Context: an optimization exercise on an open-source flow, tuned for small area and a short achievable clock period. The choices shown serve that exercise and are no tape-out recipe.
The RTL was checked by simulation tests, not by an equivalence proof against the original design.
Not every run is shown, and edits may drop behaviour that the tests do not exercise.

### flow/constraint.sdc
create_clock -name core_clock -period 80.0 [get_ports {clk}]
set_input_delay 16.0000 -clock core_clock [delete_from_list [all_inputs] [get_ports {clk}]]
set_output_delay 16.0000 -clock core_clock [all_outputs]
set_load 0.01 [all_outputs]
### flow/design.v
module CHIP(clk,
            rst_n,
            mem_wen_D,
            mem_addr_D,
            mem_wdata_D,
            mem_rdata_D,
            mem_addr_I,
            mem_rdata_I);
    input         clk, rst_n ;
    output        mem_wen_D  ;
    output [31:0] mem_addr_D ;
    output [31:0] mem_wdata_D;
    input  [31:0] mem_rdata_D;
    output [31:0] mem_addr_I ;
    input  [31:0] mem_rdata_I;
    reg    [31:0] PC          ;              
    wire   [31:0] PC_nxt      ;              
    wire          regWrite    ;              
    wire   [ 4:0] rs1, rs2, rd;              
    wire   [31:0] rs1_data    ;              
    wire   [31:0] rs2_data    ;              
    wire   [31:0] rd_data     ;              
    wire          branchWire  ;
    wire          memReadWriteWire;
    wire   [1:0]  memtoRegWire;
    wire   [2:0]  aluOpWire   ;
    wire          jalOpWire   ;
    wire          aluSrcWire  ;
    wire          auipcOp0Wire;
    wire          auipcOp1Wire;
    wire   [2:0]  immGenOpWire;
    wire          jalrOpWire  ;
    wire          regWriteWire;
    wire   [31:0] immGenWire  ;   
    wire          zeroWire    ;   
    wire   [31:0] aluIn1      ;   
    wire   [31:0] aluIn2      ;   
    wire   [31:0] aluOut      ;   
    assign mem_wdata_D = rs2_data;
    assign mem_addr_I = PC ;
    assign mem_addr_D = aluOut;
    assign rs1 = mem_rdata_I[19:15];
    assign rs2 = mem_rdata_I[24:20];
    assign rd = mem_rdata_I[11:7];
    Control_unit control0(
        .opcode(mem_rdata_I[6:0]),
        .funct7(mem_rdata_I[31:25]),
        .funct3(mem_rdata_I[14:12]),
        .Branch(branchWire),
        .MemReadWrite(mem_wen_D),
        .MemtoReg(memtoRegWire),
        .ALUOp(aluOpWire),
        .JALOp(jalOpWire),
        .ALUSrc(aluSrcWire),
        .AUIPCOp0(auipcOp0Wire),
        .AUIPCOp1(auipcOp1Wire),
        .ImmGenOp(immGenOpWire),
        .JALROp(jalrOpWire),
        .RegWrite(regWrite));
    Program_counter counter0(
    	.address(PC),
    	.immGen(immGenWire),
    	.aluResult(aluOut),
    	.address_nxt(PC_nxt),
    	.BranchPC(branchWire),
    	.ZeroPC(zeroWire),
    	.JALOpPC(jalOpWire),
    	.JALROpPC(jalrOpWire));
    Imm_gen imm0(
    	.instruction(mem_rdata_I),
    	.ImmGenOpIG(immGenOpWire),
    	.ImmGenOut(immGenWire));
    Middle_stage middle0(
    	.pc(PC),
    	.rd1(rs1_data),
    	.rd2(rs2_data),
    	.imm(immGenWire),
    	.asrc(aluSrcWire),
    	.auipc0(auipcOp0Wire),
    	.auipc1(auipcOp1Wire),
    	.o1(aluIn1),
    	.o2(aluIn2));
    MemtoReg_mux memtoReg0(
    	.i0(mem_rdata_D),
    	.i1(PC),
    	.i2(aluOut),
    	.memtoReg(memtoRegWire),
    	.writeData(rd_data));
    ALU alu(
        .mode(aluOpWire), 
        .in_A(aluIn1), 
        .in_B(aluIn2), 
        .out(aluOut),
        .zeroALU(zeroWire));
    reg_file reg0(                           
        .clk(clk),                           
        .rst_n(rst_n),                       
        .wen(regWrite),                      
        .a1(rs1),                            
        .a2(rs2),                            
        .aw(rd),                             
        .d(rd_data),                         
        .q1(rs1_data),                       
        .q2(rs2_data));                      
    always @(posedge clk or negedge rst_n) begin
        if (!rst_n) begin
            PC <= 32'h00010000;  
        end
        else begin
            PC <= PC_nxt;
        end
    end
endmodule
module Control_unit(opcode,
                    funct7,
                    funct3,
                    Branch,
                    MemReadWrite,
                    MemtoReg,
                    ALUOp,
                    JALOp,
                    ALUSrc,
                    AUIPCOp0,
                    AUIPCOp1,
                    ImmGenOp,
                    JALROp,
                    RegWrite);
    input [6:0] opcode;
    input [6:0] funct7;
    input [2:0] funct3;
    output reg  Branch;
    output reg  MemReadWrite;
    output reg [1:0] MemtoReg;
    output reg [2:0] ALUOp;
    output reg  JALOp;
    output reg  ALUSrc;
    output reg  AUIPCOp0;
    output reg  AUIPCOp1;
    output reg [2:0] ImmGenOp;
    output reg  JALROp;
    output reg  RegWrite;
    always @(*) begin
        if(!opcode[6]&&opcode[5]&&opcode[4]&&!opcode[3]&&!opcode[2]&&opcode[1]&&opcode[0])begin  
            if(funct7[5])begin  
                Branch <= 1'b0;
                MemReadWrite <= 1'b0;
                MemtoReg <= 2'b10;
                ALUOp <= 3'b001;
                JALOp <= 1'b0;
                ALUSrc <= 1'b0;
                AUIPCOp0 <= 1'b0;
                AUIPCOp1 <= 1'b0;
                ImmGenOp <= 3'b000;
                JALROp <= 1'b0;
                RegWrite <= 1'b1;
            end
            else begin  
                if(funct7[0])begin  
                    Branch <= 1'b0;
	                MemReadWrite <= 1'b0;
	                MemtoReg <= 2'b10;
                    ALUOp <= 3'b010;
	                JALOp <= 1'b0;
	                ALUSrc <= 1'b0;
	                AUIPCOp0 <= 1'b0;
	                AUIPCOp1 <= 1'b0;
	                ImmGenOp <= 3'b000;
	                JALROp <= 1'b0;
	                RegWrite <= 1'b1;
                end
                else begin  
                    Branch <= 1'b0;
	                MemReadWrite <= 1'b0;
	                MemtoReg <= 2'b10;
	                ALUOp <= 3'b000;
	                JALOp <= 1'b0;
	                ALUSrc <= 1'b0;
	                AUIPCOp0 <= 1'b0;
	                AUIPCOp1 <= 1'b0;
	                ImmGenOp <= 3'b000;
	                JALROp <= 1'b0;
	                RegWrite <= 1'b1;
                end
            end
        end
        else if(!opcode[6]&&!opcode[5]&&!opcode[4]&&!opcode[3]&&!opcode[2]&&opcode[1]&&opcode[0])begin  
            Branch <= 1'b0;
            MemReadWrite <= 1'b0;
            MemtoReg <= 2'b00;
            ALUOp <= 3'b000;
            JALOp <= 1'b0;
            ALUSrc <= 1'b1;
            AUIPCOp0 <= 1'b0;
            AUIPCOp1 <= 1'b0;
            ImmGenOp <= 3'b000;
            JALROp <= 1'b0;
            RegWrite <= 1'b1;
        end
        else if(!opcode[6]&&opcode[5]&&!opcode[4]&&!opcode[3]&&!opcode[2]&&opcode[1]&&opcode[0])begin  
            Branch <= 1'b0;
            MemReadWrite <= 1'b1;
            MemtoReg <= 2'b00;
            ALUOp <= 3'b000;
            JALOp <= 1'b0;
            ALUSrc <= 1'b1;
            AUIPCOp0 <= 1'b0;
            AUIPCOp1 <= 1'b0;
            ImmGenOp <= 3'b001;
            JALROp <= 1'b0;
            RegWrite <= 1'b0;
        end
        else if(opcode[6]&&opcode[5]&&!opcode[4]&&!opcode[3]&&!opcode[2]&&opcode[1]&&opcode[0])begin  
            if (!funct3[0]) begin   
                Branch <= 1'b1;
                MemReadWrite <= 1'b0;
                MemtoReg <= 2'b00;
                ALUOp <= 3'b001;
                JALOp <= 1'b0;
                ALUSrc <= 1'b0;
                AUIPCOp0 <= 1'b0;
                AUIPCOp1 <= 1'b0;
                ImmGenOp <= 3'b010;
                JALROp <= 1'b0;
                RegWrite <= 1'b0;
            end
            else begin   
                Branch <= 1'b1;
                MemReadWrite <= 1'b0;
                MemtoReg <= 2'b00;
                ALUOp <= 3'b100;
                JALOp <= 1'b0;
                ALUSrc <= 1'b0;
                AUIPCOp0 <= 1'b0;
                AUIPCOp1 <= 1'b0;
                ImmGenOp <= 3'b010;
                JALROp <= 1'b0;
                RegWrite <= 1'b0;
            end
        end
        else if(!opcode[6]&&!opcode[5]&&opcode[4]&&!opcode[3]&&opcode[2]&&opcode[1]&&opcode[0])begin  
            Branch <= 1'b0;
            MemReadWrite <= 1'b0;
            MemtoReg <= 2'b10;
            ALUOp <= 3'b000;
            JALOp <= 1'b0;
            ALUSrc <= 1'b1;
            AUIPCOp0 <= 1'b1;
            AUIPCOp1 <= 1'b1;
            ImmGenOp <= 3'b011;
            JALROp <= 1'b0;
            RegWrite <= 1'b1;
        end
        else if(opcode[6]&&opcode[5]&&!opcode[4]&&opcode[3]&&opcode[2]&&opcode[1]&&opcode[0])begin  
            Branch <= 1'b0;
            MemReadWrite <= 1'b0;
            MemtoReg <= 2'b01;
            ALUOp <= 3'b000;
            JALOp <= 1'b1;
            ALUSrc <= 1'b0;
            AUIPCOp0 <= 1'b0;
            AUIPCOp1 <= 1'b0;
            ImmGenOp <= 3'b100;
            JALROp <= 1'b0;
            RegWrite <= 1'b1;
        end
        else if(opcode[6]&&opcode[5]&&!opcode[4]&&!opcode[3]&&opcode[2]&&opcode[1]&&opcode[0])begin  
            Branch <= 1'b0;
            MemReadWrite <= 1'b0;
            MemtoReg <= 2'b00;
            ALUOp <= 3'b000;
            JALOp <= 1'b0;
            ALUSrc <= 1'b1;
            AUIPCOp0 <= 1'b0;
            AUIPCOp1 <= 1'b0;
            ImmGenOp <= 3'b000;
            JALROp <= 1'b1;
            RegWrite <= 1'b0;
        end
        else begin  
            if (funct3[2]) begin  
                Branch <= 1'b0;
                MemReadWrite <= 1'b0;
                MemtoReg <= 2'b10;
                ALUOp <= 3'b101;
                JALOp <= 1'b0;
                ALUSrc <= 1'b1;
                AUIPCOp0 <= 1'b0;
                AUIPCOp1 <= 1'b0;
                ImmGenOp <= 3'b000;
                JALROp <= 1'b0;
                RegWrite <= 1'b1;
            end
            else if(funct3[1])begin  
                Branch <= 1'b0;
	            MemReadWrite <= 1'b0;
	            MemtoReg <= 2'b10;
	            ALUOp <= 3'b011;
	            JALOp <= 1'b0;
	            ALUSrc <= 1'b1;
	            AUIPCOp0 <= 1'b0;
	            AUIPCOp1 <= 1'b0;
	            ImmGenOp <= 3'b000;
	            JALROp <= 1'b0;
	            RegWrite <= 1'b1;
            end
            else begin  
                Branch <= 1'b0;
	            MemReadWrite <= 1'b0;
	            MemtoReg <= 2'b10;
	            ALUOp <= 3'b000;
	            JALOp <= 1'b0;
	            ALUSrc <= 1'b1;
	            AUIPCOp0 <= 1'b0;
	            AUIPCOp1 <= 1'b0;
	            ImmGenOp <= 3'b000;
	            JALROp <= 1'b0;
	            RegWrite <= 1'b1;
            end
        end
    end
endmodule
module Program_counter(address, immGen, aluResult, address_nxt, BranchPC, ZeroPC, JALOpPC, JALROpPC);
    input [31:0] address;
    input [31:0] immGen;
    input [31:0] aluResult;
    input BranchPC;
    input ZeroPC;
    input JALOpPC;
    input JALROpPC;
    output reg [31:0] address_nxt;
    always @(*) begin
    	if (!JALROpPC) begin
    		if ((BranchPC && ZeroPC) || JALOpPC)begin
	            address_nxt = address + (immGen << 1);
	        end
	        else begin
	            address_nxt = address + 4;
	        end
    	end
    	else begin
    		address_nxt = aluResult;
    	end
    end
endmodule
module Imm_gen(instruction,ImmGenOpIG,ImmGenOut);
    input [31:0] instruction;
    input [2:0] ImmGenOpIG;
    output reg [31:0] ImmGenOut;
    always @(*) begin
        case(ImmGenOpIG)
            3'b000 : begin   
                if(instruction[31]==1'b0)begin
                    ImmGenOut[31:12] <= 20'b0000_0000_0000_0000_0000;
                    ImmGenOut[11:0] <= instruction[31:20];
                end
                else begin
                    ImmGenOut[31:12] <= 20'b1111_1111_1111_1111_1111;
                    ImmGenOut[11:0] <= instruction[31:20];
                end
            end
            3'b001 : begin   
                if(instruction[31]==1'b0)begin
                    ImmGenOut[31:12] <= 20'b0000_0000_0000_0000_0000;
                    ImmGenOut[11:5] <= instruction[31:25];
                    ImmGenOut[4:0] <= instruction[11:7];
                end
                else begin
                    ImmGenOut[31:12] <= 20'b1111_1111_1111_1111_1111;
                    ImmGenOut[11:5] <= instruction[31:25];
                    ImmGenOut[4:0] <= instruction[11:7];
                end
            end
            3'b010 : begin   
                if(instruction[31]==1'b0)begin
                    ImmGenOut[31:12] <= 20'b0000_0000_0000_0000_0000;
                    ImmGenOut[11] <= instruction[31];
                    ImmGenOut[10] <= instruction[7];
                    ImmGenOut[9:4] <= instruction[30:25];
                    ImmGenOut[3:0] <= instruction[11:8];
                end
                else begin
                    ImmGenOut[31:12] <= 20'b1111_1111_1111_1111_1111;
                    ImmGenOut[11] <= instruction[31];
                    ImmGenOut[10] <= instruction[7];
                    ImmGenOut[9:4] <= instruction[30:25];
                    ImmGenOut[3:0] <= instruction[11:8];
                end
            end
            3'b011 : begin   
                if(instruction[31]==1'b0)begin
                    ImmGenOut[31:20] <= 12'b0000_0000_0000;
                    ImmGenOut[19:0] <= instruction[31:12];
                end
                else begin
                    ImmGenOut[31:20] <= 12'b1111_1111_1111;
                    ImmGenOut[19:0] <= instruction[31:12];
                end
            end
            3'b100 : begin   
                if(instruction[31]==1'b0)begin
                    ImmGenOut[31:20] <= 12'b0000_0000_0000;
                    ImmGenOut[19] <= instruction[31];
                    ImmGenOut[18:11] <= instruction[19:12];
                    ImmGenOut[10] <= instruction[20];
                    ImmGenOut[9:0] <= instruction[30:21];
                end
                else begin
                    ImmGenOut[31:20] <= 12'b1111_1111_1111;
                    ImmGenOut[19] <= instruction[31];
                    ImmGenOut[18:11] <= instruction[19:12];
                    ImmGenOut[10] <= instruction[20];
                    ImmGenOut[9:0] <= instruction[30:21];
                end
            end
            default: begin
                ImmGenOut[31:0] <= 32'b00;
            end
        endcase
    end
endmodule
module Middle_stage(pc,rd1,rd2,imm,asrc,auipc0,auipc1,o1,o2);
	input [31:0] pc, rd1, rd2, imm;
	input asrc,auipc0, auipc1;
	output reg [31:0] o1, o2;
	always @(*) begin
		if (auipc0==1'b1) begin
			o1 = pc;
		end
		else begin
			o1 = rd1;
		end
		if (auipc1==1'b0) begin
			if (asrc==1'b0) begin
				o2 = rd2;
			end
			else begin
				o2 = imm;
			end
		end
		else begin
			o2 = imm << 12;
		end
	end
endmodule
module MemtoReg_mux(i0, i1, i2, memtoReg, writeData);
	input [31:0] i0;
	input [31:0] i1;
	input [31:0] i2;
	input [1:0] memtoReg;
	output reg [31:0] writeData;
	always @(*) begin
		case (memtoReg)
			2'b00 : writeData <= i0;
			2'b01 : writeData <= i1 + 4;
			2'b10 : writeData <= i2;
			default : writeData <= 31'b0;
		endcase
	end
endmodule
module reg_file(clk, rst_n, wen, a1, a2, aw, d, q1, q2);
    parameter BITS = 32;
    parameter word_depth = 32;
    parameter addr_width = 5;  
    input clk, rst_n, wen;  
    input [BITS-1:0] d;
    input [addr_width-1:0] a1, a2, aw;
    output [BITS-1:0] q1, q2;
    reg [BITS-1:0] mem [0:word_depth-1];
    reg [BITS-1:0] mem_nxt [0:word_depth-1];
    integer i;
    assign q1 = mem[a1];
    assign q2 = mem[a2];
    always @(*) begin
        for (i=0; i<word_depth; i=i+1)
            mem_nxt[i] = (wen && (aw == i)) ? d : mem[i];
    end
    always @(posedge clk or negedge rst_n) begin
        if (!rst_n) begin
            mem[0] <= 0;
            for (i=1; i<word_depth; i=i+1) begin
                case(i)
                    32'd2: mem[i] <= 32'hbffffff0;
                    32'd3: mem[i] <= 32'h10008000;
                    default: mem[i] <= 32'h0;
                endcase
            end
        end
        else begin
            mem[0] <= 0;
            for (i=1; i<word_depth; i=i+1)
                mem[i] <= mem_nxt[i];
        end       
    end
endmodule
module ALU(mode, in_A, in_B, out, zeroALU);
    input  [2:0]  mode;
    input  [31:0] in_A, in_B;
    output [31:0] out;
    output reg zeroALU;
    reg  [63:0] shreg [0:32];
    reg  [32:0] alu_out;
    parameter ADD = 3'b000;
    parameter SUB = 3'b001;
    parameter MULT = 3'b010;
    parameter COMPARE = 3'b011;
    parameter BNE = 3'b100;
    parameter SRLI = 3'b101;
    integer i;
    assign out = shreg[32][31:0]; 
    always @(*) begin
        for (i=0; i<32; i=i+1)
            shreg[i] = {64{1'b0}};
        alu_out = {33{1'b0}};
        case(mode)
            ADD:begin
                shreg[32] =  in_A + in_B;
                zeroALU = 1'b0;
            end
            SUB:begin
                shreg[32] =  in_A - in_B;
                if (shreg[32]==64'b0) begin
                    zeroALU = 1'b1;
                end
                else begin
                    zeroALU = 1'b0;
                end
            end
            COMPARE:begin
                shreg[32] =  (in_A<in_B) ? {{63{1'b0}},1'b1} : {64{1'b0}};
                zeroALU = 1'b0;
            end
            MULT:begin
                shreg[0] = in_A;
                for (i=0; i<32; i=i+1) begin
                    if (shreg[i][0]) begin
                        alu_out = shreg[i][63:32] + in_B;
                        shreg[i+1] = {alu_out, shreg[i][31:1]};
                    end
                    else
                        shreg[i+1] = {1'b0, shreg[i][63:1]};
                end
                zeroALU = 1'b0;
            end
            BNE:begin
                shreg[32] =  in_A - in_B;
                if (shreg[32]==64'b0) begin
                    zeroALU = 1'b0;
                end
                else begin
                    zeroALU = 1'b1;
                end
            end
            SRLI:begin
                shreg[32] = in_A >> in_B;
                zeroALU = 1'b0;
            end
            default:begin
            	shreg[32] = {64{1'b0}};
            	zeroALU = 1'b0;
            end
        endcase
    end
endmodule
### flow/run.sh
#!/bin/bash
# synth_recipe.tcl (not shown) runs the flow's synth.tcl, then flattens the netlist and writes it again
# the make line also repeats each setting of config.mk as NAME=value (left out here)
make -C /OpenROAD-flow-scripts/flow DESIGN_CONFIG=/design/flow/config.mk WORK_HOME=/design/flow/orfs CLKGATE_MAP_FILE= SYNTH_SCRIPT=/design/flow/synth_recipe.tcl finish
### flow/config.mk
export PLATFORM = sky130hd
export DESIGN_NAME = CHIP
export DESIGN_NICKNAME = CHIP
export VERILOG_FILES = /design/flow/design.v
export SDC_FILE = /design/flow/constraint.sdc
export NUM_CORES = 4
export LEC_CHECK = 0
export CAP_MARGIN = 20
export CORE_MARGIN = 2
export CORE_UTILIZATION = 40
export SETUP_SLACK_MARGIN = 5
export SLEW_MARGIN = 20
==> report_table.html, run 1 <==
<table>
<tr><th>Metric</th><th>Value</th></tr>
<tr><th colspan="2">Clock network</th></tr>
<tr><td>Later-pin clock latency in the skew report</td><td>770 ps</td></tr>
<tr><td>H-tree level count</td><td>3</td></tr>
<tr><td>Clock Pin Slew Worst Setup and Hold Paths</td><td>60 ps</td></tr>
<tr><td>Max Buffers Root-to-Sink</td><td>3</td></tr>
<tr><td>Clock tree from TritonCTS</td><td>yes</td></tr>
<tr><td>Hold buffer count at cts</td><td>0</td></tr>
<tr><th colspan="2">Synth</th></tr>
<tr><td>Proportion of synthesized area in mux cells</td><td>5.00%</td></tr>
<tr><td>Post-synth EDFFs</td><td>0</td></tr>
<tr><td>Leading post-synthesis cells by instance count</td><td>sky130_fd_sc_hd__nand2_1 (1362), sky130_fd_sc_hd__o21ai_0 (1016), sky130_fd_sc_hd__dfrtp_1 (994)</td></tr>
<tr><td>Avg Cell Area, Syn</td><td>7.96 um^2</td></tr>
<tr><td>Synthesis Warnings</td><td>11</td></tr>
<tr><td>Number of instances in the synthesized netlist</td><td>11008</td></tr>
<tr><td>Fraction of synthesized cell area in xor and xnor cells</td><td>4.50%</td></tr>
<tr><td>Biggest area consumer among synthesized cells</td><td>sky130_fd_sc_hd__dfrtp_1</td></tr>
<tr><td>Async set or reset register ratio after synthesis</td><td>100%</td></tr>
<tr><td>Combinational family with the most area after synthesis</td><td>compound AO/OA/AOI/OAI gates</td></tr>
<tr><td>Most used standard cell by instance count after synthesis</td><td>sky130_fd_sc_hd__nand2_1</td></tr>
<tr><td>Synthesized-area fraction occupied by and/or/nand/nor cells</td><td>19.7%</td></tr>
<tr><td>Main area contributors after synthesis</td><td>sky130_fd_sc_hd__dfrtp_1 (28%), sky130_fd_sc_hd__ha_1 (8.0%), sky130_fd_sc_hd__nand2_1 (5.8%), sky130_fd_sc_hd__o21ai_0 (5.8%), sky130_fd_sc_hd__a22oi_1 (5.2%)</td></tr>
<tr><td>Number of storage elements in the synthesis netlist</td><td>1024</td></tr>
<tr><td>Post-synthesis share of cell area spent on full adders, half adders and majority gates</td><td>8.70%</td></tr>
<tr><td>Unique cell type count in the Yosys netlist</td><td>110</td></tr>
<tr><td>Compound-cell area share of the yosys netlist</td><td>27.6%</td></tr>
<tr><th colspan="2">Detailed routing</th></tr>
<tr><td>Count of nets left with antenna violations after detail routing</td><td>0</td></tr>
<tr><td>First drt pass iteration count</td><td>9</td></tr>
<tr><td>Routed wire length</td><td>489000 um</td></tr>
<tr><td>Detailed-route wire length per cell</td><td>35.1 um</td></tr>
<tr><td>Average vias per placed instance</td><td>6.95</td></tr>
<tr><td>DR iter-0 viols</td><td>15517</td></tr>
<tr><td>Post-detailed-route DRC marker count</td><td>0</td></tr>
<tr><th colspan="2">Floorplan</th></tr>
<tr><td>Starting utilization of the core area</td><td>40.3%</td></tr>
<tr><td>Number of rows created at floorplan</td><td>171</td></tr>
<tr><td>Area of the core</td><td>0.217 mm^2</td></tr>
<tr><td>Die ar.</td><td>0.223 mm^2</td></tr>
<tr><td>Num ports</td><td>163</td></tr>
<tr><th colspan="2">Layout</th></tr>
<tr><td>Count of nets after finishing</td><td>11622</td></tr>
<tr><td>Synth-to-layout area growth</td><td>13.7%</td></tr>
<tr><td>Filler cell count</td><td>21476</td></tr>
<tr><td>Fraction of final layout cells sized beyond drive strength 1</td><td>12.5%</td></tr>
<tr><th colspan="2">Global route</th></tr>
<tr><td>Global-route wire length before repair</td><td>676000 um</td></tr>
<tr><td>Tot GR Track Use</td><td>41.9%</td></tr>
<tr><td>Aggregate global routing overflow</td><td>0</td></tr>
<tr><td>Pin count of the biggest net entering global routing</td><td>114</td></tr>
<tr><td>Number of global-route vias before repair</td><td>90190</td></tr>
<tr><td>Initial antenna violation count</td><td>44</td></tr>
<tr><th colspan="2">Setup path</th></tr>
<tr><td>Critical Path Source</td><td>mem_rdata_I[21]</td></tr>
<tr><td>Critical path start-end classification</td><td>input port to output pin</td></tr>
<tr><td>Slowest stage delay, CP</td><td>630 ps</td></tr>
<tr><td>Register-to-register setup slack</td><td>38830 ps</td></tr>
<tr><td>Buffers plus inverters on the worst setup path</td><td>18</td></tr>
<tr><td>Reg2Reg Capture Point</td><td>reg0.mem[4][31]$_DFFE_PN0P_</td></tr>
<tr><td>Critical path endpoint</td><td>mem_addr_D[31]</td></tr>
<tr><td>Worst reg2reg startpoint</td><td>reg0.mem[12][10]$_DFFE_PN0P_</td></tr>
<tr><td>WP depth</td><td>188</td></tr>
<tr><td>Worst r2r path cells</td><td>189</td></tr>
<tr><td>Family of cells with the greatest summed delay on the critical path</td><td>compound AO/OA/AOI/OAI gates</td></tr>
<tr><td>Critical path's slowest cell</td><td>sky130_fd_sc_hd__or4b_2</td></tr>
<tr><td>Arrival @ worst endpoint</td><td>57490 ps</td></tr>
<tr><td>Largest driver fanout on the critical path</td><td>37</td></tr>
<tr><td>Required time at the worst-slack endpoint</td><td>64000 ps</td></tr>
<tr><th colspan="2">STA</th></tr>
<tr><td>Aggregate negative setup slack</td><td>0 ps</td></tr>
<tr><td>Final Max Tran Viols</td><td>0</td></tr>
<tr><td>Period Utilization, post-route</td><td>91.9%</td></tr>
<tr><td>RSZ-0062 raised after global routing</td><td>false</td></tr>
<tr><td>Worst slew margin relative to its limit</td><td>6.81%</td></tr>
<tr><td>Final hold violations</td><td>0</td></tr>
<tr><td>Worst clock skew</td><td>40.7 ps</td></tr>
<tr><td>Measured slew at the worst slew-check pin</td><td>1400 ps</td></tr>
<tr><td>Post-layout minimum cycle time</td><td>73490 ps</td></tr>
<tr><td>Final-report setup violation count</td><td>0</td></tr>
<tr><th colspan="2">Min path</th></tr>
<tr><td>Hold path cells</td><td>2</td></tr>
<tr><td>Worst min-delay path endpoint</td><td>reg0.mem[2][25]$_DFFE_PN1P_</td></tr>
<tr><td>Worst Hold Launch</td><td>reg0.mem[2][25]$_DFFE_PN1P_</td></tr>
<tr><td>Class of the tightest hold or removal check</td><td>register to register</td></tr>
<tr><th colspan="2">Placed design</th></tr>
<tr><td>Half-perimeter wire length after detailed placement</td><td>327000 um</td></tr>
<tr><td>Final GP Congestion</td><td>1.02</td></tr>
<tr><th colspan="2">Outcome</th></tr>
<tr><td>Outcome</td><td>no timing/DRC/antenna violations</td></tr>
</table>
run 1: layer usage:
| layer | share of wire (%) | global-route usage, % | up-vias |
|---|---|---|---|
| met3 | 13 | 15.0 | 2487 |
| li1 | - | - | 40399 |
| met5 | 0.13 | 0.800 | - |
| met1 | 35 | 48.9 | 46430 |
| met2 | 41 | 61.4 | 7624 |
| met4 | 10 | 34.7 | 34 |
run 1: what timing repair did:
item | 4_1_cts | 5_1_grt
setup buffers | 3 | 65
pin swaps | 1 | 33
endpoints found under the setup margin | 2 | 2
resized for setup | 55 | 345
cloned | 0 | 7
run 1: registers in the layout, indices dropped and copies added, names as in the netlist:
register / count
PC: 32
reg0.mem: 992
run 1: area by class of cell:
class	instances	area (um^2)	area share (%)
tap	2854	3570	3.59
antenna	46	115	0.116
inverter	409	1560	1.57
timing repair buffer	602	5370	5.39
clock inverter	50	709	0.713
clock buffer	148	3010	3.02
sequential	1024	25700	25.8
multi-input combinational	8824	59600	59.8
run 1: metrics by stage:
step | hold slack, ps | utilization, % | setup slack [ps] | area [um^2] | std cells
2_1_floorplan | 455 | - | 8460 | 87600 | 11008
3_3_place_gp | 480 | 43.1 | 1510 | 93600 | 13635
3_5_place_dp | 484 | 43.1 | 1960 | 93600 | 13636
4_1_cts | 499 | 44.9 | 5010 | 97600 | 13837
5_1_grt | 523 | 45.8 | 4740 | 99500 | 13919
6_report | 502 | 45.8 | 6510 | 99600 | 13957
run 1: layout by cell type (no fill, tap or decap), types with 379 or more instances in the layout:
master | synthesis | routed
sky130_fd_sc_hd__dfrtp_1 | 994 | 994
sky130_fd_sc_hd__nand3_1 | 427 | 413
sky130_fd_sc_hd__a22oi_1 | 605 | 598
sky130_fd_sc_hd__buf_4 | 11 | 379
sky130_fd_sc_hd__ha_1 | 558 | 552
sky130_fd_sc_hd__nand2_1 | 1362 | 1341
sky130_fd_sc_hd__a21oi_1 | 721 | 670
sky130_fd_sc_hd__nor2_1 | 854 | 778
sky130_fd_sc_hd__inv_1 | 395 | 394
sky130_fd_sc_hd__o21ai_0 | 1016 | 984
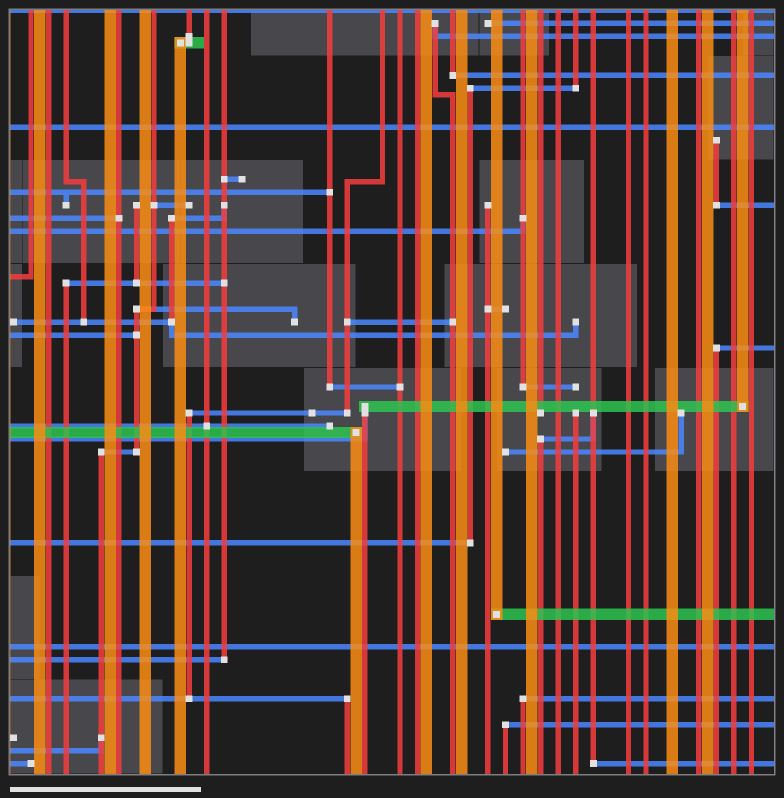
**Above:** run 1 (close-up of the layout).
Scale bar: 5 um. Region (226, 226) to (246, 246) um. Cells in grey, sequential cells in the stronger grey; small squares are vias.
orange -> M4
red -> M2
blue -> M1
green -> M3
most frequent = nor2_4 (2), nand2b_4 (2)
cells with their middle in the window = 9
sequential cells in the window = 0

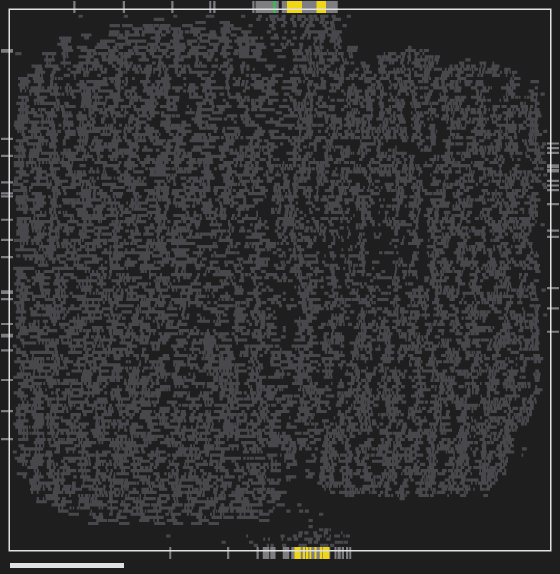
**Above:** run 1 (pin map).
Scale bar: 100 um. Pins as bars across the die edge, other pins in grey.
green -> `mem_wen_D`  # pins 1, direction output, edge top
yellow -> `mem_rdata_D`  # pins 32, direction input, edge 19 top, 13 bottom
all pins by edge = 73 top, 54 bottom, 20 left, 16 right
vertical die dimension: 472 um
Die Wd: 472 um
Port Buffer Count: 162

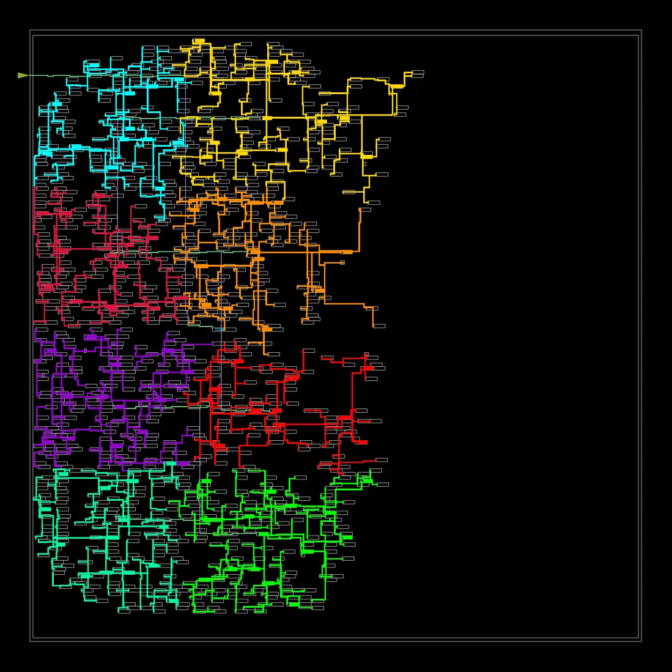
**Above:** run 1 (CTS result over the die).
num sequential: 1024
number of sinks handled by clock tree synthesis: 1024
Root Buffer: sky130_fd_sc_hd__clkbuf_16
number of buffers inserted during clock tree synthesis: 105

**Run 1: cell area per tile**

The die is cut into 24 by 24 equal tiles; dark blue is low, red is high, 0 to 100% covered.
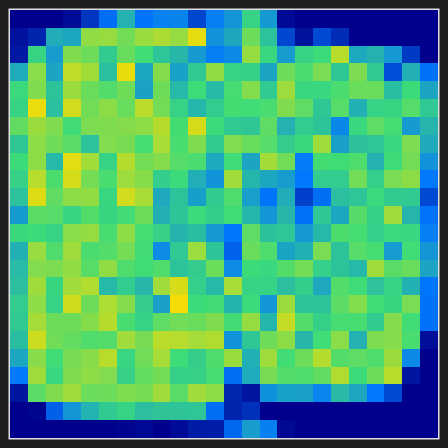

==> run 1 -> run 2 <==
==> flow/design.v (replaced) <==
module CHIP(clk,
            rst_n,
            mem_wen_D,
            mem_addr_D,
            mem_wdata_D,
            mem_rdata_D,
            mem_addr_I,
            mem_rdata_I);
    input         clk, rst_n ;
    output        mem_wen_D  ;
    output [31:0] mem_addr_D ;
    output [31:0] mem_wdata_D;
    input  [31:0] mem_rdata_D;
    output [31:0] mem_addr_I ;
    input  [31:0] mem_rdata_I;
    wire [31:0] ins = mem_rdata_I;
    reg  [31:0] PC;
    wire b6 = ins[6], b5 = ins[5], b4 = ins[4], b3 = ins[3], b2 = ins[2];
    wire isR     = b5 & b4;
    wire isI     = b4 & ~b5 & ~b2;
    wire isAUIPC = b4 & b2;
    wire isLW    = ~b5 & ~b4;
    wire isBR    = b6 & ~b2;
    wire isJAL   = b3;
    wire isJALR  = b6 & b2 & ~b3;
    wire regWrite = b4 | ~b5 | b3;
    assign mem_wen_D = ~b6 & b5 & ~b4;
    wire isMul = isR & ins[25];
    wire isSrl = isI & ins[14];
    wire isSlt = isI & ins[13];
    wire isAdd = (isR & ~ins[25]) | (isI & ~ins[14] & ~ins[13]);
    wire [4:0] ra = ins[19:15];
    wire [4:0] rb = ins[24:20];
    wire [4:0] rd = ins[11:7];
    wire [31:0] wd;
    wire [31:0] rq [0:31];
    assign rq[0] = 32'b0;
    genvar g;
    generate
        for (g = 1; g < 32; g = g + 1) begin : R
            reg [31:0] q;
            always @(posedge clk or negedge rst_n) begin
                if (!rst_n)
                    q <= (g == 2) ? 32'hbffffff0 : (g == 3) ? 32'h10008000 : 32'h0;
                else if (regWrite && rd == g)
                    q <= wd;
            end
            assign rq[g] = q;
        end
    endgenerate
    reg [31:0] rs1, rs2;
    integer i;
    always @(*) begin
        rs1 = 32'b0;
        rs2 = 32'b0;
        for (i = 1; i < 32; i = i + 1) begin
            rs1 = rs1 | (rq[i] & {32{ra == i}});
            rs2 = rs2 | (rq[i] & {32{rb == i}});
        end
    end
    wire        selS  = b5 & ~b6;
    wire [31:0] immI  = {{20{ins[31]}}, ins[31:20]};
    wire [31:0] immIS = {{20{ins[31]}}, ins[31:25], selS ? ins[11:7] : ins[24:20]};
    wire [31:0] immB  = {{20{ins[31]}}, ins[7], ins[30:25], ins[11:8], 1'b0};
    wire [31:0] immJ  = {{12{ins[31]}}, ins[19:12], ins[20], ins[30:21], 1'b0};
    wire [31:0] immU  = {ins[31:12], 12'b0};
    wire [31:0] immT  = isJAL ? immJ : (b6 ? immB : immU);
    wire [31:0] addr  = rs1 + immIS;            
    assign mem_addr_D  = addr;
    assign mem_wdata_D = rs2;
    assign mem_addr_I  = PC;
    wire [31:0] aluB  = b5 ? rs2 : immI;
    wire        inv   = b5 ? ins[30] : ins[13];
    wire [32:0] asum  = {1'b0, rs1} + {1'b0, aluB ^ {32{inv}}} + {32'b0, inv};
    wire        lt    = ~asum[32];
    wire [31:0] prod  = rs1 * rs2;
    wire [31:0] shr   = rs1 >> rb;
    wire [31:0] tgt   = PC + immT;
    wire [31:0] pc4   = PC + 32'd4;
    assign wd = ({32{isLW}}    & mem_rdata_D)
              | ({32{isJAL}}   & pc4)
              | ({32{isAUIPC}} & tgt)
              | ({32{isMul}}   & prod)
              | ({32{isSrl}}   & shr)
              | ({32{isSlt}}   & {31'b0, lt})
              | ({32{isAdd}}   & asum[31:0]);
    wire eq    = (rs1 == rs2);
    wire taken = isJAL | (isBR & (eq ^ ins[12]));
    wire [31:0] PC_nxt = isJALR ? addr : (taken ? tgt : pc4);
    always @(posedge clk or negedge rst_n) begin
        if (!rst_n)
            PC <= 32'h00010000;
        else
            PC <= PC_nxt;
    end
endmodule
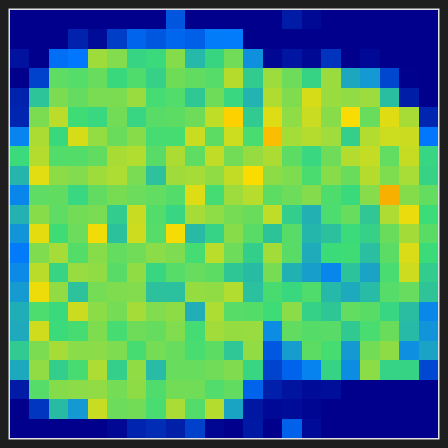
**Above:** run 2 (cell area per tile).
The die is cut into 22 by 22 equal tiles; dark blue is low, red is high, 0 to 100% covered.
tiles over 75% full = 0.60%
fullest tile = 80%
nearly empty tiles = 15%

==> report_table.html, run 2 <==
<table>
<tr><th>Metric</th><th>Value</th></tr>
<tr><th colspan="2">Detailed routing</th></tr>
<tr><td>Detailed route wirelength on metal2</td><td>155000 um (-24%)</td></tr>
<tr><td>Average vias per placed instance</td><td>6.87 (-1.1%)</td></tr>
<tr><td>Routed wire length</td><td>392000 um (-20%)</td></tr>
<tr><td>Detailed-route wire length per cell</td><td>35.9 um (+2.4%)</td></tr>
<tr><td>DR iter-0 viols</td><td>14418 (-7.1%)</td></tr>
<tr><td>Total length of routed met3 wires</td><td>61600 um (-0.94%)</td></tr>
<tr><td>Uppermost layer routed</td><td>met5</td></tr>
<tr><td>Count of nets left with antenna violations after detail routing</td><td>0 (unchanged)</td></tr>
<tr><td>Post-detailed-route DRC marker count</td><td>0 (unchanged)</td></tr>
<tr><td>First drt pass iteration count</td><td>7 (-2)</td></tr>
<tr><td>M1 WL</td><td>136000 um (-21%)</td></tr>
<tr><th colspan="2">STA</th></tr>
<tr><td>RSZ-0062 raised after global routing</td><td>false</td></tr>
<tr><td>Tightest hold margin</td><td>501 ps (-1.46 ps)</td></tr>
<tr><td>Final hold violations</td><td>0 (unchanged)</td></tr>
<tr><td>Post-layout minimum cycle time</td><td>40840 ps (-32650 ps)</td></tr>
<tr><td>Worst slew margin relative to its limit</td><td>17.1% (+10 points)</td></tr>
<tr><td>Final Max Tran Viols</td><td>0 (unchanged)</td></tr>
<tr><td>Worst setup margin</td><td>39160 ps (+32650 ps)</td></tr>
<tr><td>Measured slew at the worst slew-check pin</td><td>1240 ps (-157 ps)</td></tr>
<tr><td>Aggregate negative setup slack</td><td>0 ps (unchanged)</td></tr>
<tr><td>Final-report setup violation count</td><td>0 (unchanged)</td></tr>
<tr><td>Period Utilization, post-route</td><td>51.1% (-41 points)</td></tr>
<tr><td>Worst clock skew</td><td>122 ps (+81.2 ps)</td></tr>
<tr><th colspan="2">Synth</th></tr>
<tr><td>Post-synth EDFFs</td><td>0 (unchanged)</td></tr>
<tr><td>Most used standard cell by instance count after synthesis</td><td>sky130_fd_sc_hd__dfrtp_1</td></tr>
<tr><td>Synthesis Warnings</td><td>1 (-10)</td></tr>
<tr><td>Unique cell type count in the Yosys netlist</td><td>96 (-13%)</td></tr>
<tr><td>Number of instances in the synthesized netlist</td><td>8442 (-23%)</td></tr>
<tr><td>Avg Cell Area, Syn</td><td>8.82 um^2 (+11%)</td></tr>
<tr><td>Async set or reset register ratio after synthesis</td><td>100% (unchanged)</td></tr>
<tr><td>Biggest area consumer among synthesized cells</td><td>sky130_fd_sc_hd__dfrtp_1</td></tr>
<tr><td>Fraction of post-synthesis cell area in the top cell type by area</td><td>33.4%</td></tr>
<tr><td>Number of storage elements in the synthesis netlist</td><td>1024 (unchanged)</td></tr>
<tr><td>Synth Flop Type</td><td>sky130_fd_sc_hd__dfrtp_1</td></tr>
<tr><td>Leading post-synthesis cells by instance count</td><td>sky130_fd_sc_hd__dfrtp_1 (994), sky130_fd_sc_hd__nand2_1 (926), sky130_fd_sc_hd__nor2_1 (717)</td></tr>
<tr><td>Main area contributors after synthesis</td><td>sky130_fd_sc_hd__dfrtp_1 (33%), sky130_fd_sc_hd__fa_1 (11%), sky130_fd_sc_hd__a22oi_1 (5.9%), sky130_fd_sc_hd__nand2_1 (4.7%), sky130_fd_sc_hd__a21oi_1 (3.9%)</td></tr>
<tr><th colspan="2">Min path</th></tr>
<tr><td>Worst Hold Launch</td><td>R[31].q[15]$_DFFE_PN0P_</td></tr>
<tr><td>Hold path cells</td><td>2 (unchanged)</td></tr>
<tr><td>Class of the tightest hold or removal check</td><td>register to register</td></tr>
<tr><td>Worst min-delay path endpoint</td><td>R[31].q[15]$_DFFE_PN0P_</td></tr>
<tr><th colspan="2">Placed design</th></tr>
<tr><td>Port Buffer Count</td><td>160 (-1.2%)</td></tr>
<tr><td>Final GP Congestion</td><td>1.03 (+0.86%)</td></tr>
<tr><td>Post-DP Area</td><td>0.0793 mm^2 (-15%)</td></tr>
<tr><td>Placement-stage worst setup slack</td><td>39590 ps (+37630 ps)</td></tr>
<tr><td>Half-perimeter wire length after detailed placement</td><td>248000 um (-24%)</td></tr>
<tr><th colspan="2">Clock network</th></tr>
<tr><td>Later-pin clock latency in the skew report</td><td>810 ps (+40 ps)</td></tr>
<tr><td>Root Buffer</td><td>sky130_fd_sc_hd__clkbuf_16</td></tr>
<tr><td>Max Buffers Root-to-Sink</td><td>3 (unchanged)</td></tr>
<tr><td>Clock Pin Slew Worst Setup and Hold Paths</td><td>60 ps (about the same)</td></tr>
<tr><td>Number of sinks handled by clock tree synthesis</td><td>1024 (unchanged)</td></tr>
<tr><td>Clock tree from TritonCTS</td><td>yes</td></tr>
<tr><td>Hold buffer count at cts</td><td>0 (unchanged)</td></tr>
<tr><td>Count of cells resized by post-cts repair</td><td>0 (-100%)</td></tr>
<tr><td>Setup Buffers After CTS</td><td>0 (-3)</td></tr>
<tr><th colspan="2">Setup path</th></tr>
<tr><td>Critical path start-end classification</td><td>input port to output pin</td></tr>
<tr><td>Register-to-register setup slack</td><td>68910 ps (+30080 ps)</td></tr>
<tr><td>Worst r2r path cells</td><td>31 (-84%)</td></tr>
<tr><td>Largest driver fanout on the critical path</td><td>22 (-41%)</td></tr>
<tr><td>Worst reg2reg startpoint</td><td>R[15].q[11]$_DFFE_PN0P_</td></tr>
<tr><td>Arrival @ worst endpoint</td><td>24840 ps (-32650 ps)</td></tr>
<tr><td>Slowest stage delay, CP</td><td>810 ps (+180 ps)</td></tr>
<tr><td>Reg2Reg Capture Point</td><td>R[19].q[23]$_DFFE_PN0P_</td></tr>
<tr><td>Required time at the worst-slack endpoint</td><td>64000 ps (about the same)</td></tr>
<tr><td>Critical path's slowest cell</td><td>sky130_fd_sc_hd__nor2_4</td></tr>
<tr><td>Family of cells with the greatest summed delay on the critical path</td><td>buffers and inverters</td></tr>
<tr><th colspan="2">Layout</th></tr>
<tr><td>Top register by number of flip-flops</td><td>R.q</td></tr>
<tr><td>Final cell utilization of the core</td><td>45.0% (-0.76 points)</td></tr>
<tr><td>Fraction of final layout cells sized beyond drive strength 1</td><td>10.0% (-2.5 points)</td></tr>
<tr><td>Synth-to-layout area growth</td><td>12.1%</td></tr>
<tr><td>Filler cell count</td><td>17968 (-16%)</td></tr>
<tr><td>Most frequent cells in the layout</td><td>sky130_fd_sc_hd__dfrtp_1 (994), sky130_fd_sc_hd__nand2_1 (914), sky130_fd_sc_hd__nor2_1 (641)</td></tr>
<tr><td>Non-Filler Cell Area, Final</td><td>0.0834 mm^2 (-16%)</td></tr>
<tr><td>Count of nets after finishing</td><td>8985 (-23%)</td></tr>
<tr><td>Most common cell after layout, fill and taps aside</td><td>sky130_fd_sc_hd__dfrtp_1</td></tr>
<tr><td>Largest registers</td><td>R.q x992, PC x32</td></tr>
<tr><td>Number of flip-flops under the largest register name</td><td>992 (unchanged)</td></tr>
<tr><th colspan="2">Floorplan</th></tr>
<tr><td>Area of the core</td><td>0.185 mm^2 (-15%)</td></tr>
<tr><td>Number of rows created at floorplan</td><td>158 (-7.6%)</td></tr>
<tr><td>Starting utilization of the core area</td><td>40.2% (-0.12 points)</td></tr>
<tr><td>Num ports</td><td>163 (unchanged)</td></tr>
<tr><td>Die Wd</td><td>435 um (-7.8%)</td></tr>
<tr><td>Die ar.</td><td>0.190 mm^2 (-15%)</td></tr>
<tr><td>Vertical die dimension</td><td>435 um (-7.8%)</td></tr>
<tr><th colspan="2">Global route</th></tr>
<tr><td>Global-route wire length before repair</td><td>543000 um (-20%)</td></tr>
<tr><td>Number of global-route vias before repair</td><td>70087 (-22%)</td></tr>
<tr><td>Initial antenna violation count</td><td>58 (+32%)</td></tr>
<tr><td>Pin count of the biggest net entering global routing</td><td>91 (-20%)</td></tr>
<tr><td>Tot GR Track Use</td><td>40.2% (-1.7 points)</td></tr>
<tr><td>Aggregate global routing overflow</td><td>0 (unchanged)</td></tr>
<tr><th colspan="2">Outcome</th></tr>
<tr><td>Outcome</td><td>no timing/DRC/antenna violations</td></tr>
</table>
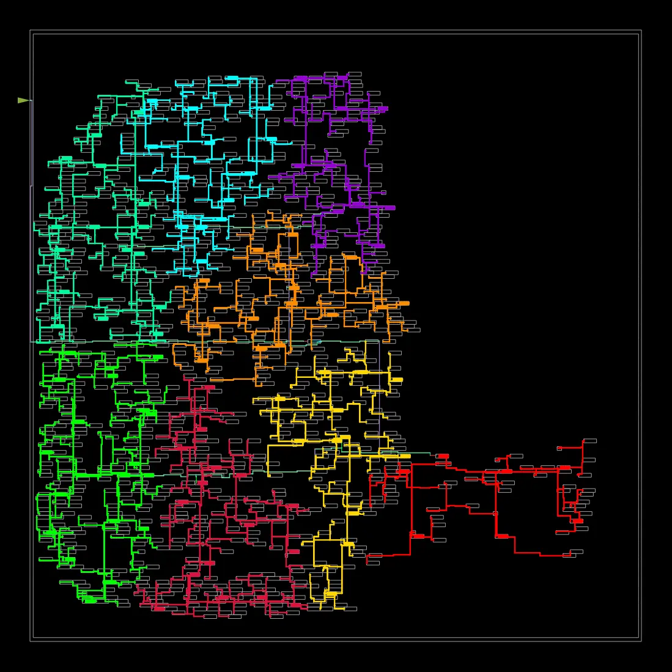
**Above:** run 2 (CTS result over the die).
H-tree level count: 3
number of buffers inserted during clock tree synthesis: 111

==> run 2: cell count changes after synthesis, moves of 134 or more <==
cell	delta
sky130_fd_sc_hd__xnor2_1	-137
sky130_fd_sc_hd__nand2_1	-436
sky130_fd_sc_hd__nand3_1	-217
sky130_fd_sc_hd__and3_1	+134
sky130_fd_sc_hd__o21ai_0	-496
sky130_fd_sc_hd__a21oi_1	-138
sky130_fd_sc_hd__and2_1	+139
sky130_fd_sc_hd__ha_1	-326
sky130_fd_sc_hd__a21o_1	-158
sky130_fd_sc_hd__nor2_1	-137
sky130_fd_sc_hd__fa_1	+379
==> run 2: logic make-up after synthesis <==
kind of cell,after synthesis,synth area share [%]
compound gates,2199,18.9
xor+xnor,236,2.86
fa+ha+maj,643,15.0
buf+inv,1240,6.65
flops,1024,34.5
mux,215,3.42
simple gates,2885,18.7
==> run 2: through the flow <==
step	cells
after floorplan	8442
after global placement	10642
after detailed placement	10643
after CTS	10851
after global routing	10854
final	10922
==> run 2: cell type report <==
class	instances	area [um^2]	share of cell area [%]
Multi-Input combinational cell	6178	44900	53.8
Sequential cell	1024	25700	30.8
Timing Repair Buffer	439	3690	4.42
Clock buffer	152	3180	3.81
Tap cell	2480	3100	3.72
Inverter	522	1960	2.35
Clock inverter	56	738	0.885
Antenna cell	71	178	0.213
==> run 2: worst max path at each step <==
stage                    startpoint             end  slack [ps]  cells past startpoint
floorplan           mem_rdata_I[16]  mem_addr_D[30]       42570                     26
finish              mem_rdata_I[18]  mem_addr_D[24]       39160                     25
global route        mem_rdata_I[18]  mem_addr_D[30]       39210                     25
detailed placement  mem_rdata_I[18]  mem_addr_D[30]       39590                     25
CTS                 mem_rdata_I[18]  mem_addr_D[30]       39580                     25
global placement    mem_rdata_I[18]  mem_addr_D[30]       39560                     25
==> run 2: routing by layer <==
| layer | global-route usage, % | vias up |
|---|---|---|
| li1 | - | 29357 |
| met1 | 49.1 | 36109 |
| met2 | 55.4 | 7211 |
| met3 | 17.6 | 2327 |
| met4 | 30.1 | 30 |
| met5 | 0.302 | - |
**Run 2: close-up of the layout**

Scale bar: 5 um. Region (208, 208) to (228, 228) um. Cells in grey, sequential cells in the stronger grey; small squares are vias.
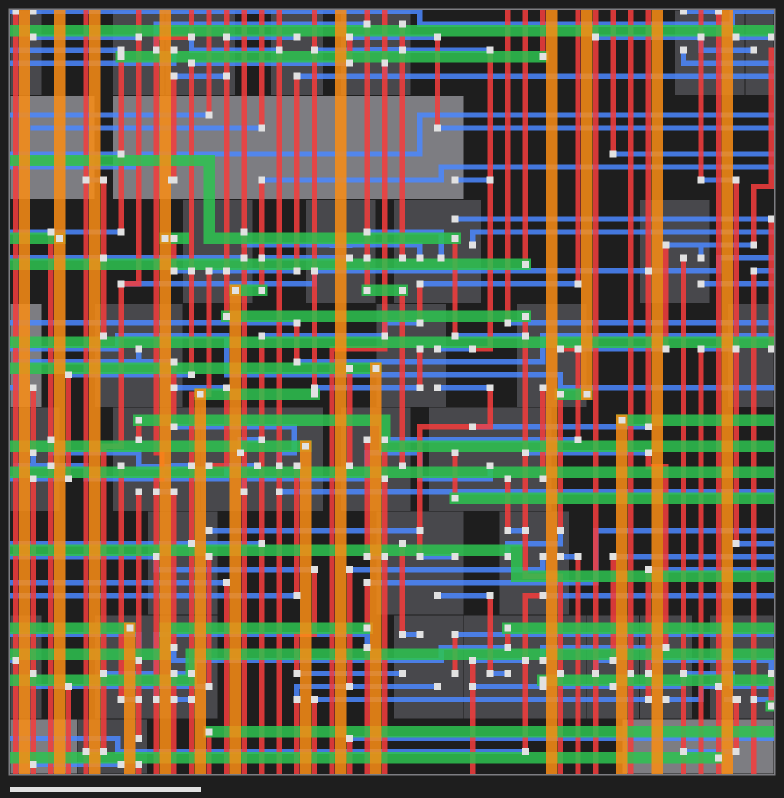

## Run 3: large edit since run 2, in outline
flow/design.v: 96 -> 1676 lines; modules unchanged: 0
  CHIP: edited, 96 -> 139 lines
  srldec: new, 6 lines
  wdec: new, 12 lines
  rdec: new, 12 lines
  rmux: new, 18 lines
  addfast: new, 24 lines
  aoi222: new, 5 lines
  ao22: new, 5 lines
  fa: new, 6 lines
  mul32: new, 1427 lines
  benc: new, 7 lines
  o22ai: new, 5 lines
  nor2: new, 5 lines
  xor2: new, 5 lines
==> module ao22 as of run 3 <==
module ao22(a1, a2, b1, b2, x);
    input  a1, a2, b1, b2;
    output x;
    assign x = (a1 & a2) | (b1 & b2);
endmodule
==> module o22ai as of run 3 <==
module o22ai(a1, a2, b1, b2, y);
    input  a1, a2, b1, b2;
    output y;
    assign y = ~((a1 | a2) & (b1 | b2));
endmodule
==> module rdec as of run 3 <==
module rdec(a, sel);
    input  [4:0] a;
    output [31:1] sel;
    wire [3:0] lo = 4'b1 << a[1:0];
    wire [7:0] hi = 8'b1 << a[4:2];
    genvar g;
    generate
        for (g = 1; g < 32; g = g + 1) begin : D
            assign sel[g] = lo[g % 4] & hi[g / 4];
        end
    endgenerate
endmodule
==> module CHIP as of run 3 <==
module CHIP(clk,
            rst_n,
            mem_wen_D,
            mem_addr_D,
            mem_wdata_D,
            mem_rdata_D,
            mem_addr_I,
            mem_rdata_I);
    input         clk, rst_n ;
    output        mem_wen_D  ;
    output [31:0] mem_addr_D ;
    output [31:0] mem_wdata_D;
    input  [31:0] mem_rdata_D;
    output [31:0] mem_addr_I ;
    input  [31:0] mem_rdata_I;
    wire [31:0] ins = mem_rdata_I;
    reg  [31:0] PC;
    genvar g;
    wire b6 = ins[6], b5 = ins[5], b4 = ins[4], b3 = ins[3], b2 = ins[2];
    wire isR     = b5 & b4;
    wire isI     = b4 & ~b5 & ~b2;
    wire isAUIPC = b4 & b2;
    wire isLW    = ~b5 & ~b4;
    wire isBR    = b6 & ~b2;
    wire isJAL   = b3;
    wire isJALR  = b6 & b2 & ~b3;
    wire regWrite = b4 | ~b5 | b3;
    assign mem_wen_D = ~b6 & b5 & ~b4;
    wire isMul = isR & ins[25];
    wire isSlt = isI & ins[13];
    wire isAdd = (isR & ~ins[25]) | (isI & ~ins[14] & ~ins[13]);
    wire isSrl, nSrl;                
    srldec dsr(.ins(ins), .srl(isSrl), .nsrl(nSrl));
    wire [4:0] ra = ins[19:15];
    wire [4:0] rb = ins[24:20];
    wire [4:0] rd = ins[11:7];
    wire [31:0] wd;
    wire [31:1] wen, hold, sel1, sel2;
    wdec  dw(.we(regWrite), .a(rd), .wen(wen), .hold(hold));
    rdec  d1(.a(ra), .sel(sel1));
    rdec  d2(.a(rb), .sel(sel2));
    wire [32*32-1:0] rq;
    assign rq[31:0] = 32'b0;
    generate
        for (g = 1; g < 32; g = g + 1) begin : R
            reg  [31:0] q;
            wire [31:0] d;
            ao22 m[31:0] (.a1(wen[g]), .a2(wd), .b1(hold[g]), .b2(q), .x(d));
            always @(posedge clk or negedge rst_n) begin
                if (!rst_n)
                    q <= (g == 2) ? 32'hbffffff0 : (g == 3) ? 32'h10008000 : 32'h0;
                else
                    q <= d;
            end
            assign rq[32*g+31:32*g] = q;
        end
    endgenerate
    wire [31:0] rs1, rs2;
    generate
        for (g = 0; g < 32; g = g + 1) begin : P
            wire [30:0] col;
            genvar k;
            for (k = 0; k < 31; k = k + 1) begin : C
                assign col[k] = rq[32*(k+1)+g];
            end
            rmux m1(.sel(sel1), .d(col), .y(rs1[g]));
            rmux m2(.sel(sel2), .d(col), .y(rs2[g]));
        end
    endgenerate
    wire        selS  = b5 & ~b6;
    wire [31:0] immI  = {{20{ins[31]}}, ins[31:20]};
    wire [31:0] immIS = {{20{ins[31]}}, ins[31:25], selS ? ins[11:7] : ins[24:20]};
    wire [31:0] immB  = {{20{ins[31]}}, ins[7], ins[30:25], ins[11:8], 1'b0};
    wire [31:0] immJ  = {{12{ins[31]}}, ins[19:12], ins[20], ins[30:21], 1'b0};
    wire [31:0] immU  = {ins[31:12], 12'b0};
    wire [31:0] immT  = isJAL ? immJ : (b6 ? immB : immU);
    wire [31:0] addr;
    addfast af(.a(rs1), .b(immIS), .s(addr));
    assign mem_addr_D  = addr;
    assign mem_wdata_D = rs2;
    assign mem_addr_I  = PC;
    wire [31:0] aluB  = b5 ? rs2 : immI;
    wire        inv   = b5 ? ins[30] : ins[13];
    wire [31:0] aluBx = aluB ^ {32{inv}};
    wire [32:0] ac;
    wire [31:0] asum;
    assign ac[0] = inv;
    generate
        for (g = 0; g < 32; g = g + 1) begin : AA
            fa u(.a(rs1[g]), .b(aluBx[g]), .c(ac[g]), .s(asum[g]), .co(ac[g+1]));
        end
    endgenerate
    wire        lt    = ~ac[32];
    wire [31:0] rs1r, man, mb, prod;
    generate
        for (g = 0; g < 32; g = g + 1) begin : M
            assign rs1r[g] = rs1[31-g];
            assign mb[g]   = (nSrl & rs2[g]) | (isSrl & (rb == g));
        end
    endgenerate
    o22ai mam[31:0] (.a1(nSrl), .a2(rs1r), .b1(isSrl), .b2(rs1), .y(man));
    mul32 mul(.an(man), .b(mb), .p(prod));
    wire [31:0] prodr;
    generate
        for (g = 0; g < 32; g = g + 1) begin : MR
            assign prodr[g] = prod[31-g];
        end
    endgenerate
    wire [31:0] tgt;
    wire [31:0] tc;
    assign tgt[0] = PC[0];
    assign tgt[1] = PC[1] ^ immT[1];
    assign tc[2]  = PC[1] & immT[1];
    generate
        for (g = 2; g < 32; g = g + 1) begin : TA
            if (g < 31) begin : F
                fa u(.a(PC[g]), .b(immT[g]), .c(tc[g]), .s(tgt[g]), .co(tc[g+1]));
            end else begin : L
                assign tgt[g] = PC[g] ^ immT[g] ^ tc[g];
            end
        end
    endgenerate
    wire [31:0] pc4   = {PC[31:2] + 30'd1, PC[1:0]};
    wire [31:0] wn0, wn1;
    aoi222 wm0[31:0] (.a1(isLW), .a2(mem_rdata_D), .b1(isJAL), .b2(pc4),
                      .c1(isAUIPC), .c2(tgt), .y(wn0));
    aoi222 wm1[31:0] (.a1(isMul), .a2(prod), .b1(isSrl), .b2(prodr),
                      .c1(isAdd), .c2(asum), .y(wn1));
    assign wd = ~(wn0 & wn1) | {31'b0, isSlt & lt};
    wire eq    = (rs1 == rs2);
    wire taken = isJAL | (isBR & (eq ^ ins[12]));
    wire [31:0] PC_nxt = isJALR ? addr : (taken ? tgt : pc4);
    always @(posedge clk or negedge rst_n) begin
        if (!rst_n)
            PC <= 32'h00010000;
        else
            PC <= PC_nxt;
    end
endmodule
==> module rmux as of run 3 <==
module rmux(sel, d, y);
    input  [31:1] sel;
    input  [30:0] d;
    output y;
    wire [10:0] n;
    genvar k;
    generate
        for (k = 0; k < 10; k = k + 1) begin : G
            aoi222 u(.a1(sel[3*k+1]), .a2(d[3*k]), .b1(sel[3*k+2]), .b2(d[3*k+1]),
                     .c1(sel[3*k+3]), .c2(d[3*k+2]), .y(n[k]));
        end
    endgenerate
    assign n[10] = ~(sel[31] & d[30]);
    wire z0 = ~(n[0] & n[1] & n[2] & n[3]);
    wire z1 = ~(n[4] & n[5] & n[6] & n[7]);
    wire z2 = ~(n[8] & n[9] & n[10]);
    assign y = z0 | z1 | z2;
endmodule
==> module nor2 as of run 3 <==
module nor2(a, b, y);
    input  a, b;
    output y;
    assign y = ~(a | b);
endmodule
==> module fa as of run 3 <==
module fa(a, b, c, s, co);
    input  a, b, c;
    output s, co;
    assign s  = a ^ b ^ c;
    assign co = (a & b) | (a & c) | (b & c);
endmodule
==> module wdec as of run 3 <==
module wdec(we, a, wen, hold);
    input        we;
    input  [4:0] a;
    output [31:1] wen, hold;
    genvar g;
    generate
        for (g = 1; g < 32; g = g + 1) begin : D
            assign wen[g]  = we & (a == g);
            assign hold[g] = ~wen[g];
        end
    endgenerate
endmodule
==> module benc as of run 3 <==
module benc(b2, b1, b0, none, ntwo, neg);
    input  b2, b1, b0;
    output none, ntwo, neg;
    assign none = ~(b1 ^ b0);
    assign ntwo = ~((b2 & ~b1 & ~b0) | (~b2 & b1 & b0));
    assign neg  = b2;
endmodule
==> module xor2 as of run 3 <==
module xor2(a, b, y);
    input  a, b;
    output y;
    assign y = a ^ b;
endmodule
==> module srldec as of run 3 <==
module srldec(ins, srl, nsrl);
    input  [31:0] ins;
    output srl, nsrl;
    assign srl  = ins[4] & ~ins[5] & ~ins[2] & ins[14];
    assign nsrl = ~srl;
endmodule
==> module addfast as of run 3 <==
module addfast(a, b, s);
    input  [31:0] a, b;
    output [31:0] s;
    wire [31:0] G [0:5];
    wire [31:0] P [0:5];
    assign G[0] = a & b;
    assign P[0] = a ^ b;
    genvar l, i;
    generate
        for (l = 0; l < 5; l = l + 1) begin : L
            for (i = 0; i < 32; i = i + 1) begin : B
                if ((i >> l) & 1) begin : C
                    localparam integer j = ((i >> l) << l) - 1;
                    assign G[l+1][i] = G[l][i] | (P[l][i] & G[l][j]);
                    assign P[l+1][i] = P[l][i] & P[l][j];
                end else begin : T
                    assign G[l+1][i] = G[l][i];
                    assign P[l+1][i] = P[l][i];
                end
            end
        end
    endgenerate
    assign s = P[0] ^ {G[5][30:0], 1'b0};
endmodule
==> module aoi222 as of run 3 <==
module aoi222(a1, a2, b1, b2, c1, c2, y);
    input  a1, a2, b1, b2, c1, c2;
    output y;
    assign y = ~((a1 & a2) | (b1 & b2) | (c1 & c2));
endmodule
--- a/flow/config.mk
+++ b/flow/config.mk
@@ -11,2 +11,3 @@
 export SETUP_SLACK_MARGIN = 5
 export SLEW_MARGIN = 20
+export SYNTH_HIERARCHICAL = 1
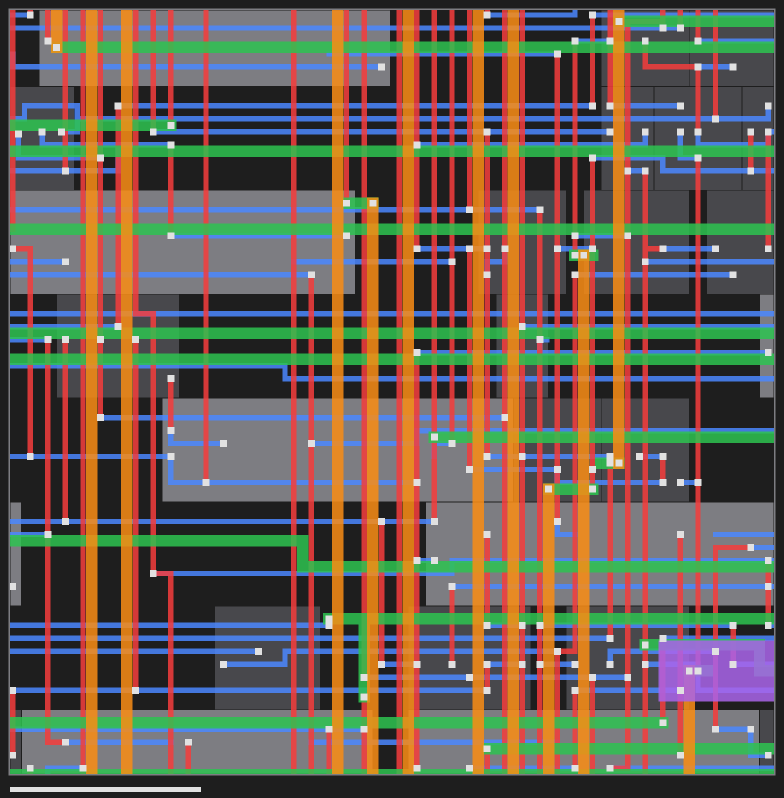
**Above:** run 3 (close-up of the layout).
Scale bar: 5 um. Region (186, 186) to (206, 206) um. Cells in grey, sequential cells in the stronger grey; small squares are vias.
red -> M2
green -> M3
orange -> M4
purple -> M5
blue -> M1
most frequent = dfrtp_1 (6), a22o_1 (3), nor2_2 (3)
cells with their middle in the window = 20
netlist names of flops here include = `R.q` (6)
sequential cells in the window = 6

==> report_table.html, run 3 <==
<table>
<tr><th>Metric</th><th>Value</th></tr>
<tr><th colspan="2">Outcome</th></tr>
<tr><td>Outcome</td><td>no timing/DRC/antenna violations</td></tr>
<tr><th colspan="2">Floorplan</th></tr>
<tr><td>Area of the core</td><td>0.150 mm^2 (-19%)</td></tr>
<tr><td>Die ar.</td><td>0.154 mm^2 (-19%)</td></tr>
<tr><td>Starting utilization of the core area</td><td>40.3% (+0.069 points)</td></tr>
<tr><td>Num ports</td><td>163 (unchanged)</td></tr>
<tr><td>Number of rows created at floorplan</td><td>142 (-10%)</td></tr>
<tr><td>Tapcells inserted</td><td>2016 (-19%)</td></tr>
<tr><th colspan="2">Detailed routing</th></tr>
<tr><td>First drt pass iteration count</td><td>17 (+10)</td></tr>
<tr><td>Post-detailed-route DRC marker count</td><td>0 (unchanged)</td></tr>
<tr><td>Count of nets left with antenna violations after detail routing</td><td>0 (unchanged)</td></tr>
<tr><td>Detailed-route wire length per cell</td><td>38.0 um (+5.8%)</td></tr>
<tr><td>Average vias per placed instance</td><td>7.65 (+11%)</td></tr>
<tr><td>DR iter-0 viols</td><td>12022 (-17%)</td></tr>
<tr><td>Routed wire length</td><td>281000 um (-28%)</td></tr>
<tr><th colspan="2">Synth</th></tr>
<tr><td>Most used standard cell by instance count after synthesis</td><td>sky130_fd_sc_hd__a22o_1</td></tr>
<tr><td>Number of storage elements in the synthesis netlist</td><td>1024 (unchanged)</td></tr>
<tr><td>Synthesis Warnings</td><td>8 (+7)</td></tr>
<tr><td>Synth Flop Type</td><td>sky130_fd_sc_hd__dfrtp_1</td></tr>
<tr><td>Post-synth EDFFs</td><td>0 (unchanged)</td></tr>
<tr><td>Fraction of post-synthesis cell area in the top cell type by area</td><td>41.3% (+7.8 points)</td></tr>
<tr><td>Async set or reset register ratio after synthesis</td><td>100% (unchanged)</td></tr>
<tr><td>Number of instances in the synthesized netlist</td><td>4887 (-42%)</td></tr>
<tr><td>Unique cell type count in the Yosys netlist</td><td>77 (-20%)</td></tr>
<tr><td>Avg Cell Area, Syn</td><td>12.3 um^2 (+40%)</td></tr>
<tr><td>Main area contributors after synthesis</td><td>sky130_fd_sc_hd__dfrtp_1 (41%), sky130_fd_sc_hd__a22o_1 (15%), sky130_fd_sc_hd__a222oi_1 (12%), sky130_fd_sc_hd__fa_1 (9.7%), sky130_fd_sc_hd__xor2_1 (4.9%)</td></tr>
<tr><th colspan="2">STA</th></tr>
<tr><td>Final Max Tran Viols</td><td>0 (unchanged)</td></tr>
<tr><td>Worst clock skew</td><td>68.7 ps (-53.3 ps)</td></tr>
<tr><td>Worst slew margin relative to its limit</td><td>21.2% (+4.1 points)</td></tr>
<tr><td>Final-report setup violation count</td><td>0 (unchanged)</td></tr>
<tr><td>RSZ-0062 raised after global routing</td><td>false</td></tr>
<tr><td>Measured slew at the worst slew-check pin</td><td>1180 ps (-61.7 ps)</td></tr>
<tr><td>Period Utilization, post-route</td><td>48.6% (-2.4 points)</td></tr>
<tr><td>Aggregate negative setup slack</td><td>0 ps (unchanged)</td></tr>
<tr><td>Post-layout minimum cycle time</td><td>38880 ps (-1960 ps)</td></tr>
<tr><th colspan="2">Clock network</th></tr>
<tr><td>H-tree level count</td><td>3 (unchanged)</td></tr>
<tr><td>Setup Buffers After CTS</td><td>0 (unchanged)</td></tr>
<tr><td>Number of sinks handled by clock tree synthesis</td><td>1024 (unchanged)</td></tr>
<tr><td>Clock tree from TritonCTS</td><td>yes</td></tr>
<tr><td>Count of cells resized by post-cts repair</td><td>0 (unchanged)</td></tr>
<tr><td>Max Buffers Root-to-Sink</td><td>3 (unchanged)</td></tr>
<tr><td>Clock Pin Slew Worst Setup and Hold Paths</td><td>60 ps (about the same)</td></tr>
<tr><td>Root Buffer</td><td>sky130_fd_sc_hd__clkbuf_16</td></tr>
<tr><td>Hold buffer count at cts</td><td>0 (unchanged)</td></tr>
<tr><th colspan="2">Layout</th></tr>
<tr><td>Multi-Input Combinational</td><td>3712 (-40%)</td></tr>
<tr><td>Most frequent cells in the layout</td><td>sky130_fd_sc_hd__a22o_1 (1006), sky130_fd_sc_hd__dfrtp_1 (994), sky130_fd_sc_hd__a222oi_1 (704)</td></tr>
<tr><td>Non-Clock Buffer Area Fraction</td><td>5.31% (+0.89 points)</td></tr>
<tr><td>Filler cell count</td><td>13411 (-25%)</td></tr>
<tr><td>Non-Filler Cell Area, Final</td><td>0.0703 mm^2 (-16%)</td></tr>
<tr><td>Share of the final layout cell area in sequential cells</td><td>36.5% (+5.7 points)</td></tr>
<tr><td>Num sequential</td><td>1024 (unchanged)</td></tr>
<tr><td>Total area of multi-input combinational cells</td><td>0.0346 mm^2 (-23%)</td></tr>
<tr><td>Number of clock buffers in the layout</td><td>164 (+7.9%)</td></tr>
<tr><td>Invs w/o clock</td><td>50 (-90%)</td></tr>
<tr><td>Non-clock buffer count</td><td>402 (-8.4%)</td></tr>
<tr><td>Max-area cell class</td><td>multi-input combinational cells</td></tr>
<tr><td>Count of nets after finishing</td><td>5717 (-36%)</td></tr>
<tr><td>Synth-to-layout area growth</td><td>16.7%</td></tr>
<tr><td>Reg area</td><td>0.0257 mm^2 (unchanged)</td></tr>
<tr><td>Proportion of cell area occupied by multi-input gates</td><td>49.3% (-4.6 points)</td></tr>
<tr><td>Clock distribution area overhead in the final layout</td><td>5.10% (+0.40 points)</td></tr>
<tr><td>Fraction of final layout cells sized beyond drive strength 1</td><td>12.1% (+2.1 points)</td></tr>
<tr><td>Top register by number of flip-flops</td><td>R.q</td></tr>
<tr><td>Antenna diodes</td><td>1 (-99%)</td></tr>
<tr><td>Number of flip-flops under the largest register name</td><td>992 (unchanged)</td></tr>
<tr><td>Largest registers</td><td>R.q x992, PC x32</td></tr>
<tr><th colspan="2">Placed design</th></tr>
<tr><td>Post-DP Area</td><td>0.0665 mm^2 (-16%)</td></tr>
<tr><td>Final GP Congestion</td><td>0.968 (-6.2%)</td></tr>
<tr><td>Half-perimeter wire length after detailed placement</td><td>168000 um (-32%)</td></tr>
<tr><th colspan="2">Min path</th></tr>
<tr><td>Worst min-delay path endpoint</td><td>R[8].q[6]$_DFF_PN0_</td></tr>
<tr><td>Class of the tightest hold or removal check</td><td>register to register</td></tr>
<tr><td>Hold path cells</td><td>1 (-1)</td></tr>
<tr><td>Worst Hold Launch</td><td>R[8].q[6]$_DFF_PN0_</td></tr>
<tr><th colspan="2">Setup path</th></tr>
<tr><td>Critical path's slowest cell</td><td>sky130_fd_sc_hd__nand2b_1</td></tr>
<tr><td>Critical path start-end classification</td><td>input port to output pin</td></tr>
<tr><td>Arrival @ worst endpoint</td><td>22880 ps (-1960 ps)</td></tr>
<tr><td>Slowest stage delay, CP</td><td>810 ps (about the same)</td></tr>
<tr><td>WP depth</td><td>17 (-32%)</td></tr>
<tr><td>Critical path endpoint</td><td>mem_addr_D[27]</td></tr>
<tr><td>Critical Path Source</td><td>mem_rdata_I[15]</td></tr>
<tr><td>Worst reg2reg startpoint</td><td>R[22].q[1]$_DFF_PN0_</td></tr>
<tr><td>Endpoint kind of the worst setup timing path</td><td>output pin</td></tr>
<tr><td>Largest driver fanout on the critical path</td><td>21 (-4.5%)</td></tr>
<tr><td>Reg2Reg Capture Point</td><td>R[24].q[31]$_DFF_PN0_</td></tr>
<tr><td>Register-to-register setup slack</td><td>62150 ps (-6760 ps)</td></tr>
<tr><td>Family of cells with the greatest summed delay on the critical path</td><td>compound AO/OA/AOI/OAI gates</td></tr>
<tr><th colspan="2">Global route</th></tr>
<tr><td>Aggregate global routing overflow</td><td>0 (unchanged)</td></tr>
<tr><td>Global-route wire length before repair</td><td>400000 um (-26%)</td></tr>
<tr><td>Initial antenna violation count</td><td>4 (-93%)</td></tr>
<tr><td>Number of global-route vias before repair</td><td>55512 (-21%)</td></tr>
<tr><td>Pin count of the biggest net entering global routing</td><td>175 (+92%)</td></tr>
<tr><th colspan="2">Job</th></tr>
<tr><td>Max-Cap Viols</td><td>0</td></tr>
</table>
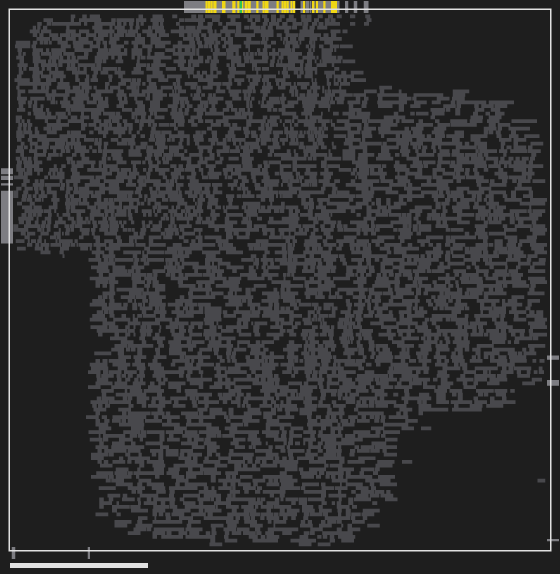
**Above:** run 3 (pin map).
Scale bar: 100 um. Pins as bars across the die edge, other pins in grey.
yellow -> `mem_rdata_D`  # pins 32, direction input, edge top
green -> `mem_wen_D`  # pins 1, direction output, edge top
all pins by edge = 120 top, 34 left, 6 right, 3 bottom
Port Buffer Count: 160
Die Wd: 392 um
vertical die dimension: 392 um

run 3: changes by cell type after synthesis, moves of 416 or more:
| cell | before | now |
|---|---|---|
| sky130_fd_sc_hd__nand2_1 | 926 | 200 |
| sky130_fd_sc_hd__a222oi_1 | 29 | 704 |
| sky130_fd_sc_hd__and3_1 | 427 | 11 |
| sky130_fd_sc_hd__o21ai_0 | 520 | 20 |
| sky130_fd_sc_hd__nor2_1 | 717 | 162 |
| sky130_fd_sc_hd__a22oi_1 | 587 | 0 |
| sky130_fd_sc_hd__a21oi_1 | 583 | 42 |
| sky130_fd_sc_hd__inv_1 | 514 | 49 |
| sky130_fd_sc_hd__clkbuf_1 | 577 | 37 |
| sky130_fd_sc_hd__a22o_1 | 7 | 1009 |
run 3: through the flow:
stage / cells / utilization [%] / hold slack, ps / worst slack [ps]
floorplan: 4889 / - / 483 / 44190
global placement: 7187 / 44.3 / 499 / 41320
detailed placement: 7195 / 44.4 / 503 / 41290
CTS: 7392 / 46.8 / 522 / 41290
global route: 7401 / 47.0 / 533 / 41070
finish: 7402 / 47.0 / 520 / 41120
run 3: layer usage:
layer  up-vias  part of all wire (%)  wire length, um  track usage, %
met1     28660                    36           100000            45.4
met5         -                 0.023               65           0.415
li1      21987                     -                -               -
met4         6                   7.6            21300            22.9
met2      4866                    42           117000            50.6
met3      1093                    15            41700            12.5
run 3: cells by family (layout without fill, tap and decap cells):
family	after synthesis	count (layout)	synth area share [%]
flip-flops	1024	1024	42.6
XOR/XNOR	438	438	6.36
AO/OA/AOI/OAI	2236	2236	32.7
AND/OR/NAND/NOR	666	666	5.83
multiplexers	15	15	0.259
other	1	4	0.00622
buffers and inverters	153	649	1.33
adder cells (fa/ha/maj)	354	354	11.0
run 3: per-module statistics from Yosys, one instance, submodules excluded, excerpt:
module	times used	cells inside	area [um^2]
o22ai	288	1	6.26
aoi222	704	1	10.0
srldec	1	2	23.8
CHIP	1	1556	29100
benc	16	5	37.5
mul32	1	95	903
**Run 3: CTS result over the die**

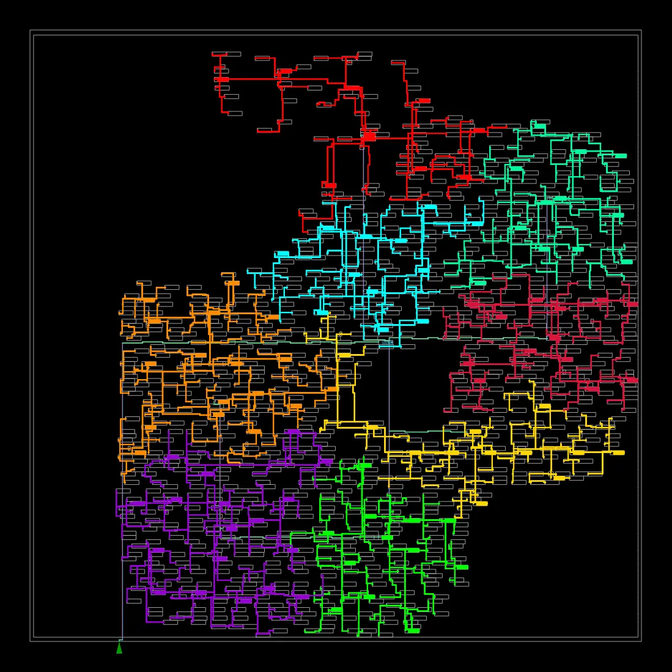

==> run 3 -> run 4 <==
==> flow/flow/run.sh (new file) <==
#!/bin/bash
# Standard layout, with timing repair aimed at a tighter setup slack margin
# (the clock period and constraints are unchanged).
set -euo pipefail
bash standard.sh SETUP_SLACK_MARGIN=43 finish > standard.log 2>&1
==> flow/standard.sh (new file) <==
#!/bin/bash
# synth_recipe.tcl (not shown) runs the flow's synth.tcl, then flattens the netlist and writes it again
# the make line also repeats each setting of config.mk as NAME=value (left out here)
make -C /OpenROAD-flow-scripts/flow DESIGN_CONFIG=/design/flow/config.mk WORK_HOME=/design/flow/orfs CLKGATE_MAP_FILE= SYNTH_SCRIPT=/design/flow/synth_recipe.tcl "${@:-finish}"
--- a/flow/config.mk
+++ b/flow/config.mk
@@ -10,3 +10,2 @@
 export CORE_UTILIZATION = 40
-export SETUP_SLACK_MARGIN = 5
 export SLEW_MARGIN = 20
removed: flow/run.sh
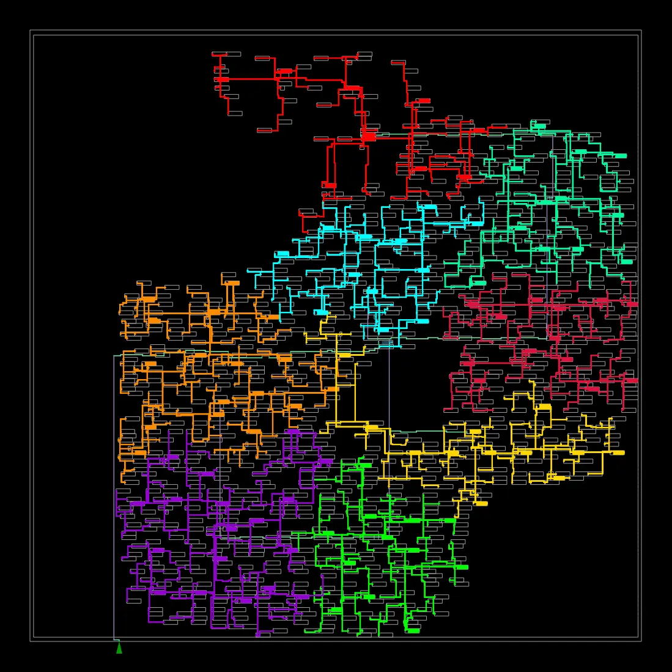
**Above:** run 4 (CTS result over the die).
number of buffers inserted during clock tree synthesis: 107

==> report_table.html, run 4 <==
<table>
<tr><th>Metric</th><th>Value</th></tr>
<tr><th colspan="2">Synth</th></tr>
<tr><td>Fraction of post-synthesis cell area in the top cell type by area</td><td>41.3% (unchanged)</td></tr>
<tr><td>Unique cell type count in the Yosys netlist</td><td>77 (unchanged)</td></tr>
<tr><td>Most used standard cell by instance count after synthesis</td><td>sky130_fd_sc_hd__a22o_1</td></tr>
<tr><td>Post-synth EDFFs</td><td>0 (unchanged)</td></tr>
<tr><td>Number of instances in the synthesized netlist</td><td>4887 (unchanged)</td></tr>
<tr><td>Synth Flop Type</td><td>sky130_fd_sc_hd__dfrtp_1</td></tr>
<tr><td>Main area contributors after synthesis</td><td>sky130_fd_sc_hd__dfrtp_1 (41%), sky130_fd_sc_hd__a22o_1 (15%), sky130_fd_sc_hd__a222oi_1 (12%), sky130_fd_sc_hd__fa_1 (9.7%), sky130_fd_sc_hd__xor2_1 (4.9%)</td></tr>
<tr><td>Avg Cell Area, Syn</td><td>12.3 um^2 (unchanged)</td></tr>
<tr><td>Async set or reset register ratio after synthesis</td><td>100% (unchanged)</td></tr>
<tr><th colspan="2">Layout</th></tr>
<tr><td>Filler cell count</td><td>13380 (-0.23%)</td></tr>
<tr><td>Number of flip-flops under the largest register name</td><td>992 (unchanged)</td></tr>
<tr><td>Count of nets after finishing</td><td>5746 (+0.51%)</td></tr>
<tr><td>Largest registers</td><td>R.q x992, PC x32</td></tr>
<tr><td>Final cell utilization of the core</td><td>47.4% (+0.38 points)</td></tr>
<tr><td>Post-route non-filler standard cell count</td><td>7431 (+0.39%)</td></tr>
<tr><td>Total area of multi-input combinational cells</td><td>0.0349 mm^2 (+0.71%)</td></tr>
<tr><td>Fraction of final layout cells sized beyond drive strength 1</td><td>13.4% (+1.4 points)</td></tr>
<tr><th colspan="2">STA</th></tr>
<tr><td>Final Max Tran Viols</td><td>0 (unchanged)</td></tr>
<tr><td>Aggregate negative setup slack</td><td>0 ps (unchanged)</td></tr>
<tr><td>Period Utilization, post-route</td><td>46.4% (-2.2 points)</td></tr>
<tr><td>Worst setup margin</td><td>42870 ps (+1760 ps)</td></tr>
<tr><td>Final-report setup violation count</td><td>0 (unchanged)</td></tr>
<tr><td>Post-layout minimum cycle time</td><td>37130 ps (-1760 ps)</td></tr>
<tr><td>Measured slew at the worst slew-check pin</td><td>1230 ps (+54.4 ps)</td></tr>
<tr><td>RSZ-0062 raised after global routing</td><td>true</td></tr>
<tr><td>Worst clock skew</td><td>68.0 ps (-0.687 ps)</td></tr>
<tr><th colspan="2">Global route</th></tr>
<tr><td>Highest-utilization routing layer at the global route stage</td><td>met2</td></tr>
<tr><td>Global-route wire length before repair</td><td>401000 um (+0.35%)</td></tr>
<tr><td>Initial antenna violation count</td><td>9 (+5)</td></tr>
<tr><td>Number of global-route vias before repair</td><td>55740 (+0.41%)</td></tr>
<tr><td>Fraction of met3 tracks used by global routing</td><td>13.0% (+0.50 points)</td></tr>
<tr><td>Aggregate global routing overflow</td><td>0 (unchanged)</td></tr>
<tr><th colspan="2">Detailed routing</th></tr>
<tr><td>Uppermost layer routed</td><td>met5</td></tr>
<tr><td>DR iter-0 viols</td><td>12081 (+0.49%)</td></tr>
<tr><td>Average vias per placed instance</td><td>7.65 (about the same)</td></tr>
<tr><td>Total length of routed met3 wires</td><td>42400 um (+1.6%)</td></tr>
<tr><td>First drt pass iteration count</td><td>15 (-2)</td></tr>
<tr><td>Routed wire length</td><td>282000 um (+0.49%)</td></tr>
<tr><td>Count of nets left with antenna violations after detail routing</td><td>0 (unchanged)</td></tr>
<tr><td>Detailed route wirelength on metal2</td><td>118000 um (+0.30%)</td></tr>
<tr><th colspan="2">Outcome</th></tr>
<tr><td>Outcome</td><td>no timing/DRC/antenna violations</td></tr>
<tr><th colspan="2">Floorplan</th></tr>
<tr><td>Starting utilization of the core area</td><td>40.3% (unchanged)</td></tr>
<tr><td>Number of rows created at floorplan</td><td>142 (unchanged)</td></tr>
<tr><td>Die Wd</td><td>392 um (unchanged)</td></tr>
<tr><td>Area of the core</td><td>0.150 mm^2 (unchanged)</td></tr>
<tr><td>Vertical die dimension</td><td>392 um (unchanged)</td></tr>
<tr><td>Num ports</td><td>163 (unchanged)</td></tr>
<tr><td>Die ar.</td><td>0.154 mm^2 (unchanged)</td></tr>
<tr><th colspan="2">Clock network</th></tr>
<tr><td>Number of sinks handled by clock tree synthesis</td><td>1024 (unchanged)</td></tr>
<tr><td>Clock tree from TritonCTS</td><td>yes</td></tr>
<tr><td>Max Buffers Root-to-Sink</td><td>3 (unchanged)</td></tr>
<tr><td>Clock Pin Slew Worst Setup and Hold Paths</td><td>60 ps (about the same)</td></tr>
<tr><td>H-tree level count</td><td>3 (unchanged)</td></tr>
<tr><th colspan="2">Setup path</th></tr>
<tr><td>Register-to-register setup slack</td><td>62150 ps (about the same)</td></tr>
<tr><td>Critical path's slowest cell</td><td>sky130_fd_sc_hd__a2111o_2</td></tr>
<tr><td>Critical path start-end classification</td><td>input port to output pin</td></tr>
<tr><td>Endpoint kind of the worst setup timing path</td><td>output pin</td></tr>
<tr><td>Slowest stage delay, CP</td><td>710 ps (-100 ps)</td></tr>
<tr><th colspan="2">Job</th></tr>
<tr><td>Max-Cap Viols</td><td>0 (unchanged)</td></tr>
<tr><th colspan="2">Placed design</th></tr>
<tr><td>Final GP Congestion</td><td>0.968 (unchanged)</td></tr>
<tr><td>Post-DP Area</td><td>0.0665 mm^2 (unchanged)</td></tr>
<tr><td>Placement-stage worst setup slack</td><td>41290 ps (unchanged)</td></tr>
<tr><th colspan="2">Min path</th></tr>
<tr><td>Class of the tightest hold or removal check</td><td>register to register</td></tr>
</table>
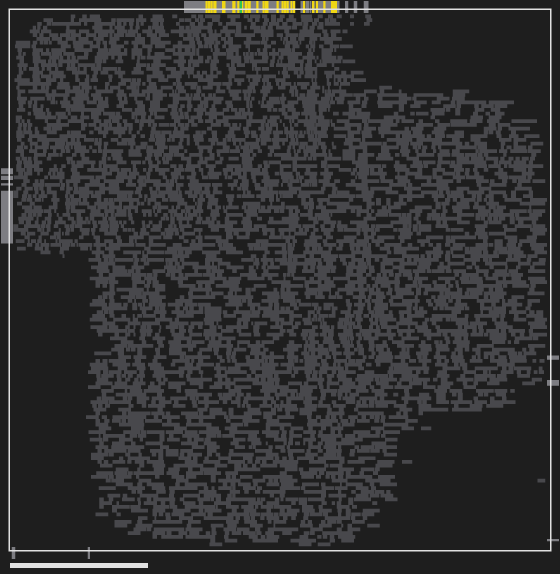
**Above:** run 4 (pin map).
Scale bar: 100 um. Pins as bars across the die edge, other pins in grey.
yellow -> `mem_rdata_D`  # pins 32, direction input, edge top
green -> `mem_wen_D`  # pins 1, direction output, edge top
all pins by edge = 120 top, 34 left, 6 right, 3 bottom

## run 4: cell counts after synthesis
Identical to the previous run, type by type.
## run 4: repair_timing
| item | 4_1_cts | 5_1_grt |
|---|---|---|
| setup endpoints to repair | 31 | 21 |
| hold buffers | 0 | 0 |
| buffers inserted | 24 | 7 |
| pin swaps | 31 | 38 |
| resized for setup | 77 | 69 |
| cloned | 0 | 0 |
## run 4: final timing paths
path,depth (start not counted),to,startpoint
worst max-delay path,19,mem_addr_D[31],mem_rdata_I[16]
worst min-delay path,1,R[14].q[22]$_DFF_PN0_,R[14].q[22]$_DFF_PN0_
worst max register to register,48,R[24].q[31]$_DFF_PN0_,R[28].q[1]$_DFF_PN0_
worst min register to register,1,R[14].q[22]$_DFF_PN0_,R[14].q[22]$_DFF_PN0_
max in group asynchronous,4,PC[28]$_DFF_PN0_,rst_n
min in group asynchronous,1,R[29].q[2]$_DFF_PN0_,rst_n
## run 4: cell type report
class                           instances  share of cell area (%)
Antenna cell                            1                 0.00353
Multi-Input combinational cell       3712                    49.2
Sequential cell                      1024                    36.2
Inverter                               50                   0.265
Clock inverter                         33                   0.665
Clock buffer                          164                    4.39
Timing Repair Buffer                  431                    5.74
Tap cell                             2016                    3.56
## run 4: cells by family after synthesis
family / share of synthesized area, %
xor gates and xnor gates: 6.36
buffers and inverters: 1.33
adders and majority gates: 11.0
and+or+nand+nor: 5.83
AOI/OAI and AO/OA: 32.7
muxes: 0.259
DFF: 42.6
other: 0.00622
## run 4: through the flow
step	hold slack (ps)
after floorplan	483
after global placement	499
after detailed placement	503
after CTS	522
after global routing	533
final	520
## run 4: worst reg2reg max path, delay by kind of cell, from the launching register on
kind                       cells  cell delay [ps]
buffers and inverters          3             1150
xor gates and xnor gates       6             1190
adders and majority gates     30            12070
and+or+nand+nor                2              650
DFF                            1              380
AOI/OAI and AO/OA              7             2380
## run 4: per-module statistics from Yosys, one instance, submodules excluded, a selection
module | flip-flops and latches | times used | cells inside
benc | 0 | 16 | 5
addfast | 0 | 1 | 152
xor2 | 0 | 272 | 1
ao22 | 0 | 992 | 1
nor2 | 0 | 16 | 1
fa | 0 | 286 | 1
mul32 | 0 | 1 | 95
o22ai | 0 | 288 | 1
CHIP | 1024 | 1 | 1556
srldec | 0 | 1 | 2
wdec | 0 | 1 | 96
**Run 4: cell area per tile**

The die is cut into 39 by 39 equal tiles; dark blue is low, red is high, 0 to 100% covered.
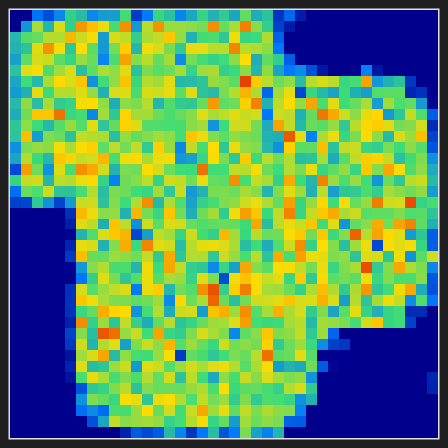

==> run 5: too many edits to list; what changed since run 4 <==
flow/design.v: 1676 -> 2302 lines; modules unchanged: 11
  CHIP: edited, 139 -> 151 lines
  rmux: edited, 18 -> 19 lines
  c_nand4: new, 5 lines
  c_nand3: new, 5 lines
  c_nor3: new, 5 lines
  addx: new, 582 lines
  c_inv: new, 5 lines
  c_nand2: new, 5 lines
  c_nor2: new, 5 lines
  c_aoi21: new, 5 lines
  c_oai21: new, 5 lines
  c_mux2i: new, 5 lines
  c_xor2: new, 5 lines
  c_xnor2: new, 5 lines
  removed: addfast
==> module c_nand2 as of run 5 <==
module c_nand2(a, b, y);
    input  a, b;
    output y;
    assign y = ~(a & b);
endmodule
==> module c_inv as of run 5 <==
module c_inv(a, y);
    input  a;
    output y;
    assign y = ~a;
endmodule
==> module c_nand3 as of run 5 <==
module c_nand3(a, b, c, y);
    input  a, b, c;
    output y;
    assign y = ~(a & b & c);
endmodule
==> module c_nand4 as of run 5 <==
module c_nand4(a, b, c, d, y);
    input  a, b, c, d;
    output y;
    assign y = ~(a & b & c & d);
endmodule
==> module CHIP as of run 5 <==
module CHIP(clk,
            rst_n,
            mem_wen_D,
            mem_addr_D,
            mem_wdata_D,
            mem_rdata_D,
            mem_addr_I,
            mem_rdata_I);
    input         clk, rst_n ;
    output        mem_wen_D  ;
    output [31:0] mem_addr_D ;
    output [31:0] mem_wdata_D;
    input  [31:0] mem_rdata_D;
    output [31:0] mem_addr_I ;
    input  [31:0] mem_rdata_I;
    wire [31:0] ins = mem_rdata_I;
    reg  [31:0] PC;
    genvar g;
    wire b6 = ins[6], b5 = ins[5], b4 = ins[4], b3 = ins[3], b2 = ins[2];
    wire isR     = b5 & b4;
    wire isI     = b4 & ~b5 & ~b2;
    wire isAUIPC = b4 & b2;
    wire isLW    = ~b5 & ~b4;
    wire isBR    = b6 & ~b2;
    wire isJAL   = b3;
    wire isJALR  = b6 & b2 & ~b3;
    wire regWrite = b4 | ~b5 | b3;
    assign mem_wen_D = ~b6 & b5 & ~b4;
    wire isMul = isR & ins[25];
    wire isSlt = isI & ins[13];
    wire isAdd = (isR & ~ins[25]) | (isI & ~ins[14] & ~ins[13]);
    wire isSrl, nSrl;                
    srldec dsr(.ins(ins), .srl(isSrl), .nsrl(nSrl));
    wire [4:0] ra = ins[19:15];
    wire [4:0] rb = ins[24:20];
    wire [4:0] rd = ins[11:7];
    reg         ph;
    wire [31:0] wd;
    wire [31:0] wdx = wd ^ {32{ph}};          
    wire [31:1] wen, hold, sel1, sel2;
    wdec  dw(.we(regWrite), .a(rd), .wen(wen), .hold(hold));
    rdec  d1(.a(ra), .sel(sel1));
    rdec  d2(.a(rb), .sel(sel2));
    wire [32*32-1:0] rq;
    assign rq[31:0] = 32'b0;
    generate
        for (g = 1; g < 32; g = g + 1) begin : R
            reg  [31:0] q;
            wire [31:0] d;
            o22ai m[31:0] (.a1(hold[g]), .a2(wdx), .b1(wen[g]), .b2(q), .y(d));
            always @(posedge clk or negedge rst_n) begin
                if (!rst_n)
                    q <= (g == 2) ? 32'hbffffff0 : (g == 3) ? 32'h10008000 : 32'h0;
                else
                    q <= d;
            end
            assign rq[32*g+31:32*g] = q;
        end
    endgenerate
    always @(posedge clk or negedge rst_n) begin
        if (!rst_n)
            ph <= 1'b0;
        else
            ph <= ~ph;
    end
    wire [31:0] yn1, yn2;                     
    generate
        for (g = 0; g < 32; g = g + 1) begin : P
            wire [30:0] col;
            genvar k;
            for (k = 0; k < 31; k = k + 1) begin : C
                assign col[k] = rq[32*(k+1)+g];
            end
            rmux m1(.sel(sel1), .d(col), .yn(yn1[g]));
            rmux m2(.sel(sel2), .d(col), .yn(yn2[g]));
        end
    endgenerate
    wire ph1 = ph & (ra != 5'd0);
    wire ph2 = ph & (rb != 5'd0);
    wire [31:0] rs1 = ~(yn1 ^ {32{ph1}});
    wire [31:0] rs2 = ~(yn2 ^ {32{ph2}});
    wire        selS  = b5 & ~b6;
    wire [31:0] immI  = {{20{ins[31]}}, ins[31:20]};
    wire [31:0] immIS = {{20{ins[31]}}, ins[31:25], selS ? ins[11:7] : ins[24:20]};
    wire [31:0] immB  = {{20{ins[31]}}, ins[7], ins[30:25], ins[11:8], 1'b0};
    wire [31:0] immJ  = {{12{ins[31]}}, ins[19:12], ins[20], ins[30:21], 1'b0};
    wire [31:0] immU  = {ins[31:12], 12'b0};
    wire [31:0] immT  = isJAL ? immJ : (b6 ? immB : immU);
    wire [31:0] addr;
    addx af(.yn(yn1), .bl(immIS[11:0]), .bs(ins[31]), .phi(ph1), .s(addr));
    assign mem_addr_D  = addr;
    assign mem_wdata_D = rs2;
    assign mem_addr_I  = PC;
    wire [31:0] aluB  = b5 ? rs2 : immI;
    wire        inv   = b5 ? ins[30] : ins[13];
    wire [31:0] aluBx = aluB ^ {32{inv}};
    wire [32:0] ac;
    wire [31:0] asum;
    assign ac[0] = inv;
    generate
        for (g = 0; g < 32; g = g + 1) begin : AA
            fa u(.a(rs1[g]), .b(aluBx[g]), .c(ac[g]), .s(asum[g]), .co(ac[g+1]));
        end
    endgenerate
    wire        lt    = ~ac[32];
    wire [31:0] rs1r, man, mb, prod;
    generate
        for (g = 0; g < 32; g = g + 1) begin : M
            assign rs1r[g] = rs1[31-g];
            assign mb[g]   = (nSrl & rs2[g]) | (isSrl & (rb == g));
        end
    endgenerate
    o22ai mam[31:0] (.a1(nSrl), .a2(rs1r), .b1(isSrl), .b2(rs1), .y(man));
    mul32 mul(.an(man), .b(mb), .p(prod));
    wire [31:0] prodr;
    generate
        for (g = 0; g < 32; g = g + 1) begin : MR
            assign prodr[g] = prod[31-g];
        end
    endgenerate
    wire [31:0] tgt;
    wire [31:0] tc;
    assign tgt[0] = PC[0];
    assign tgt[1] = PC[1] ^ immT[1];
    assign tc[2]  = PC[1] & immT[1];
    generate
        for (g = 2; g < 32; g = g + 1) begin : TA
            if (g < 31) begin : F
                fa u(.a(PC[g]), .b(immT[g]), .c(tc[g]), .s(tgt[g]), .co(tc[g+1]));
            end else begin : L
                assign tgt[g] = PC[g] ^ immT[g] ^ tc[g];
            end
        end
    endgenerate
    wire [31:0] pc4   = {PC[31:2] + 30'd1, PC[1:0]};
    wire [31:0] wn0, wn1;
    aoi222 wm0[31:0] (.a1(isLW), .a2(mem_rdata_D), .b1(isJAL), .b2(pc4),
                      .c1(isAUIPC), .c2(tgt), .y(wn0));
    aoi222 wm1[31:0] (.a1(isMul), .a2(prod), .b1(isSrl), .b2(prodr),
                      .c1(isAdd), .c2(asum), .y(wn1));
    assign wd = ~(wn0 & wn1) | {31'b0, isSlt & lt};
    wire eq    = (rs1 == rs2);
    wire taken = isJAL | (isBR & (eq ^ ins[12]));
    wire [31:0] PC_nxt = isJALR ? addr : (taken ? tgt : pc4);
    always @(posedge clk or negedge rst_n) begin
        if (!rst_n)
            PC <= 32'h00010000;
        else
            PC <= PC_nxt;
    end
endmodule
==> module c_nor2 as of run 5 <==
module c_nor2(a, b, y);
    input  a, b;
    output y;
    assign y = ~(a | b);
endmodule
==> module c_xor2 as of run 5 <==
module c_xor2(a, b, y);
    input  a, b;
    output y;
    assign y = a ^ b;
endmodule
==> module c_xnor2 as of run 5 <==
module c_xnor2(a, b, y);
    input  a, b;
    output y;
    assign y = ~(a ^ b);
endmodule
==> module c_aoi21 as of run 5 <==
module c_aoi21(a1, a2, b1, y);
    input  a1, a2, b1;
    output y;
    assign y = ~((a1 & a2) | b1);
endmodule
==> module c_mux2i as of run 5 <==
module c_mux2i(a0, a1, s, y);
    input  a0, a1, s;
    output y;
    assign y = ~(s ? a1 : a0);
endmodule
==> module c_oai21 as of run 5 <==
module c_oai21(a1, a2, b1, y);
    input  a1, a2, b1;
    output y;
    assign y = ~((a1 | a2) & b1);
endmodule
==> module rmux as of run 5 <==
module rmux(sel, d, yn);
    input  [31:1] sel;
    input  [30:0] d;
    output yn;
    wire [10:0] n;
    wire [2:0] z;
    genvar k;
    generate
        for (k = 0; k < 10; k = k + 1) begin : G
            aoi222 u(.a1(sel[3*k+1]), .a2(d[3*k]), .b1(sel[3*k+2]), .b2(d[3*k+1]),
                     .c1(sel[3*k+3]), .c2(d[3*k+2]), .y(n[k]));
        end
    endgenerate
    c_nand2 u10(.a(sel[31]), .b(d[30]), .y(n[10]));
    c_nand4 z0(.a(n[0]), .b(n[1]), .c(n[2]), .d(n[3]), .y(z[0]));
    c_nand4 z1(.a(n[4]), .b(n[5]), .c(n[6]), .d(n[7]), .y(z[1]));
    c_nand3 z2(.a(n[8]), .b(n[9]), .c(n[10]), .y(z[2]));
    c_nor3  o(.a(z[0]), .b(z[1]), .c(z[2]), .y(yn));
endmodule
==> module c_nor3 as of run 5 <==
module c_nor3(a, b, c, y);
    input  a, b, c;
    output y;
    assign y = ~(a | b | c);
endmodule
==> flow/flow/run.sh (replaced) <==
#!/bin/bash
# Standard layout (standard.sh), with timing repair aimed at a larger
# setup slack margin, free gate sizing, and buf_4 port buffers.  The clock
# period and constraints are unchanged.
set -euo pipefail
bash standard.sh SETUP_SLACK_MARGIN=45 MATCH_CELL_FOOTPRINT=0 \
    "BUFFER_PORTS_ARGS=-buffer_cell sky130_fd_sc_hd__buf_4" finish > standard.log 2>&1
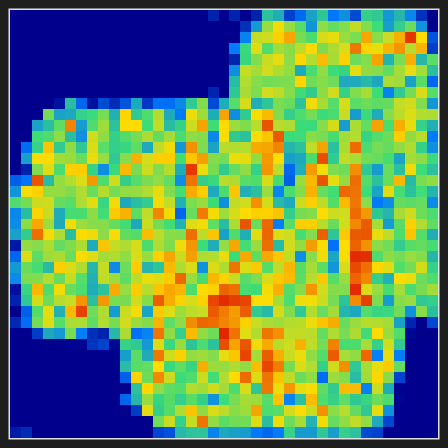
**Above:** run 5 (cell area per tile).
The die is cut into 39 by 39 equal tiles; dark blue is low, red is high, 0 to 100% covered.
fullest tile = 96%
nearly empty tiles = 20%
mean over tiles = 47%
tiles over 75% full = 14%
emptiest ninth of the die = top left
starting utilization of the core area: 40.3%
final cell utilization of the core: 49.4%
area of the core: 0.148 mm^2

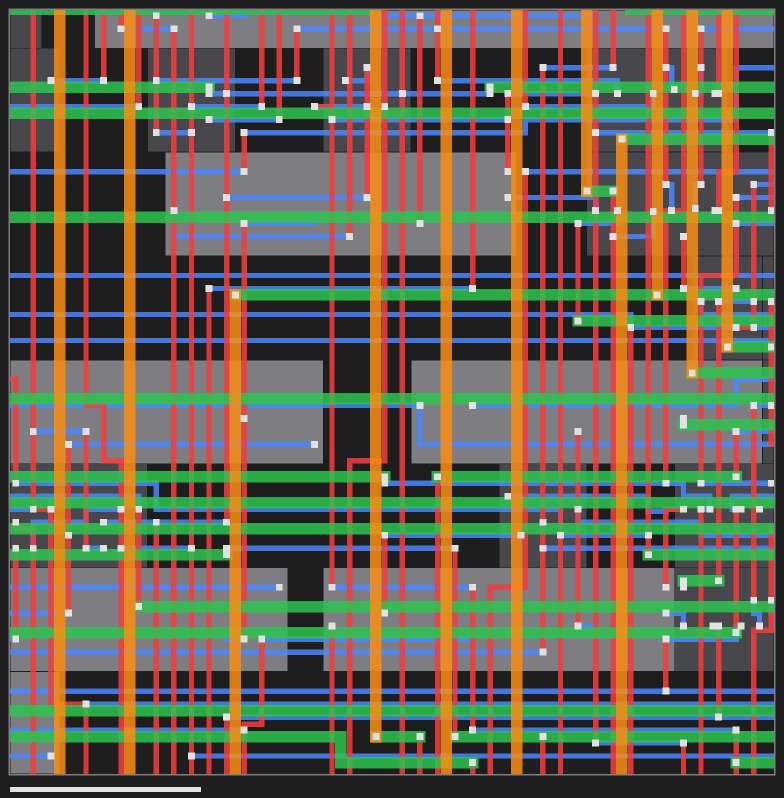
**Above:** run 5 (close-up of the layout).
Scale bar: 5 um. Region (185, 185) to (205, 205) um. Cells in grey, sequential cells in the stronger grey; small squares are vias.
orange -> M4
red -> M2
green -> M3
blue -> M1
most frequent = dfrtp_1 (5), o22ai_1 (5), a222oi_1 (4)
cells with their middle in the window = 16
netlist names of flops here include = `R.q` (5)
sequential cells in the window = 5

==> report_table.html, run 5 <==
<table>
<tr><th>Metric</th><th>Value</th></tr>
<tr><th colspan="2">Synth</th></tr>
<tr><td>Compound-cell area share of the yosys netlist</td><td>27.9% (-4.7 points)</td></tr>
<tr><td>Avg Cell Area, Syn</td><td>11.5 um^2 (-7.0%)</td></tr>
<tr><td>Fraction of synthesized cell area in xor and xnor cells</td><td>8.63% (+2.3 points)</td></tr>
<tr><td>Async set or reset register ratio after synthesis</td><td>100% (unchanged)</td></tr>
<tr><td>Combinational family with the most area after synthesis</td><td>compound AO/OA/AOI/OAI gates</td></tr>
<tr><td>Proportion of synthesized area in mux cells</td><td>0.297% (+0.037 points)</td></tr>
<tr><td>Number of instances in the synthesized netlist</td><td>5184 (+6.1%)</td></tr>
<tr><td>Fraction of post-synthesis cell area in the top cell type by area</td><td>41.9% (+0.61 points)</td></tr>
<tr><td>Most used standard cell by instance count after synthesis</td><td>sky130_fd_sc_hd__o22ai_1</td></tr>
<tr><td>Synth Flop Type</td><td>sky130_fd_sc_hd__dfrtp_1</td></tr>
<tr><td>Main area contributors after synthesis</td><td>sky130_fd_sc_hd__dfrtp_1 (42%), sky130_fd_sc_hd__o22ai_1 (13%), sky130_fd_sc_hd__a222oi_1 (12%), sky130_fd_sc_hd__fa_1 (9.6%), sky130_fd_sc_hd__xor2_1 (5.8%)</td></tr>
<tr><td>Synthesized-area fraction occupied by and/or/nand/nor cells</td><td>7.88% (+2.1 points)</td></tr>
<tr><td>Post-synthesis share of cell area spent on full adders, half adders and majority gates</td><td>10.3% (-0.65 points)</td></tr>
<tr><th colspan="2">Detailed routing</th></tr>
<tr><td>Routed wire length</td><td>293000 um (+3.8%)</td></tr>
<tr><td>Count of nets left with antenna violations after detail routing</td><td>0 (unchanged)</td></tr>
<tr><td>First drt pass iteration count</td><td>14 (-1)</td></tr>
<tr><td>Total length of routed met3 wires</td><td>49800 um (+18%)</td></tr>
<tr><td>Uppermost layer routed</td><td>met5</td></tr>
<tr><td>Average vias per placed instance</td><td>7.63 (-0.26%)</td></tr>
<tr><td>Detailed route wirelength on metal2</td><td>116000 um (-1.2%)</td></tr>
<tr><th colspan="2">Setup path</th></tr>
<tr><td>Critical path's slowest cell</td><td>sky130_fd_sc_hd__nand4_1</td></tr>
<tr><td>Endpoint kind of the worst setup timing path</td><td>output pin</td></tr>
<tr><th colspan="2">Layout</th></tr>
<tr><td>Non-clock buffer count</td><td>642 (+49%)</td></tr>
<tr><td>Share of the final layout cell area in sequential cells</td><td>35.2% (-0.96 points)</td></tr>
<tr><td>Post-route non-filler standard cell count</td><td>7818 (+5.2%)</td></tr>
<tr><td>Number of flip-flops under the largest register name</td><td>992 (unchanged)</td></tr>
<tr><td>Count of nets after finishing</td><td>6185 (+7.6%)</td></tr>
<tr><td>Num sequential</td><td>1025 (+0.098%)</td></tr>
<tr><td>Invs w/o clock</td><td>37 (-26%)</td></tr>
<tr><td>Clock distribution area overhead in the final layout</td><td>4.94% (-0.12 points)</td></tr>
<tr><td>Non-Clock Buffer Area Fraction</td><td>8.34% (+2.6 points)</td></tr>
<tr><td>Multi-Input Combinational</td><td>3988 (+7.4%)</td></tr>
<tr><td>Proportion of cell area occupied by multi-input gates</td><td>48.0% (-1.2 points)</td></tr>
<tr><td>Antenna diodes</td><td>2 (+1)</td></tr>
<tr><td>Largest registers</td><td>R.q x992, PC x32, ph x1</td></tr>
<tr><td>Max-area cell class</td><td>multi-input combinational cells</td></tr>
<tr><td>Filler cell count</td><td>13003 (-2.8%)</td></tr>
<tr><th colspan="2">Global route</th></tr>
<tr><td>Highest-utilization routing layer at the global route stage</td><td>met2</td></tr>
<tr><td>Aggregate global routing overflow</td><td>0 (unchanged)</td></tr>
<tr><td>Fraction of met3 tracks used by global routing</td><td>16.6% (+3.6 points)</td></tr>
<tr><td>Initial antenna violation count</td><td>4 (-5)</td></tr>
<tr><td>Global-route wire length before repair</td><td>414000 um (+3.3%)</td></tr>
<tr><th colspan="2">STA</th></tr>
<tr><td>Period Utilization, post-route</td><td>44.8% (-1.6 points)</td></tr>
<tr><td>Final Max Tran Viols</td><td>0 (unchanged)</td></tr>
<tr><td>Measured slew at the worst slew-check pin</td><td>1260 ps (+31.3 ps)</td></tr>
<tr><td>RSZ-0062 raised after global routing</td><td>true</td></tr>
<tr><td>Final-report setup violation count</td><td>0 (unchanged)</td></tr>
<tr><td>Worst clock skew</td><td>62.8 ps (-5.20 ps)</td></tr>
<tr><th colspan="2">Clock network</th></tr>
<tr><td>Setup Buffers After CTS</td><td>168 (+600%)</td></tr>
<tr><td>Number of sinks handled by clock tree synthesis</td><td>1025 (+0.098%)</td></tr>
<tr><td>Clock Pin Slew Worst Setup and Hold Paths</td><td>60 ps (about the same)</td></tr>
<tr><td>H-tree level count</td><td>3 (unchanged)</td></tr>
<tr><td>Count of cells resized by post-cts repair</td><td>245 (+220%)</td></tr>
<tr><td>Hold buffer count at cts</td><td>0 (unchanged)</td></tr>
<tr><th colspan="2">Placed design</th></tr>
<tr><td>Post-DP Area</td><td>0.0654 mm^2 (-1.7%)</td></tr>
<tr><td>Placement-stage worst setup slack</td><td>42700 ps (+1410 ps)</td></tr>
<tr><th colspan="2">Floorplan</th></tr>
<tr><td>Die ar.</td><td>0.152 mm^2 (-1.3%)</td></tr>
<tr><td>Num ports</td><td>163 (unchanged)</td></tr>
<tr><td>Die Wd</td><td>390 um (-0.67%)</td></tr>
<tr><td>Number of rows created at floorplan</td><td>141 (-0.70%)</td></tr>
<tr><td>Tapcells inserted</td><td>1930 (-4.3%)</td></tr>
<tr><th colspan="2">Job</th></tr>
<tr><td>Max-Cap Viols</td><td>0 (unchanged)</td></tr>
<tr><th colspan="2">Min path</th></tr>
<tr><td>Class of the tightest hold or removal check</td><td>register to register</td></tr>
<tr><th colspan="2">Outcome</th></tr>
<tr><td>Outcome</td><td>no timing/DRC/antenna violations</td></tr>
</table>
==> run 5: cell count changes after synthesis, moves of 25 or more <==
cell	change
sky130_fd_sc_hd__o21ai_1	+28
sky130_fd_sc_hd__ha_1	-30
sky130_fd_sc_hd__nand2_1	+42
sky130_fd_sc_hd__a21oi_2	+42
sky130_fd_sc_hd__a2111o_1	-64
sky130_fd_sc_hd__xnor2_1	+90
sky130_fd_sc_hd__nor3_2	+63
sky130_fd_sc_hd__a22o_1	-992
sky130_fd_sc_hd__o22ai_1	+994
sky130_fd_sc_hd__nand2b_1	+25
sky130_fd_sc_hd__buf_4	+28
sky130_fd_sc_hd__nand3_1	+64
sky130_fd_sc_hd__nor2_1	+26
sky130_fd_sc_hd__xor2_1	+58
==> run 5: path summary, 6_finish.rpt <==
| check | from | end | slack, ps | cells past startpoint |
|---|---|---|---|---|
| setup / recovery | mem_rdata_I[15] | mem_addr_D[26] | 44140 | 19 |
| hold / removal | R[24].q[21]$_DFF_PN0_ | R[24].q[21]$_DFF_PN0_ | 490 | 1 |
| setup reg to reg | R[10].q[3]$_DFF_PN0_ | R[5].q[31]$_DFF_PN0_ | 61430 | 52 |
| hold reg to reg | R[24].q[21]$_DFF_PN0_ | R[24].q[21]$_DFF_PN0_ | 490 | 1 |
| max in group asynchronous | rst_n | R[25].q[2]$_DFF_PN0_ | 61550 | 4 |
| min in group asynchronous | rst_n | R[24].q[15]$_DFF_PN0_ | 15290 | 1 |
==> run 5: per-module statistics from Yosys, one instance, submodules excluded, a selection <==
| module | area (um^2) | cells inside |
|---|---|---|
| nor2 | 3.75 | 1 |
| aoi222 | 10.0 | 1 |
| c_oai21 | 5.00 | 1 |
| addx | 388 | 48 |
| o22ai | 6.26 | 1 |
| wdec | 492 | 96 |
| c_xor2 | 8.76 | 1 |
| c_inv | 3.75 | 1 |
| mul32 | 903 | 95 |
| c_nor3 | 10.0 | 1 |
| CHIP | 29800 | 1623 |
| srldec | 23.8 | 2 |
| benc | 37.5 | 5 |
| c_xnor2 | 8.76 | 1 |
| c_nand2 | 3.75 | 1 |
==> run 5: through the flow <==
stage / hold WS [ps] / utilization, %
floorplan: 459 / -
global placement: 472 / 44.2
detailed placement: 479 / 44.3
CTS: 489 / 48.8
global route: 500 / 49.4
finish: 490 / 49.4
**Run 5: pin map**

Scale bar: 100 um. Pins as bars across the die edge, other pins in grey.
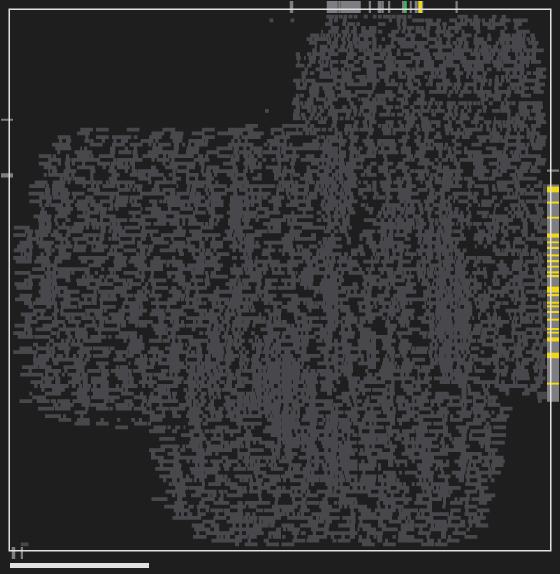

==> run 5 -> run 6 <==
--- a/flow/config.mk
+++ b/flow/config.mk
@@ -10,2 +10,4 @@
 export CORE_UTILIZATION = 40
+export CTS_CLUSTER_DIAMETER = 100
+export CTS_CLUSTER_SIZE = 25
 export SLEW_MARGIN = 20
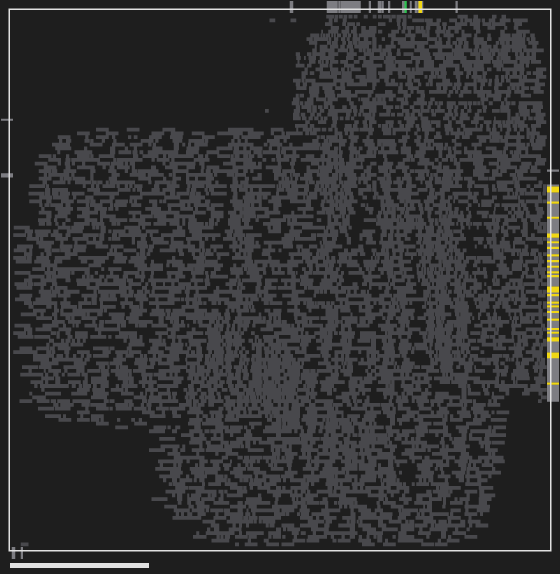
**Above:** run 6 (pin map).
Scale bar: 100 um. Pins as bars across the die edge, other pins in grey.
green -> `mem_wen_D`  # pins 1, direction output, edge top
yellow -> `mem_rdata_D`  # pins 32, direction input, edge 30 right, 2 top
Die Wd: 390 um
vertical die dimension: 390 um

==> report_table.html, run 6 <==
<table>
<tr><th>Metric</th><th>Value</th></tr>
<tr><th colspan="2">Setup path</th></tr>
<tr><td>Critical path's slowest cell</td><td>sky130_fd_sc_hd__nand4_1</td></tr>
<tr><td>Critical Path Source</td><td>mem_rdata_I[16]</td></tr>
<tr><td>Endpoint kind of the worst setup timing path</td><td>output pin</td></tr>
<tr><td>Element type at the critical path start</td><td>input port</td></tr>
<tr><td>Worst reg2reg startpoint</td><td>R[4].q[3]$_DFF_PN0_</td></tr>
<tr><td>CP Cell Sequence</td><td>buf_12 -&gt; nand2b_4 -&gt; buf_12 -&gt; nor2_4 -&gt; buf_12 -&gt; buf_12 -&gt; a222oi_1 -&gt; nand4_1 -&gt; nor3_4 -&gt; buf_6 -&gt; nor2_2 -&gt; a21oi_2 -&gt; o21ai_4 -&gt; a21oi_4 -&gt; o21ai_4 -&gt; buf_4 -&gt; a21oi_2 -&gt; xnor2_2 -&gt; buf_4</td></tr>
<tr><th colspan="2">Synth</th></tr>
<tr><td>Avg Cell Area, Syn</td><td>11.5 um^2 (unchanged)</td></tr>
<tr><td>Fraction of post-synthesis cell area in the top cell type by area</td><td>41.9% (unchanged)</td></tr>
<tr><td>Main area contributors after synthesis</td><td>sky130_fd_sc_hd__dfrtp_1 (42%), sky130_fd_sc_hd__o22ai_1 (13%), sky130_fd_sc_hd__a222oi_1 (12%), sky130_fd_sc_hd__fa_1 (9.6%), sky130_fd_sc_hd__xor2_1 (5.8%)</td></tr>
<tr><td>Synth Flop Type</td><td>sky130_fd_sc_hd__dfrtp_1</td></tr>
<tr><td>Number of instances in the synthesized netlist</td><td>5184 (unchanged)</td></tr>
<tr><td>Post-synth EDFFs</td><td>0</td></tr>
<tr><td>Most used standard cell by instance count after synthesis</td><td>sky130_fd_sc_hd__o22ai_1</td></tr>
<tr><td>Async set or reset register ratio after synthesis</td><td>100% (unchanged)</td></tr>
<tr><th colspan="2">Layout</th></tr>
<tr><td>Post-route non-filler standard cell count</td><td>7710 (-1.4%)</td></tr>
<tr><td>Number of flip-flops under the largest register name</td><td>992 (unchanged)</td></tr>
<tr><td>Most common cell after layout, fill and taps aside</td><td>sky130_fd_sc_hd__o22ai_1</td></tr>
<tr><td>Top register by number of flip-flops</td><td>R.q</td></tr>
<tr><td>Filler cell count</td><td>13166 (+1.3%)</td></tr>
<tr><td>Synth-to-layout area growth</td><td>19.4%</td></tr>
<tr><td>Count of nets after finishing</td><td>6133 (-0.84%)</td></tr>
<tr><td>Largest registers</td><td>R.q x992, PC x32, ph x1</td></tr>
<tr><td>Final cell utilization of the core</td><td>48.1% (-1.3 points)</td></tr>
<tr><th colspan="2">Global route</th></tr>
<tr><td>Aggregate global routing overflow</td><td>0 (unchanged)</td></tr>
<tr><td>Tot GR Track Use</td><td>36.6%</td></tr>
<tr><td>Global-route wire length before repair</td><td>408000 um (-1.4%)</td></tr>
<tr><td>Initial antenna violation count</td><td>2 (-2)</td></tr>
<tr><td>Number of global-route vias before repair</td><td>57062</td></tr>
<tr><th colspan="2">Floorplan</th></tr>
<tr><td>Num ports</td><td>163 (unchanged)</td></tr>
<tr><td>Number of rows created at floorplan</td><td>141 (unchanged)</td></tr>
<tr><td>Starting utilization of the core area</td><td>40.3% (unchanged)</td></tr>
<tr><td>Area of the core</td><td>0.148 mm^2 (unchanged)</td></tr>
<tr><td>Die ar.</td><td>0.152 mm^2 (unchanged)</td></tr>
<tr><th colspan="2">STA</th></tr>
<tr><td>Period Utilization, post-route</td><td>44.7% (-0.14 points)</td></tr>
<tr><td>Final-report setup violation count</td><td>0 (unchanged)</td></tr>
<tr><td>Final Max Tran Viols</td><td>0 (unchanged)</td></tr>
<tr><td>Post-layout minimum cycle time</td><td>35760 ps</td></tr>
<tr><td>Final hold violations</td><td>0</td></tr>
<tr><td>Measured slew at the worst slew-check pin</td><td>1270 ps (+1.94 ps)</td></tr>
<tr><td>Worst clock skew</td><td>66.5 ps (+3.69 ps)</td></tr>
<tr><td>Worst slew margin relative to its limit</td><td>15.3%</td></tr>
<tr><td>RSZ-0062 raised after global routing</td><td>true</td></tr>
<tr><th colspan="2">Detailed routing</th></tr>
<tr><td>First drt pass iteration count</td><td>14 (unchanged)</td></tr>
<tr><td>Count of nets left with antenna violations after detail routing</td><td>0 (unchanged)</td></tr>
<tr><td>Routed wire length</td><td>290000 um (-0.95%)</td></tr>
<tr><td>Average vias per placed instance</td><td>7.68 (+0.66%)</td></tr>
<tr><td>Detailed-route wire length per cell</td><td>37.7 um</td></tr>
<tr><th colspan="2">Clock network</th></tr>
<tr><td>Number of sinks handled by clock tree synthesis</td><td>1025 (unchanged)</td></tr>
<tr><td>H-tree level count</td><td>2 (-1)</td></tr>
<tr><td>Clock Pin Slew Worst Setup and Hold Paths</td><td>100 ps (+40 ps)</td></tr>
<tr><td>Hold buffer count at cts</td><td>0 (unchanged)</td></tr>
<tr><td>Max Buffers Root-to-Sink</td><td>3</td></tr>
<tr><th colspan="2">Outcome</th></tr>
<tr><td>Outcome</td><td>no timing/DRC/antenna violations</td></tr>
<tr><th colspan="2">Job</th></tr>
<tr><td>Max-Cap Viols</td><td>0 (unchanged)</td></tr>
<tr><th colspan="2">Min path</th></tr>
<tr><td>Worst Hold Launch</td><td>R[22].q[5]$_DFF_PN0_</td></tr>
<tr><td>Class of the tightest hold or removal check</td><td>register to register</td></tr>
<tr><th colspan="2">Placed design</th></tr>
<tr><td>Placement-stage worst setup slack</td><td>42700 ps (unchanged)</td></tr>
</table>
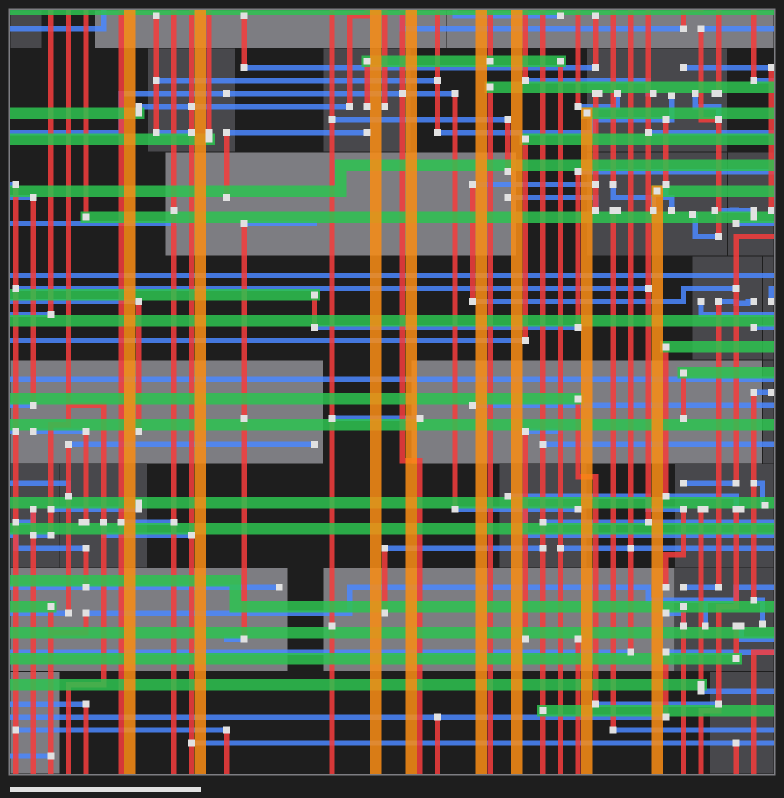
**Above:** run 6 (close-up of the layout).
Scale bar: 5 um. Region (185, 185) to (205, 205) um. Cells in grey, sequential cells in the stronger grey; small squares are vias.
green -> M3
blue -> M1
orange -> M4
red -> M2
sequential cells in the window = 5
cells with their middle in the window = 16
netlist names of flops here include = `R.q` (5)
most frequent = dfrtp_1 (5), o22ai_1 (5), a222oi_1 (4)

run 6: repair_timing:
item                       in CTS  in global routing
pin swaps                     116                 77
resized for setup             236                 85
setup endpoints to repair      64                100
buffers inserted              156                 59
gates cloned                   13                  7
run 6: per-module statistics from Yosys (local to each module, per instance), excerpt:
module	flip-flops and latches	cells	cell area (um^2)	copies in the design
c_xor2	0	1	8.76	16
addx	0	48	388	1
nor2	0	1	3.75	16
c_mux2i	0	1	10.0	1
wdec	0	96	492	1
c_nor3	0	1	10.0	64
c_inv	0	1	3.75	26
aoi222	0	1	10.0	704
run 6: final cells by class:
type	instances	area (um^2)	area share [%]
diodes	1	2.50	0.00352
inverters	37	150	0.211
multi-input cells	3989	35000	49.3
flip-flops and latches	1025	25700	36.2
clock inverters	10	175	0.247
well taps	1930	2410	3.40
clock buffers	73	1340	1.88
repair buffers	645	6210	8.75
run 6: stage by stage:
stage	hold WS [ps]	instance area, um^2
after detailed placement	479	65400
final	495	71000
after floorplan	459	59800
after global routing	506	71000
after global placement	472	65200
after CTS	495	69700
run 6: metal layers:
metal	track usage, %	wire length, um
met1	47.4	102000
met2	49.8	115000
met3	15.0	49000
met4	23.5	23200
met5	2.46	673
run 6: cells by family after synthesis:
| family | count (synthesis) | synth area share (%) |
|---|---|---|
| AO/OA/AOI/OAI | 2188 | 27.9 |
| other | 1 | 0.00631 |
| multiplexers | 17 | 0.297 |
| XOR/XNOR | 586 | 8.63 |
| AND/OR/NAND/NOR | 871 | 7.88 |
| adder cells (fa/ha/maj) | 319 | 10.3 |
| buffers and inverters | 177 | 1.73 |
| flip-flops | 1025 | 43.2 |
run 6: path summary, 6_finish.rpt:
check / end / slack, ps / cells after the start
min reg2reg: R[22].q[5]$_DFF_PN0_ / 490 / 1
min: R[22].q[5]$_DFF_PN0_ / 490 / 1
max reg2reg: R[6].q[31]$_DFF_PN0_ / 61320 / 52
max in group asynchronous: R[26].q[0]$_DFF_PN0_ / 61530 / 4
max: mem_addr_D[20] / 44240 / 19
min in group asynchronous: R[13].q[19]$_DFF_PN0_ / 15310 / 1

==> re-timing with driven ports <==
How much do the figures lean on ideal ports? The routed layouts below were timed once more, with nothing changed but the port constraints. Step 1 sets driving cells, clkbuf_16 on the clock port and buf_2 on the other inputs (assumed; they add their load-dependent delay and slew). Step 2 moves the port delays by t, midway between the first and last clock arrival at a register: inputs arrive t later, outputs are due t later. That takes back most of the time a late clock gives input paths. a / b / c = ideal ports / drivers / drivers and shift; a / b = the first two.
| run | t, ns | slack for setup (ns) | worst setup path after step 2 |
|---|---|---|---|
| run 1 | 0.835 | 6.511 / 6.342 / 6.342 | input to output |
| run 2 | 0.825 | 39.157 / 39.133 / 39.133 | input to output |
| run 3 | 0.838 | 41.116 / 41.088 / 41.088 | input to output |
| run 4 | 0.855 | 42.873 / 42.847 / 42.847 | input to output |
| run 5 | 0.816 | 44.136 / 43.906 / 43.906 | input to output |
| run 6 | 0.766 | 44.245 / 44.056 / 44.056 | input to output |
After both steps setup and hold are still met in every run listed. For run 5, which loses most, drivers alone change the setup slack by -0.230 ns; drivers and shift together by -0.230 ns.
